What follows belongs to an exercise in optimizing a design on an open flow for small area and a short achievable clock period; a production flow would make more cautious choices.
At most, simulation tests tie the RTL to the original design; equivalence was not proved.
The series may have gaps, and a smaller design here may also do less where the tests do not look.
Function not checked in runs 5 to 7, 9 and 10: the RTL went through the layout flow alone.
Power is estimated from default activity; no workload was simulated.

==> run_1/port_trees.png <==
(1 px per um)
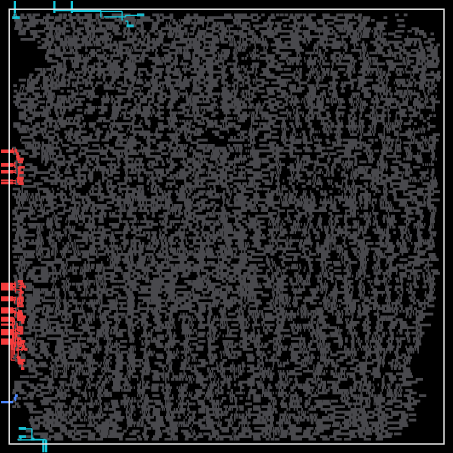
==> run_1/congestion_map.png <==
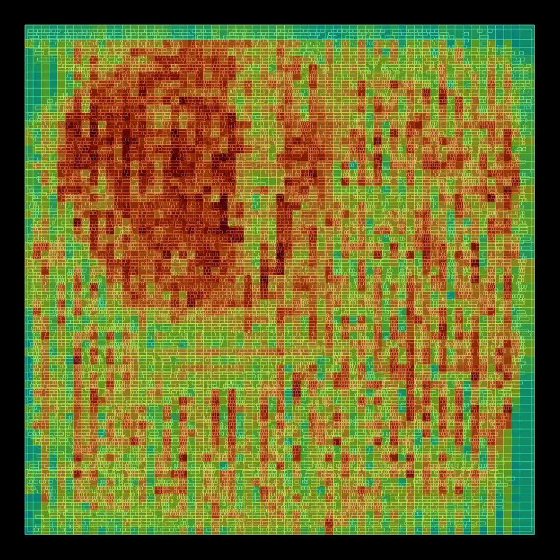
==> run_1/top_view.png <==
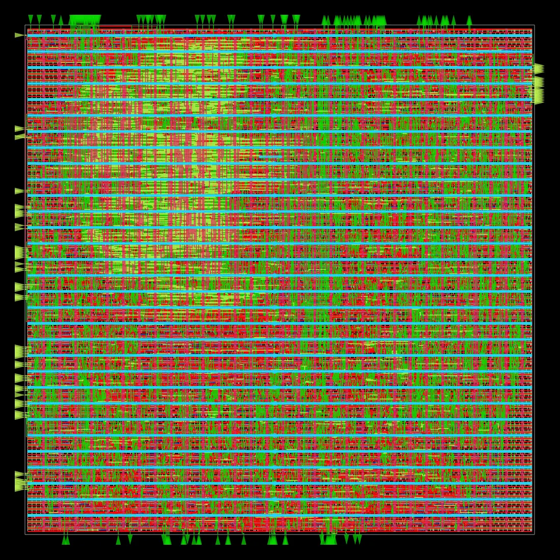
==> run_1/m4.png <==
(1 px per um) Supply wires on this layer in grey.
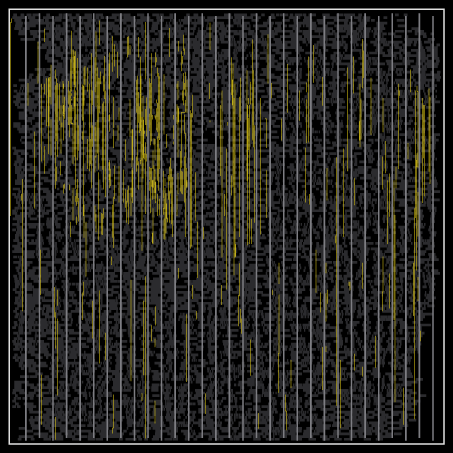
## flow/design.v in outline (module list and top-level ports)
// module exe_mul: 1843 lines
// module exe_div: 3275 lines
// module exe_muldiv: 32 lines
module exe_muldiv
(
    input logic         clk, rst,
    input logic         wb_do_branch,
    input logic         ix_mul_valid,
    input logic[4:0]    ix_mul_rd,
    input logic[31:0]   ix_mul_rs1,
    input logic[31:0]   ix_mul_rs2,
    input logic[1:0]    ix_mul_op,
    input logic         ix_div_valid,
    input logic[4:0]    ix_div_rd,
    input logic[31:0]   ix_div_rs1,
    input logic[31:0]   ix_div_rs2,
    input logic[1:0]    ix_div_op,
    output logic        mul_valid,
    output logic[4:0]   mul_rd,
    output logic[31:0]  mul_result,
    output logic        div_valid,
    output logic[4:0]   div_rd,
    output logic[31:0]  div_result
);
  // ...
==> flow/run.sh <==
#!/bin/bash
# synth_recipe.tcl (not shown) runs the flow's synth.tcl, then flattens the netlist and writes it again
# the make line also repeats each setting of config.mk as NAME=value (left out here)
make -C /OpenROAD-flow-scripts/flow DESIGN_CONFIG=/design/flow/config.mk WORK_HOME=/design/flow/orfs CLKGATE_MAP_FILE= SYNTH_SCRIPT=/design/flow/synth_recipe.tcl finish
==> flow/config.mk <==
export PLATFORM = sky130hd
export DESIGN_NAME = exe_muldiv
export DESIGN_NICKNAME = exe_muldiv
export VERILOG_FILES = /design/flow/design.v
export SDC_FILE = /design/flow/constraint.sdc
export NUM_CORES = 4
export LEC_CHECK = 0
export ABC_AREA = 1
export CAP_MARGIN = 20
export CORE_MARGIN = 2
export CORE_UTILIZATION = 50
export SETUP_SLACK_MARGIN = 5
export SLEW_MARGIN = 20
==> flow/constraint.sdc <==
create_clock -name core_clock -period 9.5 [get_ports {clk}]
set_input_delay 1.9000 -clock core_clock [delete_from_list [all_inputs] [get_ports {clk}]]
set_output_delay 1.9000 -clock core_clock [all_outputs]
set_load 0.01 [all_outputs]
==> results_dict.tcl, run 1 <==
set metrics [dict create \
    drc 0 \
    io_buffers 222 \
    core_area_um2 183000 \
    period_share 0.477 \
    path_cells "inv_2 -> xor2_1 -> fa_1 -> fa_1 -> fa_1 -> fa_1 -> fa_1 -> inv_1" \
    io_pins 223 \
    clk_path_buf_depth 3 \
    min_path_cells 0 \
    synth_ff_type "dfxtp_1" \
    die_w_um 433 \
    critPathCaptureType "register" \
    cts_tree "done" \
    fin_ws_ns 4.97 \
    path_depth 8 \
    overflow 0 \
    final_cell_mix "2741 x nand2_1, 1622 x dfxtp_1, 1602 x inv_1" \
    tns_ns 0 \
    rrSetupSlack_ns 4.97 \
    area.sequential_um2 33000 \
    p_leak_nw 50.2 \
    critPathLaunchType "register" \
    cts_made_buffers 174 \
    critPathKind "reg -> reg" \
    fin_crit_ns 4.53 \
    start_util 0.503 \
    synth_nets 12700 \
    worst_path_max_delay_cell "dfxtp_2" \
    clkTransAtPathRegs_ns 0.07 \
    place_ws_ns 3.23 \
    peakVddDrop_mv 0.323 \
    max_freq_mhz 221 \
    gp_congestion 0.929 \
    dr.pass1.iters 8 \
    critPathMaxStageDelay_ns 0.74 \
    critPathTopFamily "adder cells" \
    status "no timing/DRC/antenna violations" \
]
-- port_trees.png (at the start) --
- red: `ix_div_rs2` (bits 32; direction input; edge left; end cells 62; wire 659 um)
- blue: `rst` (bits 1; direction input; edge left; end cells 2; wire 9.50 um)
- cyan: `ix_div_rd` (bits 5; direction input; edge 3 top, 2 bottom; end cells 5; wire 242 um)

-- congestion_map.png (at the start) --
met1 Use GR: 0.357
Finished Core Util: 0.570
total track usage: 0.296
met3 GRT Util: 0.0805

-- top_view.png (at the start) --
fin area: 104000 um2
die height: 433 um

-- m4.png (at the start) --
- share of all routed wire: 5.3%
- nets with wire on the layer: 212
- longest straight run: 248 um

[run 1: cells by family (layout without fill, tap and decap cells)]
| group | after synthesis | count (layout) | synth area share |
|---|---|---|---|
| fa+ha+maj | 590 | 590 | 0.118 |
| simple gates | 5065 | 5070 | 0.238 |
| buf+inv | 2085 | 2425 | 0.0892 |
| compound gates | 1583 | 1589 | 0.106 |
| flops | 1647 | 1647 | 0.358 |
| xor+xnor | 944 | 944 | 0.0897 |
| mux | 15 | 15 | 0.00183 |
| other cells | 0 | 12 | 0 |
[run 1: power by group]
part,switching (mW),leakage [nW],internal (mW)
Clock,2.97,2.94,4.14
Combinational,9.46,33.5,5.48
Sequential,0.903,13.8,8.19
Total,13.3,50.2,17.8
[run 1: synthesized netlist by cell type (all sizes together) (10+ instances only)]
cell type | n | area [um2]
nor3 | 56 | 290
nand3b | 30 | 229
nand4 | 264 | 1690
inv | 1696 | 6370
a31oi | 27 | 175
fa | 465 | 9310
and2 | 17 | 106
buf | 124 | 850
nor4 | 20 | 138
nand3 | 859 | 4400
o21bai | 144 | 1120
dfxtp | 1647 | 33000
clkbuf | 260 | 981
o22ai | 550 | 3440
a21oi | 317 | 1760
o21a | 14 | 105
or2 | 57 | 357
o21ai | 447 | 2400
a21boi | 30 | 330
mux2 | 15 | 169
ha | 123 | 1540
o211ai | 17 | 133
nor2 | 889 | 3460
xor2 | 887 | 7770
a211oi | 10 | 85.1
xnor2 | 57 | 499
nand2 | 2862 | 11100
[run 1: repair_timing]
item	4_1_cts	5_1_grt
pin swaps	17	38
hold endpoints to repair	0	0
gates cloned	7	7
gates resized for setup	72	159
buffers inserted	14	67
setup endpoints to repair	224	322
[run 1: layout make-up]
class / instances / share of cell area
diodes: 12 / 0.000288
clock buffers: 220 / 0.0461
repair buffers: 400 / 0.0367
clock inverters: 103 / 0.0128
repair inverters: 1 / 0.0000480
inverters: 1701 / 0.0615
well taps: 2464 / 0.0295
flip-flops and latches: 1647 / 0.316
multi-input cells: 8208 / 0.497
[run 1: worst register-to-register path: cells and delay by family (launching register included)]
family     cells  cell delay, ns
xor+xnor       1            0.37
flops          1            0.74
fa+ha+maj      5            2.64
buf+inv        2            0.68
[run 1: metal layers]
metal / vias up / track usage / share of wire
met2: 3082 / 0.488 / 0.46
met1: 37000 / 0.357 / 0.40
met3: 856 / 0.0805 / 0.089
met5: - / 0 / 0.000060
li1: 38600 / - / -
met4: 2 / 0.141 / 0.053
[run 1: metrics by stage]
stage          hold WS (ns)   util  instances  total power [mW]
5_1_grt               0.303  0.570      14700              33.5
6_report              0.298  0.570      14800              31.1
3_3_place_gp          0.310  0.526      14300              23.2
3_5_place_dp          0.312  0.526      14300              23.4
2_1_floorplan         0.310      -      11900              18.5
4_1_cts               0.292  0.562      14700              30.8
==> run 2, diff against run 1 <==
--- a/flow/config.mk
+++ b/flow/config.mk
@@ -8,6 +8,6 @@
 export ABC_AREA = 1
 export CAP_MARGIN = 20
 export CORE_MARGIN = 2
-export CORE_UTILIZATION = 50
+export CORE_UTILIZATION = 40
 export SETUP_SLACK_MARGIN = 5
 export SLEW_MARGIN = 20
==> run_2/top_view.png <==
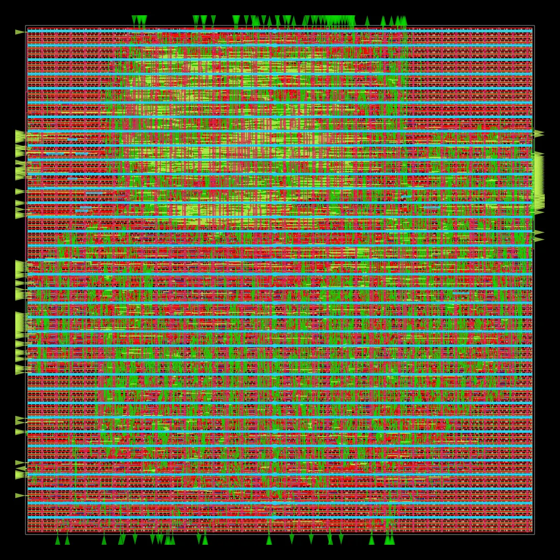
die height: 484 um
Non-Filler Instances: 15300
Std-Cell Rows: 176
final wirelength: 270 mm
Die X: 484 um

==> run_2/port_trees.png <==
(1 px per um)
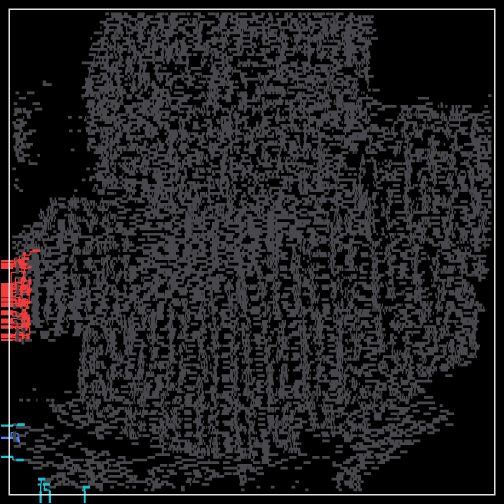
- cyan: `ix_div_rd` (bits 5; direction input; edge 3 bottom, 2 left; end cells 5; wire 56.2 um)
- blue: `rst` (bits 1; direction input; edge left; end cells 2; wire 17.7 um)
- red: `ix_div_rs2` (bits 32; direction input; edge left; end cells 62; wire 760 um)

==> run_2/congestion_map.png <==
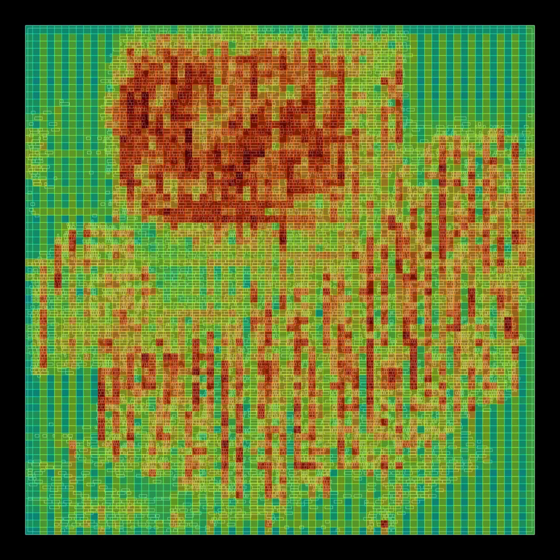
Finished Core Util: 0.460
total track usage: 0.225
GRT busiest layer: met2

==> run_2/m4.png <==
(1 px per um) Supply wires on this layer in grey.
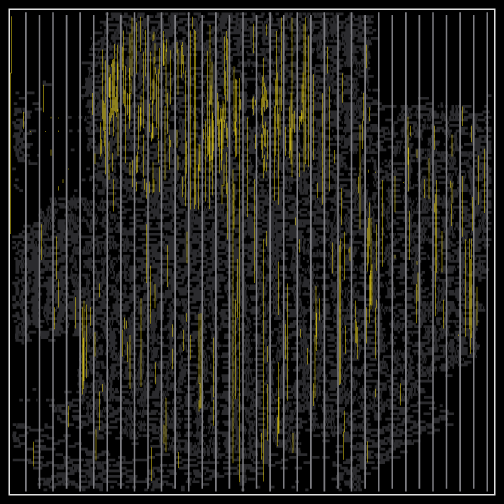
vias: 79300

==> run 2 against run 1 <==
Net effect:
- still clean on timing, DRC and antenna
- clock power is 3.9% higher
- wire length is 4.4% lower
- maximum frequency is 2.9% higher
- clock skew is 0.073 ns higher
- critical path type unchanged
==> results_dict.tcl, run 2 <==
set metrics [dict create \
    status "no timing/DRC/antenna violations" \
    io_buffers 222 \
    core_area_um2 229000 \
    gp_congestion 0.946 \
    cts_tree "done" \
    critPathKind "reg -> reg" \
    synth_top_area_cell "dfxtp_1" \
    p_leak_nw 50.5 \
    grtUsageMet3 0.0545 \
    grt_use_met1 0.278 \
    io_pins 223 \
    met2_usage 0.366 \
    stdcell_area_um2 106000 \
    synth_nets 12700 \
    rrSetupSlack_ns 5.09 \
    cts_made_buffers 181 \
    synthTopCellsByCount "2764 x nand2_1, 1647 x dfxtp_1, 1647 x inv_1, 887 x xor2_1, 856 x nor2_1" \
    clkTransAtPathRegs_ns 0.06 \
    max_freq_mhz 227 \
    drc 0 \
    period_share 0.464 \
    clk_path_buf_depth 3 \
    dr.pass1.iters 6 \
    start_util 0.402 \
    peakVddDrop_mv 0.263 \
]
run 2: cell count changes in the layout (fill, tap and decap cells not counted), sizes merged:
cell	delta
clkbuf	+18
clkinv	+9
dlygate4sd2	+1
nand3	-1
clkinvlp	-12
nand2	-1
buf	+5
a21oi	-1
diode	-2
a21boi	+3
dlymetal6s2s	-1
inv	-4
run 2: layer usage:
| metal | vias to the layer above | routed length (um) |
|---|---|---|
| li1 | 38500 | - |
| met3 | 783 | 22800 |
| met1 | 36900 | 112000 |
| met5 | - | 107 |
| met2 | 3030 | 121000 |
| met4 | 20 | 14200 |
run 2: layout make-up:
type                       instances  area (um2)
fill                           22300      124000
sequential                      1647       33000
tap                             3026        3790
antenna                           10        25.0
inverter                        1701        6410
multi-input combinational       8208       51900
clock inverter                    97        1420
timing repair buffer             405        3880
clock buffer                     238        5090
run 2: critical path: stages (launching register included):
cell	delay [ns]
dfxtp_1	0.89
inv_2	0.03
buf_4	0.37
xor2_1	0.27
fa_1	0.56
inv_1	0.06
fa_1	0.53
inv_1	0.06
fa_1	0.44
fa_1	0.49
fa_1	0.56
inv_1	0.04
run 2: kinds of logic after synthesis:
family,count (synthesis),share of synthesized area
buf+inv,2085,0.0892
simple gates,5065,0.238
fa+ha+maj,590,0.118
mux,15,0.00183
flops,1647,0.358
xor+xnor,944,0.0897
compound gates,1583,0.106
run 2: what timing repair did:
| action | CTS | global route |
|---|---|---|
| buffers inserted | 16 | 59 |
| gates resized for setup | 62 | 173 |
| cloned | 6 | 8 |
| pin swaps | 13 | 49 |
| endpoints found under the setup margin | 204 | 318 |
run 2: where the power goes:
group,total [mW],internal [mW],switching (mW)
registers,9.07,8.19,0.877
clock network,7.39,4.34,3.05
logic,14.8,5.47,9.35
total,31.3,18.0,13.3
run 2: per-stage QoR:
| stage | cells | total power, mW | setup WS, ns | hold slack (ns) |
|---|---|---|---|---|
| after floorplan | 11900 | 18.5 | 5.04 | 0.310 |
| after global placement | 14900 | 22.9 | 2.65 | 0.309 |
| after detailed placement | 14900 | 23.3 | 2.87 | 0.312 |
| after CTS | 15300 | 31.0 | 5.00 | 0.227 |
| after global routing | 15300 | 33.7 | 4.93 | 0.241 |
| final | 15300 | 31.3 | 5.09 | 0.237 |
==> run 3, diff against run 2 <==
--- a/flow/config.mk
+++ b/flow/config.mk
@@ -9,5 +9,7 @@
 export CAP_MARGIN = 20
 export CORE_MARGIN = 2
 export CORE_UTILIZATION = 40
+export CTS_CLUSTER_DIAMETER = 100
+export CTS_CLUSTER_SIZE = 30
 export SETUP_SLACK_MARGIN = 5
 export SLEW_MARGIN = 20
==> run_3/pinout.png <==
Pins as bars across the die edge, other pins in grey.
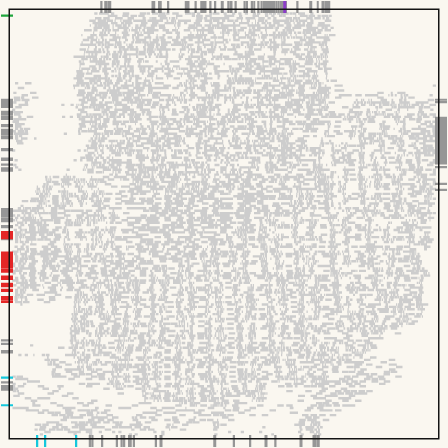
- purple: `ix_mul_op` (pins 2; direction input; edge top)
- cyan: `ix_div_rd` (pins 5; direction input; edge 3 bottom, 2 left)
- red: `ix_div_rs2` (pins 32; direction input; edge left)
- green: `clk` (pins 1; direction input; edge left)
- all pins by edge: 88 left, 63 top, 43 right, 29 bottom

==> run_3/congestion_map.png <==
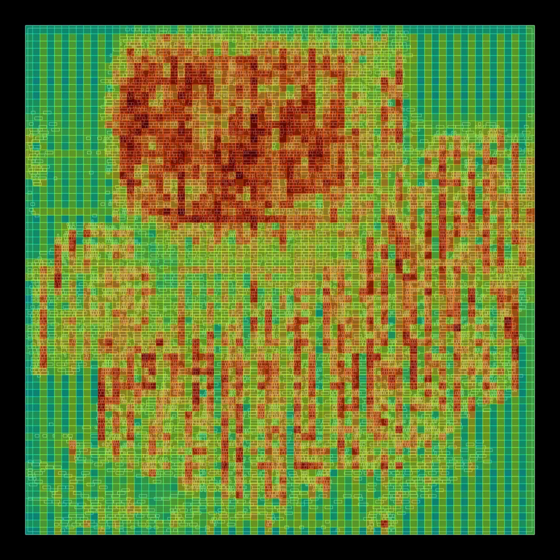
total track usage: 0.222
M2 GR Usage: 0.364

==> run_3/port_trees.png <==
(1 px per um)
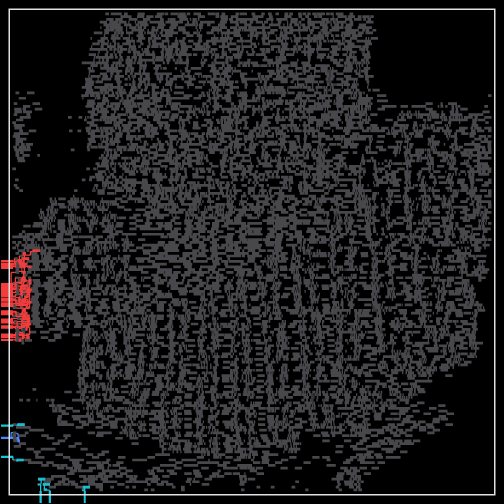
- red: `ix_div_rs2` (bits 32; direction input; edge left; end cells 62; wire 769 um)
- blue: `rst` (bits 1; direction input; edge left; end cells 2; wire 17.7 um)
- cyan: `ix_div_rd` (bits 5; direction input; edge 3 bottom, 2 left; end cells 5; wire 57.4 um)

==> run_3/top_view.png <==
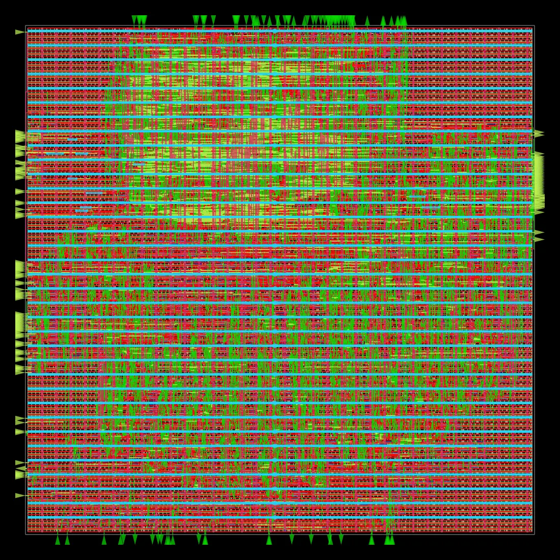
num ports: 223
Non-Filler Instances: 15100
Finished Core Util: 0.444

==> run 3 against run 2 <==
Net effect:
- critical path type unchanged
- global-route usage down 0.31 points
- still clean on timing, DRC and antenna
- worst setup slack improved by 0.015 ns
- synthesized cell count is the same
- largest power group unchanged
==> results_dict.tcl, run 3 <==
set metrics [dict create \
    status "no timing/DRC/antenna violations" \
    fp-row-count 176 \
    gp_congestion 0.946 \
    rrSetupSlack_ns 5.11 \
    overflow 0 \
    critPathLaunchType "register" \
    vias 78500 \
    switching_share 0.452 \
    power.internal_mw 15.5 \
    path_depth 10 \
    max_freq_mhz 228 \
    dr.pass1.iters 7 \
    critPathMostFrequentCell "fa_1" \
    p_comb_frac 0.524 \
    cp_num_buf_inv 4 \
    finalWirelength_mm 267 \
    tns_ns 0 \
    switchingPower_mw 12.8 \
    critPathCaptureType "register" \
    die_w_um 484 \
    synthTopCellsByCount "2764 x nand2_1, 1647 x dfxtp_1, 1647 x inv_1, 887 x xor2_1, 856 x nor2_1" \
    fin_crit_ns 4.39 \
    core_area_um2 229000 \
    synth_top_area_share 0.358 \
    cts_tree "done" \
    synth_ff_type "dfxtp_1" \
    synth_nets 12700 \
]
==> run 3: cell count changes in the layout (fill, tap and decap cells not counted), sizes merged <==
cell | previous run | this run
bufinv | 18 | 1
o21ai | 448 | 447
clkbuf | 241 | 91
clkinv | 74 | 40
inv | 1692 | 1710
nand2 | 2865 | 2866
buf | 180 | 174
diode | 10 | 8
clkinvlp | 14 | 3
==> run 3: repair_timing <==
item / 4_1_cts / 5_1_grt
gates resized for setup: 63 / 159
setup endpoints to repair: 205 / 317
setup buffers: 19 / 52
hold buffers: 0 / 0
pin swaps: 13 / 41
gates cloned: 6 / 6
==> run 3: worst register-to-register path, cell delays in order, from the launching register on <==
cell and delay (ns):
dfxtp_1 0.83, inv_4 0.41, xor2_2 0.36, fa_1 0.60
inv_1 0.06, fa_1 0.48, inv_1 0.06, fa_1 0.44
fa_1 0.48, fa_1 0.56, inv_1 0.04
==> run 3: cell type report <==
type                    instances  area, um2  share of cell area
clock buffers                  88       2150              0.0211
inverters                    1701       6410              0.0629
diodes                          8       20.0            0.000197
well taps                    3026       3790              0.0372
flip-flops and latches       1647      33000               0.324
clock inverters                53        850             0.00834
repair buffers                399       3760              0.0369
multi-input cells            8208      51800               0.509
==> run 3: stage by stage <==
| stage | setup slack, ns | instances | cell area, um2 | hold slack, ns |
|---|---|---|---|---|
| CTS | 5.00 | 15100 | 101000 | 0.319 |
| floorplan | 5.04 | 11900 | 92200 | 0.310 |
| global placement | 2.65 | 14900 | 97100 | 0.309 |
| global route | 4.90 | 15100 | 102000 | 0.327 |
| detailed placement | 2.87 | 14900 | 97100 | 0.312 |
| finish | 5.11 | 15100 | 102000 | 0.324 |
==> run 3: kinds of logic (layout without fill, tap and decap cells) <==
group,after synthesis,after routing,synth area share
other,0,8,0
flip-flops,1647,1647,0.358
XOR/XNOR,944,944,0.0897
adder cells (fa/ha/maj),590,590,0.118
AND/OR/NAND/NOR,5065,5069,0.238
AO/OA/AOI/OAI,1583,1590,0.106
buffers and inverters,2085,2241,0.0892
multiplexers,15,15,0.00183
==> run 3: power by group through the flow <==
stage                     clock (mW)  sequential, mW  combinational, mW
after global placement             0            9.20               13.7
after CTS                       4.60            9.06               14.3
after floorplan                    0            8.91               9.57
final                           4.42            9.05               14.8
after detailed placement           0            9.23               14.0
after global routing            4.84            9.19               16.7
==> run 3: per-layer routing <==
layer | routed length, um | GRT usage | vias up
met5 | 111 | 0 | -
met2 | 120000 | 0.364 | 2924
met3 | 22600 | 0.0487 | 673
met1 | 111000 | 0.277 | 36600
met4 | 13000 | 0.102 | 20
li1 | - | - | 38200
==> run 4, diff against run 3 <==
--- a/flow/config.mk
+++ b/flow/config.mk
@@ -8,7 +8,7 @@
 export ABC_AREA = 1
 export CAP_MARGIN = 20
 export CORE_MARGIN = 2
-export CORE_UTILIZATION = 40
+export CORE_UTILIZATION = 50
 export CTS_CLUSTER_DIAMETER = 100
 export CTS_CLUSTER_SIZE = 30
 export SETUP_SLACK_MARGIN = 5
==> run_4/top_view.png <==
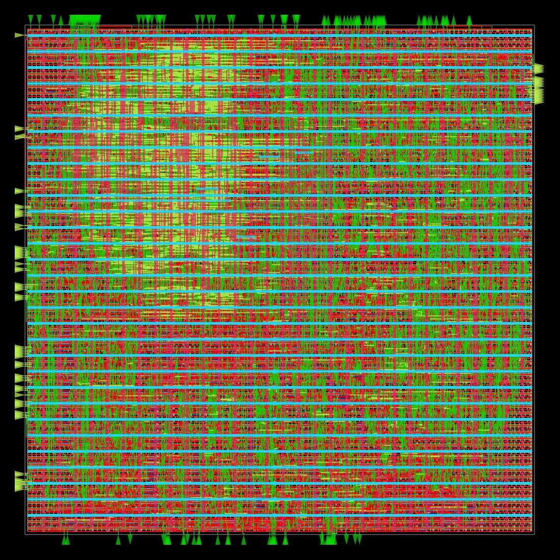
Finished Core Util: 0.551
Die Footprint: 188000 um2

==> run_4/pinout.png <==
Pins as bars across the die edge, other pins in grey.
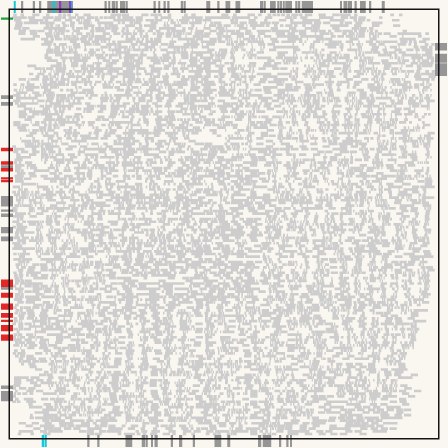
- green: `clk` (pins 1; direction input; edge left)
- purple: `ix_mul_op` (pins 2; direction input; edge top)
- red: `ix_div_rs2` (pins 32; direction input; edge left)
- cyan: `ix_div_rd` (pins 5; direction input; edge 3 top, 2 bottom)
- all pins by edge: 97 top, 67 left, 39 bottom, 20 right

==> run_4/m4.png <==
(1 px per um) Supply wires on this layer in grey.
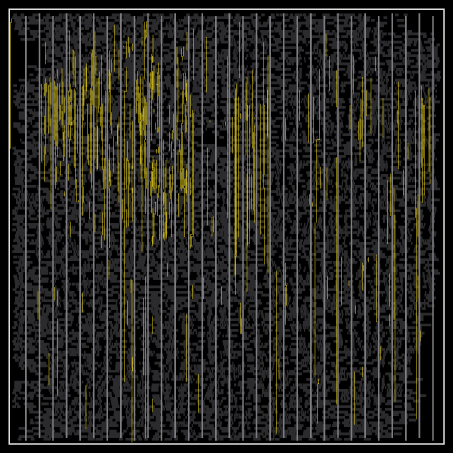
- nets with wire on the layer: 194
- share of all routed wire: 5.2%
- longest straight run: 290 um
- main direction: vertical
- wire length on this layer: 14500 um

==> run_4/congestion_map.png <==
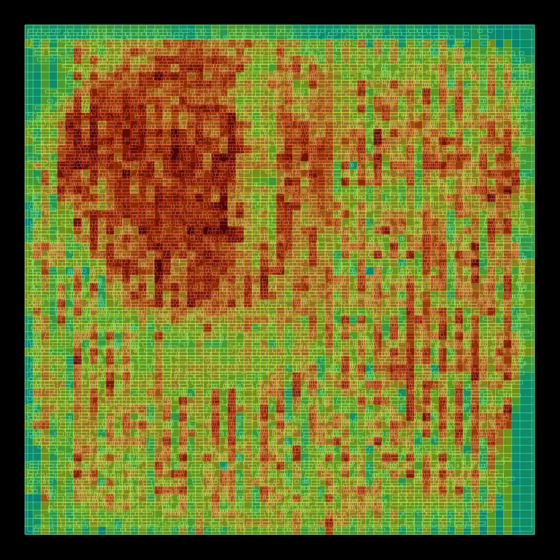
M2 GR Usage: 0.485
DR WL/cell: 19.4 um
met3 GRT Util: 0.0755
met1 Use GR: 0.354
total track usage: 0.293

==> run 4 against run 3 <==
Net effect:
- synthesized area did not move
- clock skew is 0.020 ns lower
- critical path type unchanged
- die area down 20%
- sequential share of layout area increased by 0.33 points
- hold slack got worse by 0.0043 ns
- sequential power barely moved
- utilization grew 11 points
==> results_dict.tcl, run 4 <==
set metrics [dict create \
    status "no timing/DRC/antenna violations" \
    synth_nets 12700 \
    power.internal_mw 15.3 \
    critPathLaunchType "register" \
    clkTransAtPathRegs_ns 0.12 \
    start_util 0.503 \
    gp_congestion 0.929 \
    core_area_um2 183000 \
    max_freq_mhz 223 \
    cts_made_buffers 76 \
    vias 78600 \
    critPathMaxStageDelay_ns 0.61 \
    dr.pass1.iters 8 \
    min_path_cells 0 \
    die_h_um 433 \
    synth_top_area_share 0.358 \
    synth_top_area_cell "dfxtp_1" \
    period_share 0.472 \
    fin_hold_ws_ns 0.319 \
    peakVddDrop_mv 0.244 \
    p_leak_nw 48.5 \
    synth_most_common_cell "nand2_1" \
    critPathMostFrequentCell "fa_1" \
    critPathTopFamily "adder cells" \
    switchingPower_mw 12.8 \
    path_depth 10 \
    critPathCaptureType "register" \
]
[run 4: timing repair]
action	in CTS	in global routing
setup buffers	14	71
hold buffers	0	0
setup endpoints to repair	232	328
resized for setup	71	166
gates cloned	7	9
endpoints found under the hold margin	0	0
pin swaps	17	43
[run 4: worst reg2reg max path: stages (launching register included)]
cell and delay (ns):
dfxtp_1 0.42, inv_1 0.36, buf_4 0.50, o22ai_1 0.19
xor2_1 0.27, fa_1 0.48, fa_1 0.53, fa_1 0.47
fa_1 0.61, fa_1 0.56, inv_1 0.04
[run 4: kinds of logic after synthesis]
kind of cell | synth area share
simple gates | 0.238
buf+inv | 0.0892
flops | 0.358
compound gates | 0.106
xor+xnor | 0.0897
fa+ha+maj | 0.118
mux | 0.00183
[run 4: power groups by stage]
stage	clock [mW]	combinational [mW]	sequential (mW)
finish	4.03	14.9	9.08
floorplan	0	9.57	8.91
global route	4.40	16.8	9.20
global placement	0	13.9	9.22
CTS	4.15	14.4	9.08
detailed placement	0	14.2	9.25
[run 4: layout make-up]
class,count,area [um2]
tap,2464,3080
sequential,1647,33000
inverter,1701,6410
timing repair buffer,402,3880
timing repair inverter,1,5.00
multi-input combinational,8210,51900
clock inverter,35,566
antenna,11,27.5
clock buffer,80,1930
fill,17300,82200
[run 4: layer usage]
metal	vias up	global-route usage	part of all wire
li1	38200	-	-
met1	36700	0.354	0.41
met2	2893	0.485	0.45
met3	749	0.0755	0.088
met4	10	0.139	0.052
met5	-	0	0.00070
[run 4: per-stage QoR]
| step | instance area (um2) | total power [mW] | cells | util |
|---|---|---|---|---|
| after floorplan | 92200 | 18.5 | 11900 | - |
| after global placement | 96400 | 23.2 | 14300 | 0.526 |
| after detailed placement | 96400 | 23.4 | 14300 | 0.526 |
| after CTS | 99300 | 27.6 | 14500 | 0.543 |
| after global routing | 101000 | 30.4 | 14500 | 0.551 |
| final | 101000 | 28.0 | 14600 | 0.551 |
==> run 5: too many edits to list; what changed since run 4 <==
flow/design.v: 5150 -> 5269 lines; modules unchanged: 2
  exe_mul: edited, 1843 -> 1962 lines
--- a/flow/config.mk
+++ b/flow/config.mk
@@ -10,6 +10,4 @@
 export CORE_MARGIN = 2
 export CORE_UTILIZATION = 50
-export CTS_CLUSTER_DIAMETER = 100
-export CTS_CLUSTER_SIZE = 30
 export SETUP_SLACK_MARGIN = 5
 export SLEW_MARGIN = 20
==> run_5/congestion_map.png <==
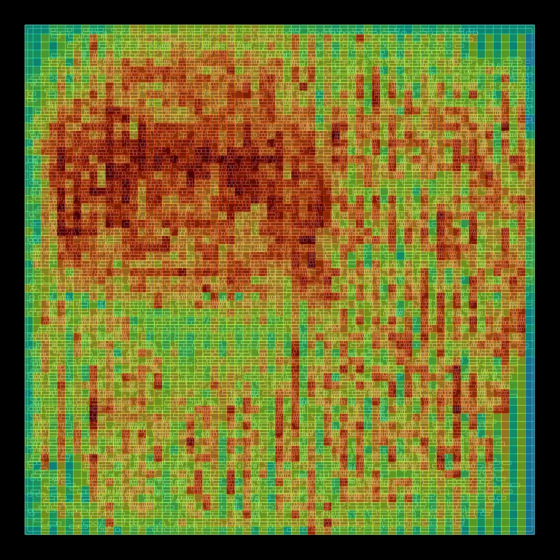
DR WL/cell: 18.8 um
M2 GR Usage: 0.476

==> run_5/pinout.png <==
Pins as bars across the die edge, other pins in grey.
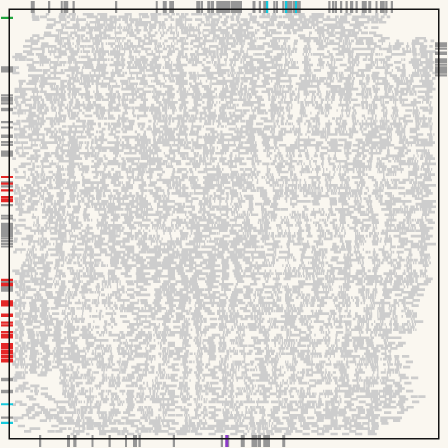
- red: `ix_div_rs2` (pins 32; direction input; edge left)
- green: `clk` (pins 1; direction input; edge left)
- purple: `ix_mul_op` (pins 2; direction input; edge bottom)
- cyan: `ix_div_rd` (pins 5; direction input; edge 3 top, 2 left)

==> run_5/m4.png <==
(1 px per um) Supply wires on this layer in grey.
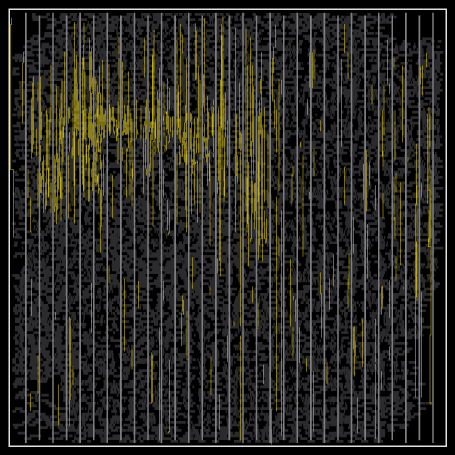
- share of all routed wire: 6.2%
- nets with wire on the layer: 231
- main direction: vertical
- wire length on this layer: 17500 um

==> run_5/port_trees.png <==
(1 px per um)
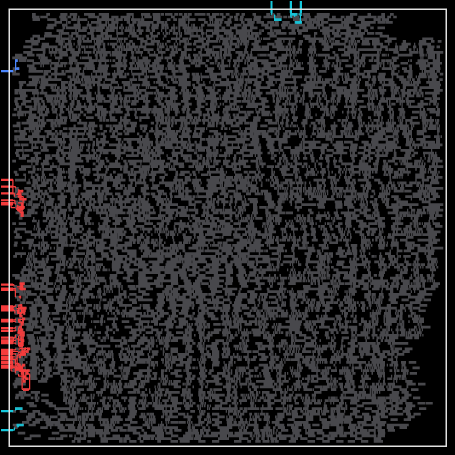
port bufs: 222

==> run 5 against run 4 <==
Net effect:
- wire length increased by 0.28%
- via count increased by 3.3%
- hold slack got worse by 0.033 ns
- register-to-register slack improved by 0.07 ns
- highest routed layer unchanged
==> results_dict.tcl, run 5 <==
set metrics [dict create \
    status "no timing/DRC/antenna violations" \
    final_cell_mix "2766 x nand2_1, 1694 x inv_1, 1681 x dfxtp_1" \
    critPathMostFrequentCell "fa_1" \
    worst_path_max_delay_cell "clkinv_1" \
    cts_made_buffers 178 \
    synth_ff_type "dfxtp_1" \
    core_area_um2 185000 \
    synth_compound_area_frac 0.109 \
    dr.pass1.iters 7 \
    min_path_cells 0 \
    clkPwrFrac 0.211 \
    synth_fa_ha_area_frac 0.109 \
    p_leak_nw 51.2 \
    synth_area_leaders "dfxtp_1 37%, nand2_1 11%, fa_1 10%" \
    critPathLaunchType "register" \
    die_h_um 435 \
    io_pins 223 \
    tns_ns 0 \
    synth_top_area_cell "dfxtp_1" \
    fin_crit_ns 4.42 \
    path_cells "clkinv_1 -> o22ai_1 -> xor2_1 -> fa_1 -> fa_1 -> inv_1 -> fa_1 -> inv_1 -> fa_1 -> inv_1" \
    clk_path_buf_depth 3 \
    dieArea_um2 190000 \
    gp_congestion 0.931 \
    peakVddDrop_mv 0.408 \
    period_share 0.465 \
    rrSetupSlack_ns 5.08 \
    critPathCaptureType "register" \
    p_comb_frac 0.517 \
    switching_share 0.447 \
    synthTopCellsByCount "2789 x nand2_1, 1738 x inv_1, 1703 x dfxtp_1, 963 x nor2_1, 879 x xor2_1" \
    synth_most_common_cell "nand2_1" \
    synth_top_family_by_area "simple AND/OR/NAND/NOR gates" \
    drc 0 \
    grtUsageTotal 0.290 \
    seqPwrFrac 0.271 \
    synth_nets 12800 \
    fp-row-count 158 \
    path_depth 10 \
    die_w_um 435 \
    clkTransAtPathRegs_ns 0.06 \
    critPathMaxStageDelay_ns 0.82 \
    max_freq_mhz 226 \
    synth_top_area_share 0.366 \
    vias 81100 \
    start_util 0.502 \
    cts_tree "done" \
]
-- run 5: changes by cell type after synthesis, sizes merged, moves of 12 or more --
cell | previous run | this run
a21oi | 317 | 358
dfxtp | 1647 | 1703
ha | 123 | 62
inv | 1696 | 1766
nand4 | 264 | 252
nor2 | 889 | 980
o21a | 14 | 31
o21bai | 144 | 130
-- run 5: power groups by stage --
stage | logic, mW | registers [mW] | clock network (mW)
after floorplan | 11.3 | 9.19 | 0
after global placement | 16.0 | 9.49 | 0
after detailed placement | 16.4 | 9.52 | 0
after CTS | 17.0 | 9.37 | 7.46
after global routing | 19.8 | 9.50 | 7.75
final | 17.9 | 9.36 | 7.29
-- run 5: timing repair --
| action | 4_1_cts | 5_1_grt |
|---|---|---|
| hold endpoints to repair | 0 | 0 |
| setup endpoints to repair | 246 | 307 |
| pin swaps | 21 | 38 |
| gates cloned | 7 | 6 |
| resized for setup | 85 | 179 |
| buffers inserted | 30 | 64 |
-- run 5: cells by family after synthesis --
logic type      Yosys count
mux                      17
flops                  1703
simple gates           5135
buf+inv                2152
compound gates         1644
fa+ha+maj               533
xor+xnor                943
-- run 5: final cells by class --
class / instances / area (um2) / share of cell area
diodes: 8 / 20.0 / 0.000189
clock buffers: 220 / 4800 / 0.0453
clock inverters: 113 / 1530 / 0.0145
inverters: 1770 / 6670 / 0.0630
multi-input cells: 8283 / 51600 / 0.487
flip-flops and latches: 1703 / 34100 / 0.322
well taps: 2480 / 3100 / 0.0293
repair buffers: 423 / 4070 / 0.0384
repair inverters: 1 / 5.00 / 0.0000472
-- run 5: metrics by stage --
stage	hold WS, ns	worst slack (ns)	util	power (mW)	instance area [um2]
2_1_floorplan	0.310	5.03	-	20.4	93100
3_3_place_gp	0.309	3.12	0.526	25.5	97400
3_5_place_dp	0.312	3.23	0.526	26.0	97400
4_1_cts	0.291	5.00	0.564	33.9	105000
5_1_grt	0.290	4.93	0.572	37.0	106000
6_report	0.286	5.08	0.572	34.5	106000
-- run 5: routing by layer --
metal / global-route usage / routed length (um)
met2: 0.476 / 127000
met5: 0 / 30
met4: 0.152 / 17500
met3: 0.0658 / 23800
met1: 0.355 / 114000
-- run 5: worst reg2reg max path, delay by kind of cell (launching register included) --
kind,cells,cell delay (ns)
DFF,1,0.60
buffers and inverters,4,0.97
AOI/OAI and AO/OA,1,0.46
xor gates and xnor gates,1,0.24
adders and majority gates,4,2.03
==> run 6, diff against run 5 <==
--- a/flow/config.mk
+++ b/flow/config.mk
@@ -9,5 +9,7 @@
 export CAP_MARGIN = 20
 export CORE_MARGIN = 2
 export CORE_UTILIZATION = 50
+export CTS_CLUSTER_DIAMETER = 100
+export CTS_CLUSTER_SIZE = 30
 export SETUP_SLACK_MARGIN = 5
 export SLEW_MARGIN = 20
==> run_6/pinout.png <==
Pins as bars across the die edge, other pins in grey.
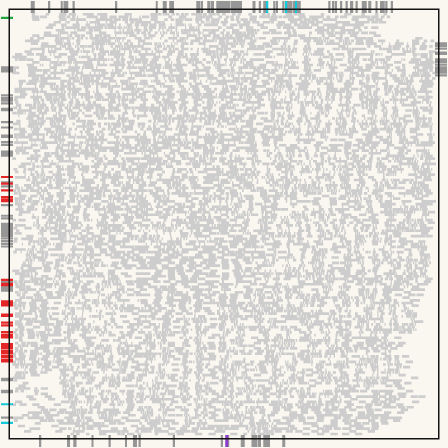
die height: 435 um
Die X: 435 um

==> run_6/congestion_map.png <==
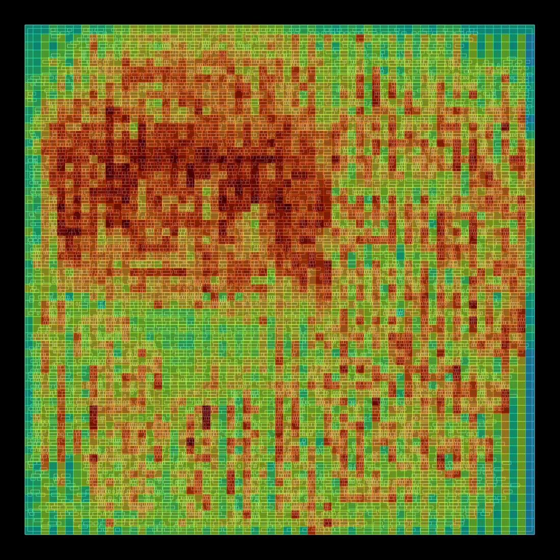
met1 Use GR: 0.354
met3 GRT Util: 0.0567
Finished Core Util: 0.551
DR WL/cell: 18.9 um
total track usage: 0.286

==> run_6/top_view.png <==
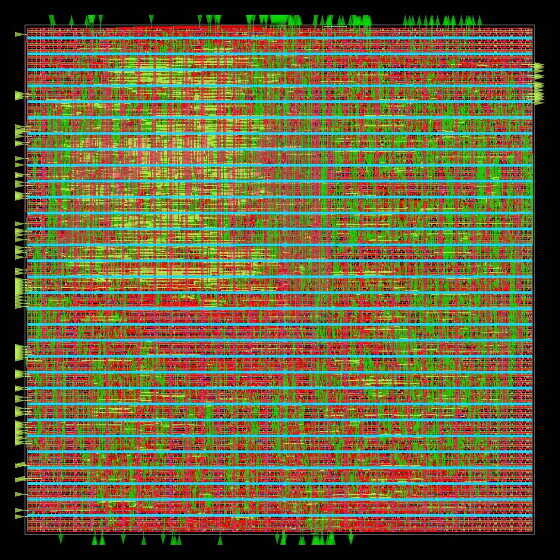
final wirelength: 279 mm
Std-Cell Rows: 158

==> run_6/m4.png <==
(1 px per um) Supply wires on this layer in grey.
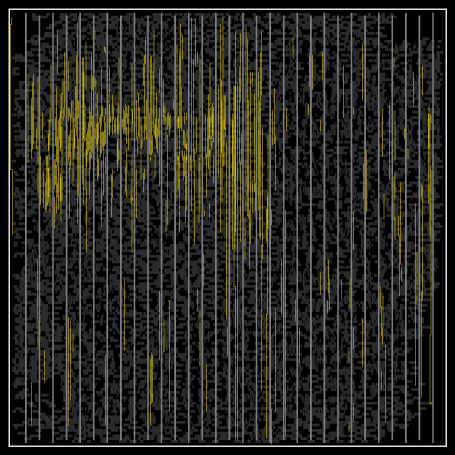
- wire length on this layer: 17300 um
- longest straight run: 358 um
- main direction: vertical

==> run 6 against run 5 <==
Net effect:
- still clean
- worst setup slack gained 0.0060 ns
- synthesized area is the same
- hold slack gained 0.024 ns
- utilization shrank 2.1 points
- synthesized cell count is the same
- die area is the same
- final cell count shrank 1.4%
- non-clock buffer count grew 9
- critical endpoint is now mul.s2_t_reg[142]$_DFF_P_
==> results_dict.tcl, run 6 <==
set metrics [dict create \
    synth_nets 12800 \
    met2_usage 0.472 \
    final_cell_mix "2763 x nand2_1, 1693 x inv_1, 1671 x dfxtp_1" \
    place_ws_ns 3.23 \
    io_pins 223 \
    clkTransAtPathRegs_ns 0.11 \
    dieArea_um2 190000 \
    worst_path_max_delay_cell "clkinv_1" \
    clk_path_buf_depth 3 \
    peakVddDrop_mv 0.400 \
    tns_ns 0 \
    critPathMaxStageDelay_ns 0.78 \
    dp_hpwl_mm 201 \
    max_freq_mhz 227 \
    critPathKind "reg -> reg" \
    overflow 0 \
    synthTopCellsByCount "2789 x nand2_1, 1738 x inv_1, 1703 x dfxtp_1, 963 x nor2_1, 879 x xor2_1" \
    path_cells "clkinv_1 -> o22ai_1 -> xor2_1 -> fa_1 -> fa_1 -> inv_1 -> fa_1 -> inv_1 -> fa_1 -> inv_1" \
    synthArstFlopShare 0 \
    vias 80300 \
    dr.pass1.iters 9 \
    start_util 0.502 \
    stdcell_area_um2 102000 \
    critPathLaunchType "register" \
    io_buffers 222 \
    synth_most_common_cell "nand2_1" \
    hold_class "reg -> reg" \
    critPathMostFrequentCell "fa_1" \
    critPathCaptureType "register" \
    synth_area_leaders "dfxtp_1 37%, nand2_1 11%, fa_1 10%" \
    min_path_cells 0 \
    cts_made_buffers 76 \
    fin_hold_ws_ns 0.310 \
    period_share 0.465 \
    status "no timing/DRC/antenna violations" \
    busiest_layer "met2" \
    synth_top_area_cell "dfxtp_1" \
    cp.arrival_ns 5.11 \
    cts_tree "done" \
    p_leak_nw 49.4 \
    core_area_um2 185000 \
    final_common_cell "nand2_1" \
    synth_top_area_share 0.366 \
    gp_congestion 0.931 \
    postPlaceCellArea_um2 97400 \
    synth_ff_type "dfxtp_1" \
    rrSetupSlack_ns 5.09 \
]
## run 6: cell count changes in the layout (fill, tap and decap cells not counted), moves of 6 or more
| cell | previous run | this run |
|---|---|---|
| bufinv_16 | 19 | 1 |
| clkinvlp_4 | 21 | 4 |
| buf_12 | 23 | 17 |
| inv_12 | 0 | 6 |
| clkbuf_8 | 19 | 3 |
| clkinv_2 | 46 | 3 |
| clkinv_4 | 11 | 2 |
| dfxtp_1 | 1681 | 1671 |
| clkbuf_16 | 179 | 77 |
| dfxtp_2 | 22 | 32 |
| buf_4 | 171 | 187 |
| clkinv_16 | 15 | 5 |
| clkbuf_1 | 23 | 1 |
## run 6: critical path: cells and delay by family, from the launching register on
family / cells / cell delay (ns)
AO/OA/AOI/OAI: 1 / 0.45
XOR/XNOR: 1 / 0.22
adder cells (fa/ha/maj): 4 / 2.08
buffers and inverters: 4 / 0.94
flip-flops: 1 / 0.58
## run 6: kinds of logic after synthesis
kind of cell	Yosys count	synth area share
XOR/XNOR	943	0.0888
AO/OA/AOI/OAI	1644	0.109
AND/OR/NAND/NOR	5135	0.235
buffers and inverters	2152	0.0906
multiplexers	17	0.00206
flip-flops	1703	0.366
adder cells (fa/ha/maj)	533	0.109
## run 6: metrics by stage
| stage | cells | utilization | power [mW] |
|---|---|---|---|
| after global routing | 14800 | 0.551 | 33.5 |
| after detailed placement | 14600 | 0.526 | 26.0 |
| after floorplan | 12100 | - | 20.4 |
| final | 14800 | 0.551 | 31.1 |
| after global placement | 14600 | 0.526 | 25.5 |
| after CTS | 14700 | 0.543 | 30.5 |
## run 6: what timing repair did
item	CTS	global route
hold buffers	0	0
hold endpoints to repair	0	0
gates resized for setup	82	200
pin swaps	19	51
setup buffers	30	73
cloned	7	7
endpoints found under the setup margin	249	308
## run 6: report_power, final
group          internal (mW)  leakage [nW]  switching (mW)
clock network           1.62          1.20            2.47
registers               8.46          14.3           0.885
logic                   6.29          33.9            11.4
total                   16.4          49.4            14.7
## run 6: area by class of cell
cell class / instances / area (um2)
diodes: 4 / 10.0
clock buffers: 80 / 1950
clock inverters: 34 / 543
fillers: 17300 / 83100
inverters: 1770 / 6670
multi-input cells: 8285 / 51700
flip-flops and latches: 1703 / 34100
well taps: 2480 / 3100
repair buffers: 432 / 4040
## run 6: routing by layer
layer / vias up / part of all wire
li1: 38700 / -
met1: 37600 / 0.41
met2: 3129 / 0.45
met3: 780 / 0.081
met4: 0 / 0.062
met5: - / 0
## Run 7: large edit since run 6, in outline
flow/design.v: 5269 -> 4814 lines; modules unchanged: 2
  exe_mul: edited, 1962 -> 1507 lines
--- a/flow/config.mk
+++ b/flow/config.mk
@@ -9,5 +9,5 @@
 export CAP_MARGIN = 20
 export CORE_MARGIN = 2
-export CORE_UTILIZATION = 50
+export CORE_UTILIZATION = 40
 export CTS_CLUSTER_DIAMETER = 100
 export CTS_CLUSTER_SIZE = 30
==> run_7/m4.png <==
(1 px per um) Supply wires on this layer in grey.
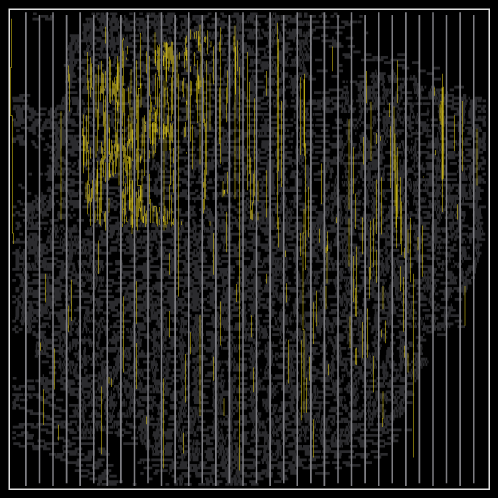
- nets with wire on the layer: 263
- wire length on this layer: 14000 um
- share of all routed wire: 4.8%
- main direction: vertical

==> run_7/pinout.png <==
Pins as bars across the die edge, other pins in grey.
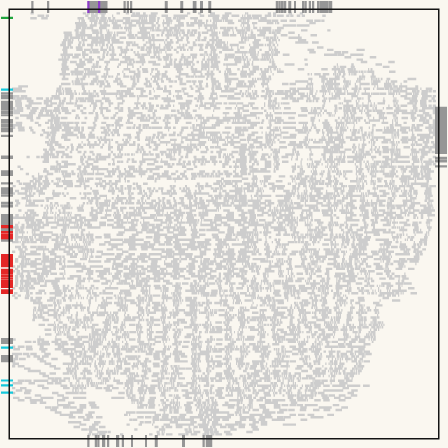
- green: `clk` (pins 1; direction input; edge left)
- purple: `ix_mul_op` (pins 2; direction input; edge top)
- cyan: `ix_div_rd` (pins 5; direction input; edge left)
- red: `ix_div_rs2` (pins 32; direction input; edge left)
- all pins by edge: 100 left, 60 top, 42 right, 21 bottom

==> run_7/congestion_map.png <==
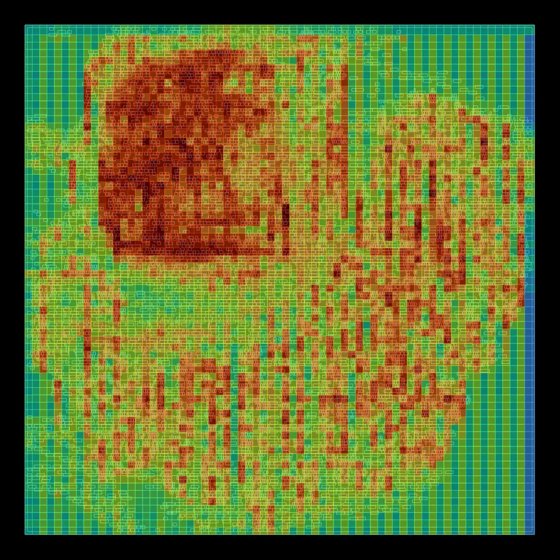
met3 GRT Util: 0.0712
met1 Use GR: 0.305
Finished Core Util: 0.447
DR WL/cell: 19.3 um

==> run_7/port_trees.png <==
(1 px per um)
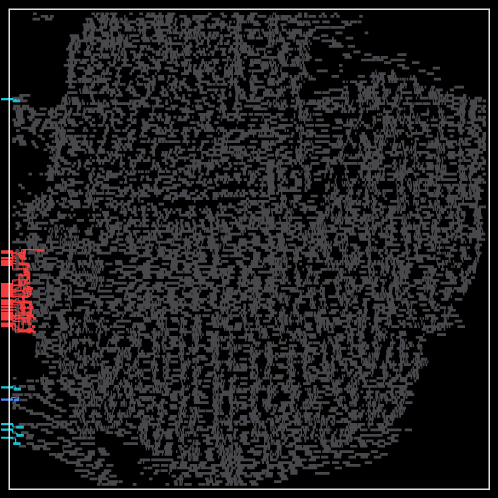
- red: `ix_div_rs2` (bits 32; direction input; edge left; end cells 63; wire 814 um)
- blue: `rst` (bits 1; direction input; edge left; end cells 2; wire 12.9 um)
- cyan: `ix_div_rd` (bits 5; direction input; edge left; end cells 5; wire 34.8 um)

==> run 7 against run 6 <==
Net effect:
- total power down 8.2%
- sequential power down 2.6%
- register-to-register slack worse by 0.18 ns
- non-clock buffer count up 18
- die area up 21%
- clock power up 3%
- synthesized cell count down 0.56%
- critical path depth down 1
- clock skew up 0.0077 ns
- critical path type unchanged
==> results_dict.tcl, run 7 <==
set metrics [dict create \
    critPathKind "reg -> reg" \
    tns_ns 0 \
    io_buffers 222 \
    vias 82000 \
    hold_class "reg -> reg" \
    fin_crit_ns 4.60 \
    critPathCaptureType "register" \
    critPathMaxStageDelay_ns 0.79 \
    cts_made_buffers 79 \
    die_w_um 478 \
    start_util 0.401 \
    cts_hold_buffers 0 \
    design_power_total_mw 28.5 \
    fp-row-count 174 \
    min_path_cells 0 \
    final_cell_mix "2827 x nand2_1, 1548 x dfxtp_1, 1510 x inv_1" \
    synth_top_area_share 0.361 \
    overflow 0 \
    rrSetupSlack_ns 4.90 \
    p_leak_nw 46.7 \
    core_area_um2 224000 \
    dp_hpwl_mm 213 \
    switchingPower_mw 13.3 \
    synth_ff_type "dfxtp_1" \
    cp.arrival_ns 5.23 \
    status "no timing/DRC/antenna violations" \
    critPathLaunchType "register" \
    n_fill_cell 22300 \
    path_cells "clkinvlp_2 -> o22ai_1 -> a221oi_1 -> xor2_1 -> fa_1 -> fa_1 -> inv_1 -> fa_1 -> fa_1" \
    worst_path_max_delay_cell "clkinvlp_2" \
    synth_most_common_cell "nand2_1" \
    cts_tree "done" \
    drc 0 \
    cp_num_buf_inv 2 \
    clkPwrFrac 0.147 \
    finalWirelength_mm 294 \
    period_share 0.484 \
    power.internal_mw 15.3 \
    io_pins 223 \
    synthTopCellsByCount "2852 x nand2_1, 1625 x dfxtp_1, 1540 x inv_1, 973 x nor2_1, 866 x nand3_1" \
    clkTransAtPathRegs_ns 0.11 \
    critPathMostFrequentCell "fa_1" \
    max_freq_mhz 218 \
    grtUsageTotal 0.245 \
    synth_top_area_cell "dfxtp_1" \
    critPathTopFamily "adder cells" \
    dieArea_um2 229000 \
    synth_nets 12600 \
]
## run 7: cell types whose count changed after synthesis, moves of 32 or more
cell | previous run | this run
a221oi_1 | 4 | 351
inv_1 | 1738 | 1540
fa_1 | 465 | 273
o22ai_1 | 547 | 377
xor2_1 | 879 | 716
dfxtp_1 | 1703 | 1625
ha_1 | 62 | 127
nand2_1 | 2789 | 2852
clkbuf_1 | 258 | 293
xnor2_1 | 64 | 97
a21oi_1 | 332 | 364
## run 7: cell type report
class,count,area [um2],area share
Sequential cell,1625,32600,0.326
Clock inverter,44,761,0.00759
Timing Repair Buffer,450,4270,0.0426
Multi-Input combinational cell,8404,50600,0.505
Clock buffer,82,2000,0.0199
Timing Repair inverter,15,92.6,0.000924
Inverter,1592,6110,0.0610
Tap cell,2992,3740,0.0374
Antenna cell,2,5.00,0.0000500
## run 7: what timing repair did
item                       CTS  global route
cloned                      15            14
setup endpoints to repair  285           341
pin swaps                   33            53
setup buffers               45            73
resized for setup          136           231
## run 7: power by group through the flow
| stage | Combinational, mW | Sequential, mW | Clock, mW |
|---|---|---|---|
| after floorplan | 8.97 | 8.75 | 0 |
| after global placement | 14.1 | 9.19 | 0 |
| after detailed placement | 14.4 | 9.22 | 0 |
| after CTS | 14.5 | 9.06 | 4.36 |
| after global routing | 16.7 | 9.21 | 4.60 |
| final | 15.2 | 9.10 | 4.21 |
## run 7: cells by family (layout without fill, tap and decap cells)
kind of cell,Yosys count,count (layout),synth area share
buf+inv,2041,2183,0.0895
mux,1,1,0.000111
other cells,0,2,0
simple gates,5331,5337,0.255
flops,1625,1625,0.361
compound gates,1845,1850,0.136
xor+xnor,813,813,0.0791
fa+ha+maj,403,403,0.0787
## run 7: per-layer routing
metal  global-route usage  routed length [um]
met1                0.305              123000
met2                0.395              129000
met3               0.0712               28100
met4                0.100               14000
met5              0.00462                  98
## run 7: metrics by stage
step	area, um2	setup WS (ns)	hold slack, ns	std cells
final	100000	4.90	0.302	15200
after floorplan	90100	4.98	0.310	12100
after CTS	98600	4.93	0.293	15100
after detailed placement	94800	3.01	0.312	14900
after global routing	100000	4.95	0.300	15200
after global placement	94800	2.87	0.310	14900
## Run 8: large edit since run 7, in outline
flow/design.v: 4814 -> 4865 lines; modules unchanged: 2
  exe_mul: edited, 1507 -> 1558 lines
==> run_8/pinout.png <==
Pins as bars across the die edge, other pins in grey.
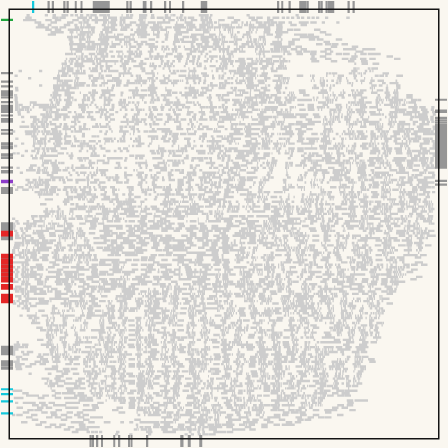
Die X: 481 um
die height: 481 um

==> run_8/congestion_map.png <==
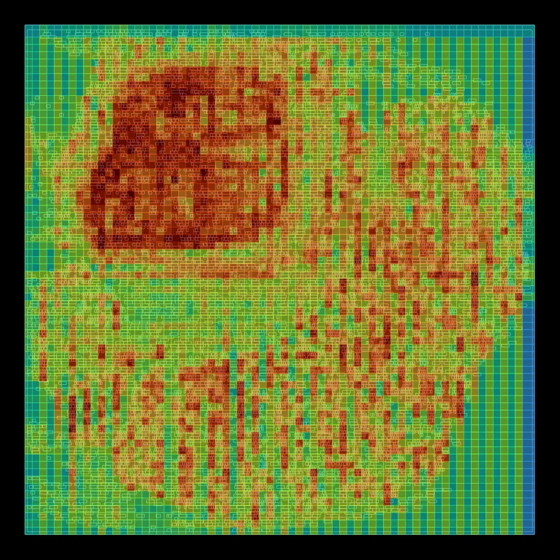
Finished Core Util: 0.448
total track usage: 0.248

==> run_8/top_view.png <==
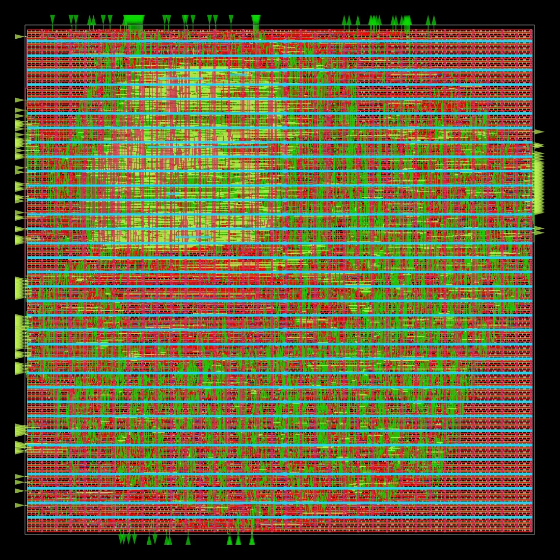
final wirelength: 299 mm
fin area: 101000 um2

==> run_8/port_trees.png <==
(1 px per um)
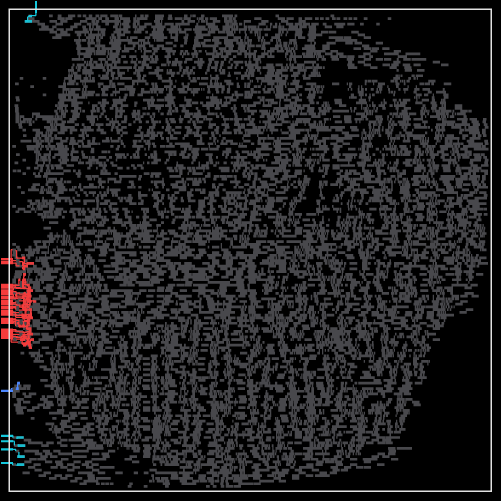
- cyan: `ix_div_rd` (bits 5; direction input; edge 4 left, 1 top; end cells 5; wire 56.2 um)
- red: `ix_div_rs2` (bits 32; direction input; edge left; end cells 62; wire 767 um)
- blue: `rst` (bits 1; direction input; edge left; end cells 2; wire 14.0 um)

==> run 8 against run 7 <==
Net effect:
- wire length is 1.8% higher
- die area increased by 0.90%
- combinational power is essentially flat
- critical path depth did not move
- utilization rose by 0.092 points
- first-iteration DRC count is 2.5% lower
- maximum frequency rose by 0.63%
==> results_dict.tcl, run 8 <==
set metrics [dict create \
    dr.pass1.iters 12 \
    fin_ws_ns 4.93 \
    synthTopCellsByCount "2808 x nand2_1, 1676 x dfxtp_1, 1595 x inv_1, 976 x nor2_1, 880 x nand3_1" \
    ys_ff_latch 1676 \
    dieArea_um2 231000 \
    hold_class "reg -> reg" \
    rrSetupSlack_ns 4.93 \
    place_ws_ns 2.68 \
    gp_congestion 0.975 \
    p_comb_frac 0.526 \
    clk_path_buf_depth 3 \
    avgRoutedWirePerCell_um 19.6 \
    synth_ff_type "dfxtp_1" \
    vias 82000 \
    min_path_cells 0 \
    critPathKind "reg -> reg" \
    clkPwrFrac 0.145 \
    io_buffers 222 \
    drc 0 \
    dp_hpwl_mm 218 \
    fin_crit_ns 4.57 \
    period_share 0.481 \
    final_cell_mix "2783 x nand2_1, 1617 x dfxtp_1, 1586 x inv_1" \
    status "no timing/DRC/antenna violations" \
    switchingPower_mw 13.3 \
    power.internal_mw 15.2 \
    synthArstFlopShare 0 \
    cts_made_buffers 77 \
    tns_ns 0 \
    cts_hold_buffers 0 \
    peakVddDrop_mv 0.245 \
    synth_top_area_cell "dfxtp_1" \
    seqPwrFrac 0.329 \
    io_pins 223 \
    cts_tree "done" \
    synth_nets 12700 \
    max_freq_mhz 219 \
    postPlaceCellArea_um2 95600 \
    critPathLaunchType "register" \
    fp-row-count 174 \
    synth_area_leaders "dfxtp_1 37%, nand2_1 12%, xor2_1 6.9%" \
    fin_hold_ws_ns 0.306 \
    synth-edff-count 0 \
    drive_gt1_frac 0.0689 \
    overflow 0 \
    synth_most_common_cell "nand2_1" \
    cp.arrival_ns 5.24 \
    p_leak_nw 47.1 \
    synth_top_area_share 0.369 \
    start_util 0.403 \
    final_common_cell "nand2_1" \
]
==> run 8: cell types whose count changed after synthesis, sizes merged, moves of 10 or more <==
| cell | previous run | this run |
|---|---|---|
| nand3 | 889 | 899 |
| nand2 | 2954 | 2899 |
| xnor2 | 97 | 74 |
| dfxtp | 1625 | 1676 |
| buf | 155 | 128 |
| nand4 | 256 | 266 |
| nand3b | 34 | 19 |
| inv | 1581 | 1635 |
| a21oi | 393 | 410 |
| clkbuf | 294 | 333 |
| o21ai | 438 | 455 |
==> run 8: per-stage QoR <==
step | util | power [mW] | instances
6_report | 0.448 | 28.5 | 15300
5_1_grt | 0.448 | 30.7 | 15200
4_1_cts | 0.440 | 28.1 | 15200
3_5_place_dp | 0.424 | 23.7 | 15000
3_3_place_gp | 0.424 | 23.4 | 15000
2_1_floorplan | - | 18.4 | 12100
==> run 8: cell type report <==
cell class / count / area (um2) / share of cell area
Antenna cell: 7 / 17.5 / 0.000174
Clock buffer: 81 / 1970 / 0.0195
Clock inverter: 37 / 647 / 0.00641
Inverter: 1645 / 6220 / 0.0617
Multi-Input combinational cell: 8373 / 50400 / 0.500
Sequential cell: 1676 / 33600 / 0.333
Tap cell: 2992 / 3740 / 0.0371
Timing Repair Buffer: 434 / 4180 / 0.0415
Timing Repair inverter: 6 / 36.3 / 0.000360
==> run 8: power groups by stage <==
stage | sequential [mW] | clock (mW) | combinational, mW
floorplan | 9.03 | 0 | 9.37
global placement | 9.50 | 0 | 13.9
detailed placement | 9.52 | 0 | 14.2
finish | 9.38 | 4.14 | 15.0
global route | 9.50 | 4.56 | 16.6
CTS | 9.35 | 4.31 | 14.4
==> run 8: per-layer routing <==
layer	part of all wire	track usage	wire length, um
met1	0.43	0.319	127000
met2	0.44	0.391	130000
met3	0.093	0.0681	27800
met4	0.046	0.100	13600
met5	0.00069	0.00601	206
==> run 8: what timing repair did <==
item | CTS | global route
gates resized for setup | 91 | 230
cloned | 7 | 19
endpoints found under the setup margin | 282 | 310
pin swaps | 26 | 61
buffers inserted | 38 | 68
==> run 8: cell families (layout without fill, tap and decap cells) <==
family	Yosys count	in the layout	synth area share
AOI/OAI and AO/OA	1879	1884	0.136
xor gates and xnor gates	789	789	0.0761
adders and majority gates	407	407	0.0785
buffers and inverters	2106	2203	0.0907
DFF	1676	1676	0.369
muxes	2	2	0.000220
other	0	7	0
and+or+nand+nor	5278	5291	0.249
==> run 8: critical path: stages (launching register included) <==
cell and delay [ns]:
dfxtp_2 0.33, buf_4 0.49, clkinv_1 0.93, xor2_1 0.84, ha_1 0.26, inv_1 0.07
fa_1 0.45, fa_1 0.50, fa_1 0.54, inv_1 0.04
## Run 9: large edit since run 8, in outline
flow/design.v: 4865 -> 5636 lines; modules unchanged: 1
  exe_mul: edited, 1558 -> 2265 lines
  exe_div: edited, 3275 -> 3339 lines
==> flow/flow/run.sh (new file) <==
#!/bin/bash
# The standard layout (standard.sh, all steps), with one change to
# synthesis: no full/half-adder cell extraction (ADDER_MAP_FILE empty), so
# that ABC maps the adders into plain gates. Registers are unchanged.
set -euo pipefail
export ADDER_MAP_FILE=
bash standard.sh > standard.log 2>&1
==> flow/standard.sh (new file) <==
#!/bin/bash
# synth_recipe.tcl (not shown) runs the flow's synth.tcl, then flattens the netlist and writes it again
# the make line also repeats each setting of config.mk as NAME=value (left out here)
make -C /OpenROAD-flow-scripts/flow DESIGN_CONFIG=/design/flow/config.mk WORK_HOME=/design/flow/orfs CLKGATE_MAP_FILE= SYNTH_SCRIPT=/design/flow/synth_recipe.tcl "${@:-finish}"
--- a/flow/config.mk
+++ b/flow/config.mk
@@ -10,6 +10,4 @@
 export CORE_MARGIN = 2
 export CORE_UTILIZATION = 40
-export CTS_CLUSTER_DIAMETER = 100
-export CTS_CLUSTER_SIZE = 30
 export SETUP_SLACK_MARGIN = 5
 export SLEW_MARGIN = 20
removed: flow/run.sh
==> run_9/congestion_map.png <==
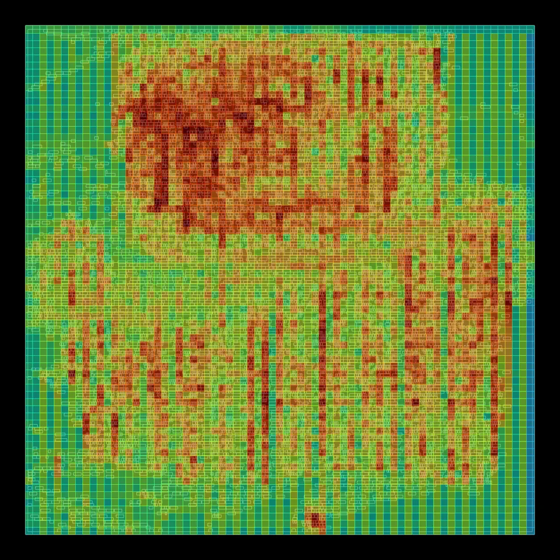
met3 GRT Util: 0.0516
DR WL/cell: 15.1 um
Finished Core Util: 0.462

==> run_9/m4.png <==
(1 px per um) Supply wires on this layer in grey.
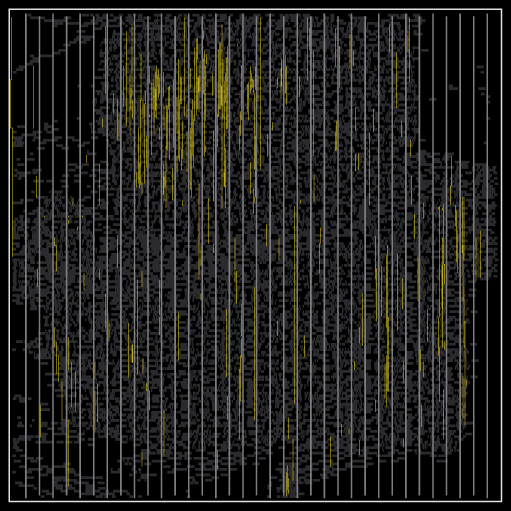
final wirelength: 275 mm
vias: 86500

==> run_9/pinout.png <==
Pins as bars across the die edge, other pins in grey.
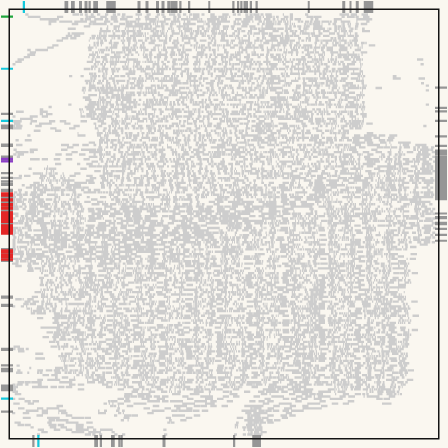
- cyan: `ix_div_rd` (pins 5; direction input; edge 3 left, 1 top, 1 bottom)
- purple: `ix_mul_op` (pins 2; direction input; edge left)
- red: `ix_div_rs2` (pins 32; direction input; edge left)
- green: `clk` (pins 1; direction input; edge left)
- all pins by edge: 84 left, 64 top, 54 right, 21 bottom

==> run_9/top_view.png <==
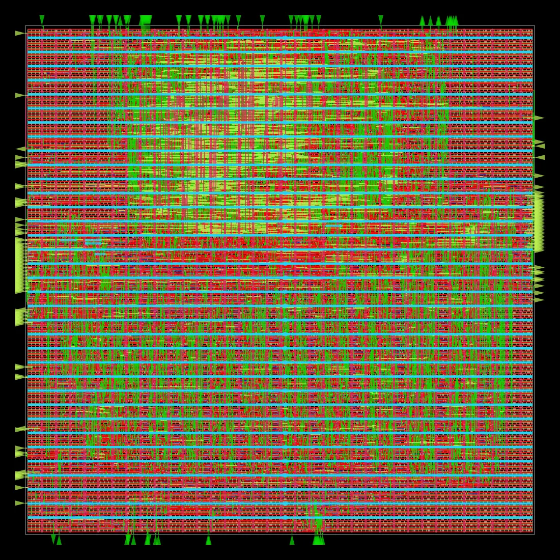
Non-Filler Instances: 18200
fin area: 109000 um2
die height: 491 um

==> run 9 against run 8 <==
Net effect:
- clock skew is 0.0021 ns lower
- critical endpoint is now div.rn0_reg[5]$_DFF_P_
- synthesized area is 4.3% higher
- sequential power is 8.5% lower
- via count is 5.5% higher
- sequential share of layout area is 4.1 points lower
- worst setup slack better by 0.081 ns
==> results_dict.tcl, run 9 <==
set metrics [dict create \
    critPathCaptureType "register" \
    power.internal_mw 17.6 \
    critPathMaxStageDelay_ns 0.22 \
    drive_gt1_frac 0.0845 \
    clkTransAtPathRegs_ns 0.06 \
    die_w_um 491 \
    drc 0 \
    final_common_cell "nand2_1" \
    cts_hold_buffers 0 \
    max_freq_mhz 223 \
    clk_path_buf_depth 3 \
    period_share 0.472 \
    core_area_um2 235000 \
    rrSetupSlack_ns 5.12 \
    fp-row-count 178 \
    synth_area_leaders "dfxtp_1 34%, nand2_1 18%, xor2_1 11%" \
    start_util 0.402 \
    gp_congestion 0.946 \
    cp.arrival_ns 5.23 \
    p_leak_nw 57.3 \
    synthSimpleGateAreaFrac 0.318 \
    hold_class "reg -> reg" \
    multi_input_area_um2 54700 \
    status "no timing/DRC/antenna violations" \
    synthTopCellsByCount "4552 x nand2_1, 2059 x inv_1, 1588 x dfxtp_1, 1542 x nor2_1, 1179 x xor2_1" \
    grtUsageTotal 0.217 \
    worst_path_max_delay_cell "o31ai_4" \
    synth_ff_type "dfxtp_1" \
    synth_top_area_share 0.336 \
    final_cell_mix "4468 x nand2_1, 2009 x inv_1, 1557 x dfxtp_1" \
    seqPwrFrac 0.275 \
    tns_ns 0 \
    n_fill_cell 23900 \
    overflow 0 \
    critPathKind "in -> reg" \
    synthArstFlopShare 0 \
    cts_tree "done" \
    switchingPower_mw 13.6 \
    area.sequential_um2 31800 \
    switching_share 0.437 \
    synth-xor-area-share 0.133 \
    worst_slew_pin_slew_ns 1.11 \
    synth_top_area_cell "dfxtp_1" \
    muxShareOfSynthArea 0.00178 \
    io_buffers 222 \
    critPathLaunchType "input pin" \
    synth_fa_ha_area_frac 0.000106 \
    p_comb_frac 0.496 \
    ys_ff_latch 1588 \
    cts_made_buffers 175 \
    synth_compound_area_frac 0.108 \
    min_path_cells 0 \
]
[run 9: timing repair]
item,4_1_cts,5_1_grt
resized for setup,95,317
buffers inserted,27,66
endpoints found under the setup margin,282,355
cloned,6,34
pin swaps,21,56
[run 9: critical path: cells and delay by family]
family,cells,cell delay [ns]
buffers and inverters,23,2.85
xor gates and xnor gates,1,0.17
and+or+nand+nor,1,0.07
AOI/OAI and AO/OA,1,0.22
[run 9: final cells by class]
type | instances | share of cell area
Multi-Input combinational cell | 10600 | 0.502
Sequential cell | 1588 | 0.293
Inverter | 2120 | 0.0748
Clock buffer | 221 | 0.0442
Tap cell | 3150 | 0.0362
Timing Repair Buffer | 417 | 0.0361
Clock inverter | 105 | 0.0130
Timing Repair inverter | 8 | 0.000701
Antenna cell | 7 | 0.000161
[run 9: layer usage]
layer	GRT usage	routed length (um)	up-vias
li1	-	-	45800
met1	0.296	124000	37300
met2	0.333	115000	2748
met3	0.0516	25500	603
met4	0.0776	10100	10
met5	0	63	-
[run 9: metrics by stage]
stage	total power [mW]	worst slack (ns)	instance area (um2)	instances	hold WS, ns
after detailed placement	23.4	3.37	99900	17700	0.312
after global routing	33.7	4.93	109000	18200	0.308
after global placement	23.2	3.36	99900	17700	0.310
after CTS	30.7	5.00	107000	18100	0.300
after floorplan	19.6	5.01	94700	14600	0.310
final	31.2	5.01	109000	18200	0.300
[run 9: logic make-up (layout without fill, tap and decap cells)]
logic type      Yosys count  count (layout)
xor+xnor               1437            1437
compound gates         1741            1743
mux                      15              15
other cells               0               7
simple gates           7345            7371
buf+inv                2486            2871
fa+ha+maj                 1               1
flops                  1588            1588
[run 9: power groups by stage]
stage	registers [mW]	logic [mW]	clock network (mW)
after detailed placement	8.72	14.6	0
after global placement	8.71	14.5	0
after floorplan	8.45	11.1	0
after global routing	8.70	17.4	7.62
after CTS	8.57	14.8	7.35
final	8.58	15.5	7.14
==> run 10, diff against run 9 <==
--- a/flow/config.mk
+++ b/flow/config.mk
@@ -8,6 +8,8 @@
 export ABC_AREA = 1
 export CAP_MARGIN = 20
 export CORE_MARGIN = 2
-export CORE_UTILIZATION = 40
+export CORE_UTILIZATION = 50
+export CTS_CLUSTER_DIAMETER = 100
+export CTS_CLUSTER_SIZE = 30
 export SETUP_SLACK_MARGIN = 5
 export SLEW_MARGIN = 20
==> run_10/port_trees.png <==
(1 px per um)
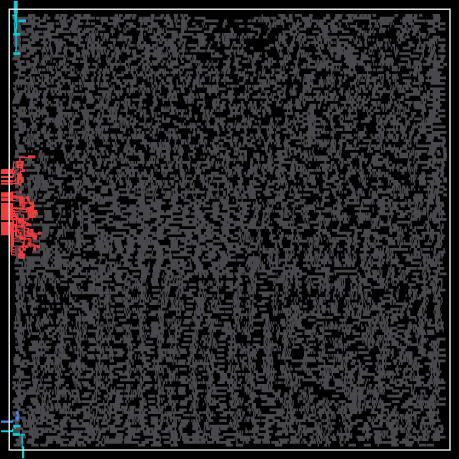
- blue: `rst` (bits 1; direction input; edge left; end cells 2; wire 14.4 um)
- red: `ix_div_rs2` (bits 32; direction input; edge left; end cells 63; wire 924 um)
- cyan: `ix_div_rd` (bits 5; direction input; edge 3 top, 1 left, 1 bottom; end cells 5; wire 121 um)

==> run_10/pinout.png <==
Pins as bars across the die edge, other pins in grey.
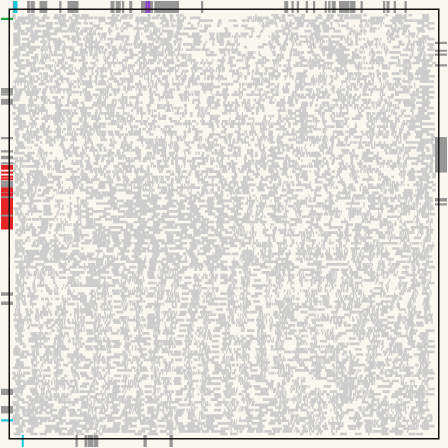
die height: 439 um
Die X: 439 um

==> run_10/congestion_map.png <==
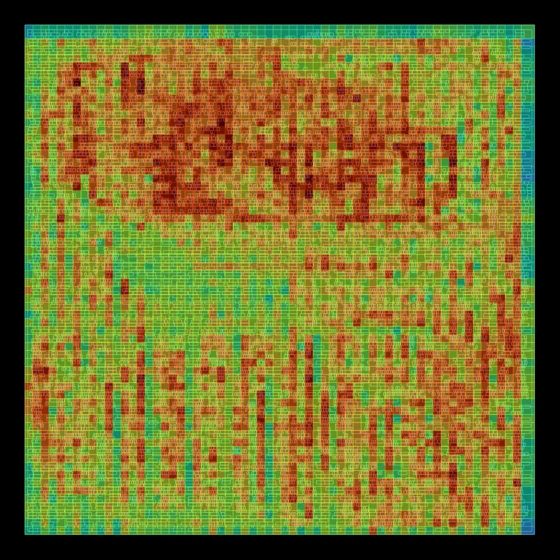
DR WL/cell: 17.4 um
M2 GR Usage: 0.455
met3 GRT Util: 0.0652
Finished Core Util: 0.557

==> run_10/m4.png <==
(1 px per um) Supply wires on this layer in grey.
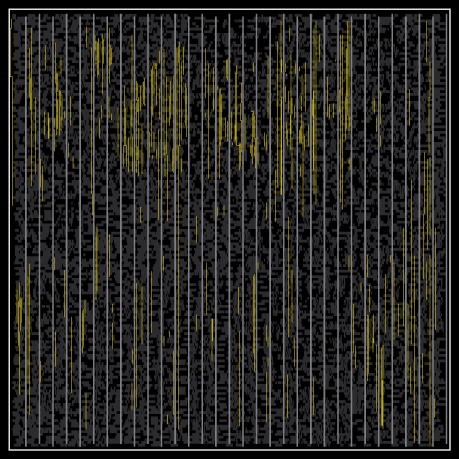
vias: 89900
final wirelength: 300 mm

==> run 10 against run 9 <==
Net effect:
- still clean on timing, DRC and antenna
- combinational power up 9.7%
- cell area down 3.8%
- hold slack gained 0.017 ns
- clock skew shrank 0.0034 ns
- critical path depth shrank 10
- clock power shrank 44%
- final cell count shrank 4.9%
- first-iteration DRC count rose by 15%
- maximum frequency grew 0.27%
- synthesized area unchanged
==> results_dict.tcl, run 10 <==
set metrics [dict create \
    status "no timing/DRC/antenna violations" \
    path_depth 16 \
    io_buffers 222 \
    cts_made_buffers 75 \
    critPathMaxStageDelay_ns 0.80 \
    drive_gt1_frac 0.0766 \
    dr.pass1.iters 6 \
    rrSetupSlack_ns 5.03 \
    cts_tree "done" \
    worst_path_max_delay_cell "xnor2_1" \
    synth_nets 14800 \
    grtUsageTotal 0.296 \
    io_pins 223 \
    peakVddDrop_mv 0.320 \
    critPathMostFrequentCell "nand2_1" \
    critPathCaptureType "register" \
    synth_area_leaders "dfxtp_1 34%, nand2_1 18%, xor2_1 11%" \
    final_cell_mix "4462 x nand2_1, 2003 x inv_1, 1536 x dfxtp_1" \
    worst_slew_pin_slew_ns 1.33 \
    gp_congestion 0.968 \
    fin_ws_ns 5.03 \
    overflow 0 \
    core_area_um2 188000 \
    max_freq_mhz 224 \
    cts_hold_buffers 0 \
    cp_num_buf_inv 1 \
    critPathTopFamily "XOR/XNOR gates" \
    hold_class "reg -> reg" \
    path_cells "inv_2 -> o22ai_1 -> xor2_1 -> o21ai_0 -> nand2_1 -> or2_2 -> nand2_1 -> xor2_1 -> or2_2 -> nand2_1 -> nand2_1 -> or2_2 -> nand2_1 -> xnor2_1 -> xnor2_1 -> xnor2_1" \
    clk_path_buf_depth 3 \
    design_power_total_mw 29.6 \
    synth_most_common_cell "nand2_1" \
    stdcell_count 17300 \
    tns_ns 0 \
    dpl.cell_count 17000 \
    synth_top_area_cell "dfxtp_1" \
    drc 0 \
    dp_hpwl_mm 220 \
    fp-row-count 159 \
    dieArea_um2 193000 \
    final_common_cell "nand2_1" \
    synthArstFlopShare 0 \
]
run 10: cell count changes in the layout (fill, tap and decap cells not counted), moves of 10 or more:
cell	delta
clkinvlp_4	-20
dfxtp_2	+11
buf_4	-26
bufinv_16	-20
clkinv_4	-12
clkbuf_16	-101
o21ai_1	-11
dfxtp_4	+10
clkinv_2	-33
clkbuf_8	-19
dfxtp_1	-21
clkbuf_1	-20
nor2_1	-10
inv_4	+15
run 10: logic make-up after synthesis:
logic type / Yosys count / synth area share
and+or+nand+nor: 7345 / 0.318
buffers and inverters: 2486 / 0.103
AOI/OAI and AO/OA: 1741 / 0.108
DFF: 1588 / 0.336
xor gates and xnor gates: 1437 / 0.133
muxes: 15 / 0.00178
adders and majority gates: 1 / 0.000106
run 10: metrics by stage:
| step | area (um2) | hold WS (ns) | utilization |
|---|---|---|---|
| finish | 105000 | 0.317 | 0.557 |
| global route | 105000 | 0.325 | 0.557 |
| CTS | 102000 | 0.323 | 0.544 |
| detailed placement | 98900 | 0.312 | 0.526 |
| global placement | 98900 | 0.310 | 0.526 |
| floorplan | 94700 | 0.310 | - |
run 10: worst reg2reg max path, cell delays in order, from the launching register on:
cell	delay (ns)
dfxtp_1	0.32
inv_2	0.74
o22ai_1	0.24
xor2_1	0.23
o21ai_0	0.21
nand2_1	0.09
or2_2	0.31
nand2_1	0.08
xor2_1	0.08
or2_2	0.31
nand2_1	0.06
nand2_1	0.06
or2_2	0.28
nand2_1	0.08
xnor2_1	0.23
xnor2_1	0.14
xnor2_1	0.80
run 10: per-layer routing:
metal  vias to the layer above  part of all wire  track usage
li1                      45500                 -            -
met1                     40700              0.45        0.404
met2                      3076              0.42        0.455
met3                       592             0.091       0.0652
met4                         8             0.039        0.110
met5                         -           0.00022            0
run 10: cell type report:
type / instances / area [um2]
Antenna cell: 6 / 15.0
Inverter: 2120 / 8210
Fill cell: 18300 / 83300
Timing Repair Buffer: 393 / 3770
Timing Repair inverter: 7 / 73.8
Clock inverter: 35 / 608
Multi-Input combinational cell: 10600 / 55100
Clock buffer: 81 / 1960
Tap cell: 2495 / 3120
Sequential cell: 1588 / 31900
run 10: what timing repair did:
item,in CTS,in global routing
cloned,11,30
endpoints found under the setup margin,317,354
pin swaps,26,70
resized for setup,147,408
setup buffers,21,68
run 10: where the power goes:
group / internal, mW / total, mW / switching [mW]
logic: 5.65 / 17.0 / 11.3
registers: 7.84 / 8.60 / 0.760
clock network: 1.64 / 4.02 / 2.38
total: 15.1 / 29.6 / 14.5

==> gallery <==
Wires at chosen ports, followed through buffers.
(1 px per um)
picture 1
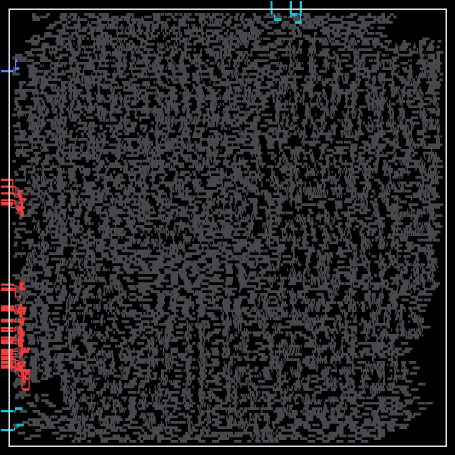
picture 2
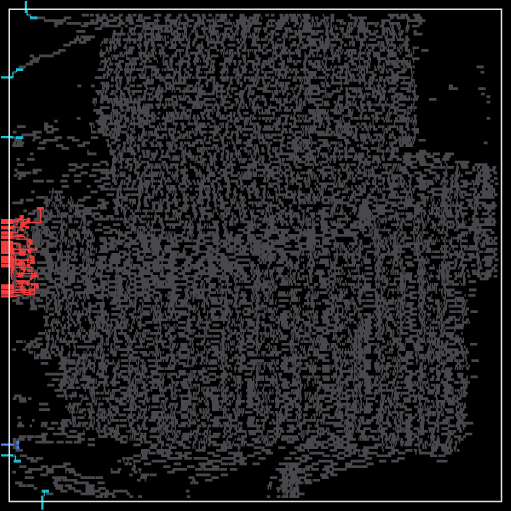
For run 6, see picture 1.
For run 9, see picture 2.

[separate check: timing with driven ports]
No port has a modelled driver above. Below, the same layouts with a new extraction and two added sets of constraints.
Step 1 assumes that a clkbuf_16 drives the clock port and a buf_2 every other input.
Step 2 moves the port delays by t, midway between the first and last clock arrival at a register: inputs arrive t later, outputs are due t later. That takes back most of the time a late clock gives input paths.
Three values: ideal, step 1, step 2; two values: the first two.
| run | shift t [ns] | setup WS [ns] | hold slack, ns | worst setup path after step 2 | cell pins on the clock port's net |
|---|---|---|---|---|---|
| run 1 | 0.899 | 4.965 / 4.965 / 4.344 | 0.298 / 0.298 / 0.298 | input to register | 1 |
| run 2 | 0.927 | 5.091 / 5.091 / 4.426 | 0.237 / 0.237 / 0.237 | input to register | 1 |
| run 3 | 0.835 | 5.106 / 5.106 / 4.435 | 0.324 / 0.324 / 0.324 | input to register | 1 |
| run 4 | 0.849 | 5.012 / 5.012 / 4.477 | 0.319 / 0.319 / 0.319 | input to register | 1 |
| run 5 | 0.925 | 5.081 / 5.081 / 4.363 | 0.286 / 0.286 / 0.286 | input to register | 1 |
| run 6 | 0.863 | 5.087 / 5.087 / 4.390 | 0.310 / 0.310 / 0.310 | input to register | 1 |
| run 7 | 0.846 | 4.904 / 4.904 / 4.358 | 0.302 / 0.302 / 0.302 | input to register | 1 |
| run 8 | 0.865 | 4.933 / 4.933 / 4.408 | 0.306 / 0.306 / 0.306 | input to register | 1 |
| run 9 | 0.918 | 5.014 / 5.084 / 4.166 | 0.300 / 0.300 / 0.300 | input to register | 1 |
| run 10 | 0.845 | 5.026 / 5.026 / 4.379 | 0.317 / 0.317 / 0.317 | input to register | 1 |
After both steps setup and hold are still met in every run listed. For run 9, which loses most, drivers alone change the setup slack by +0.070 ns; drivers and shift together by -0.848 ns.
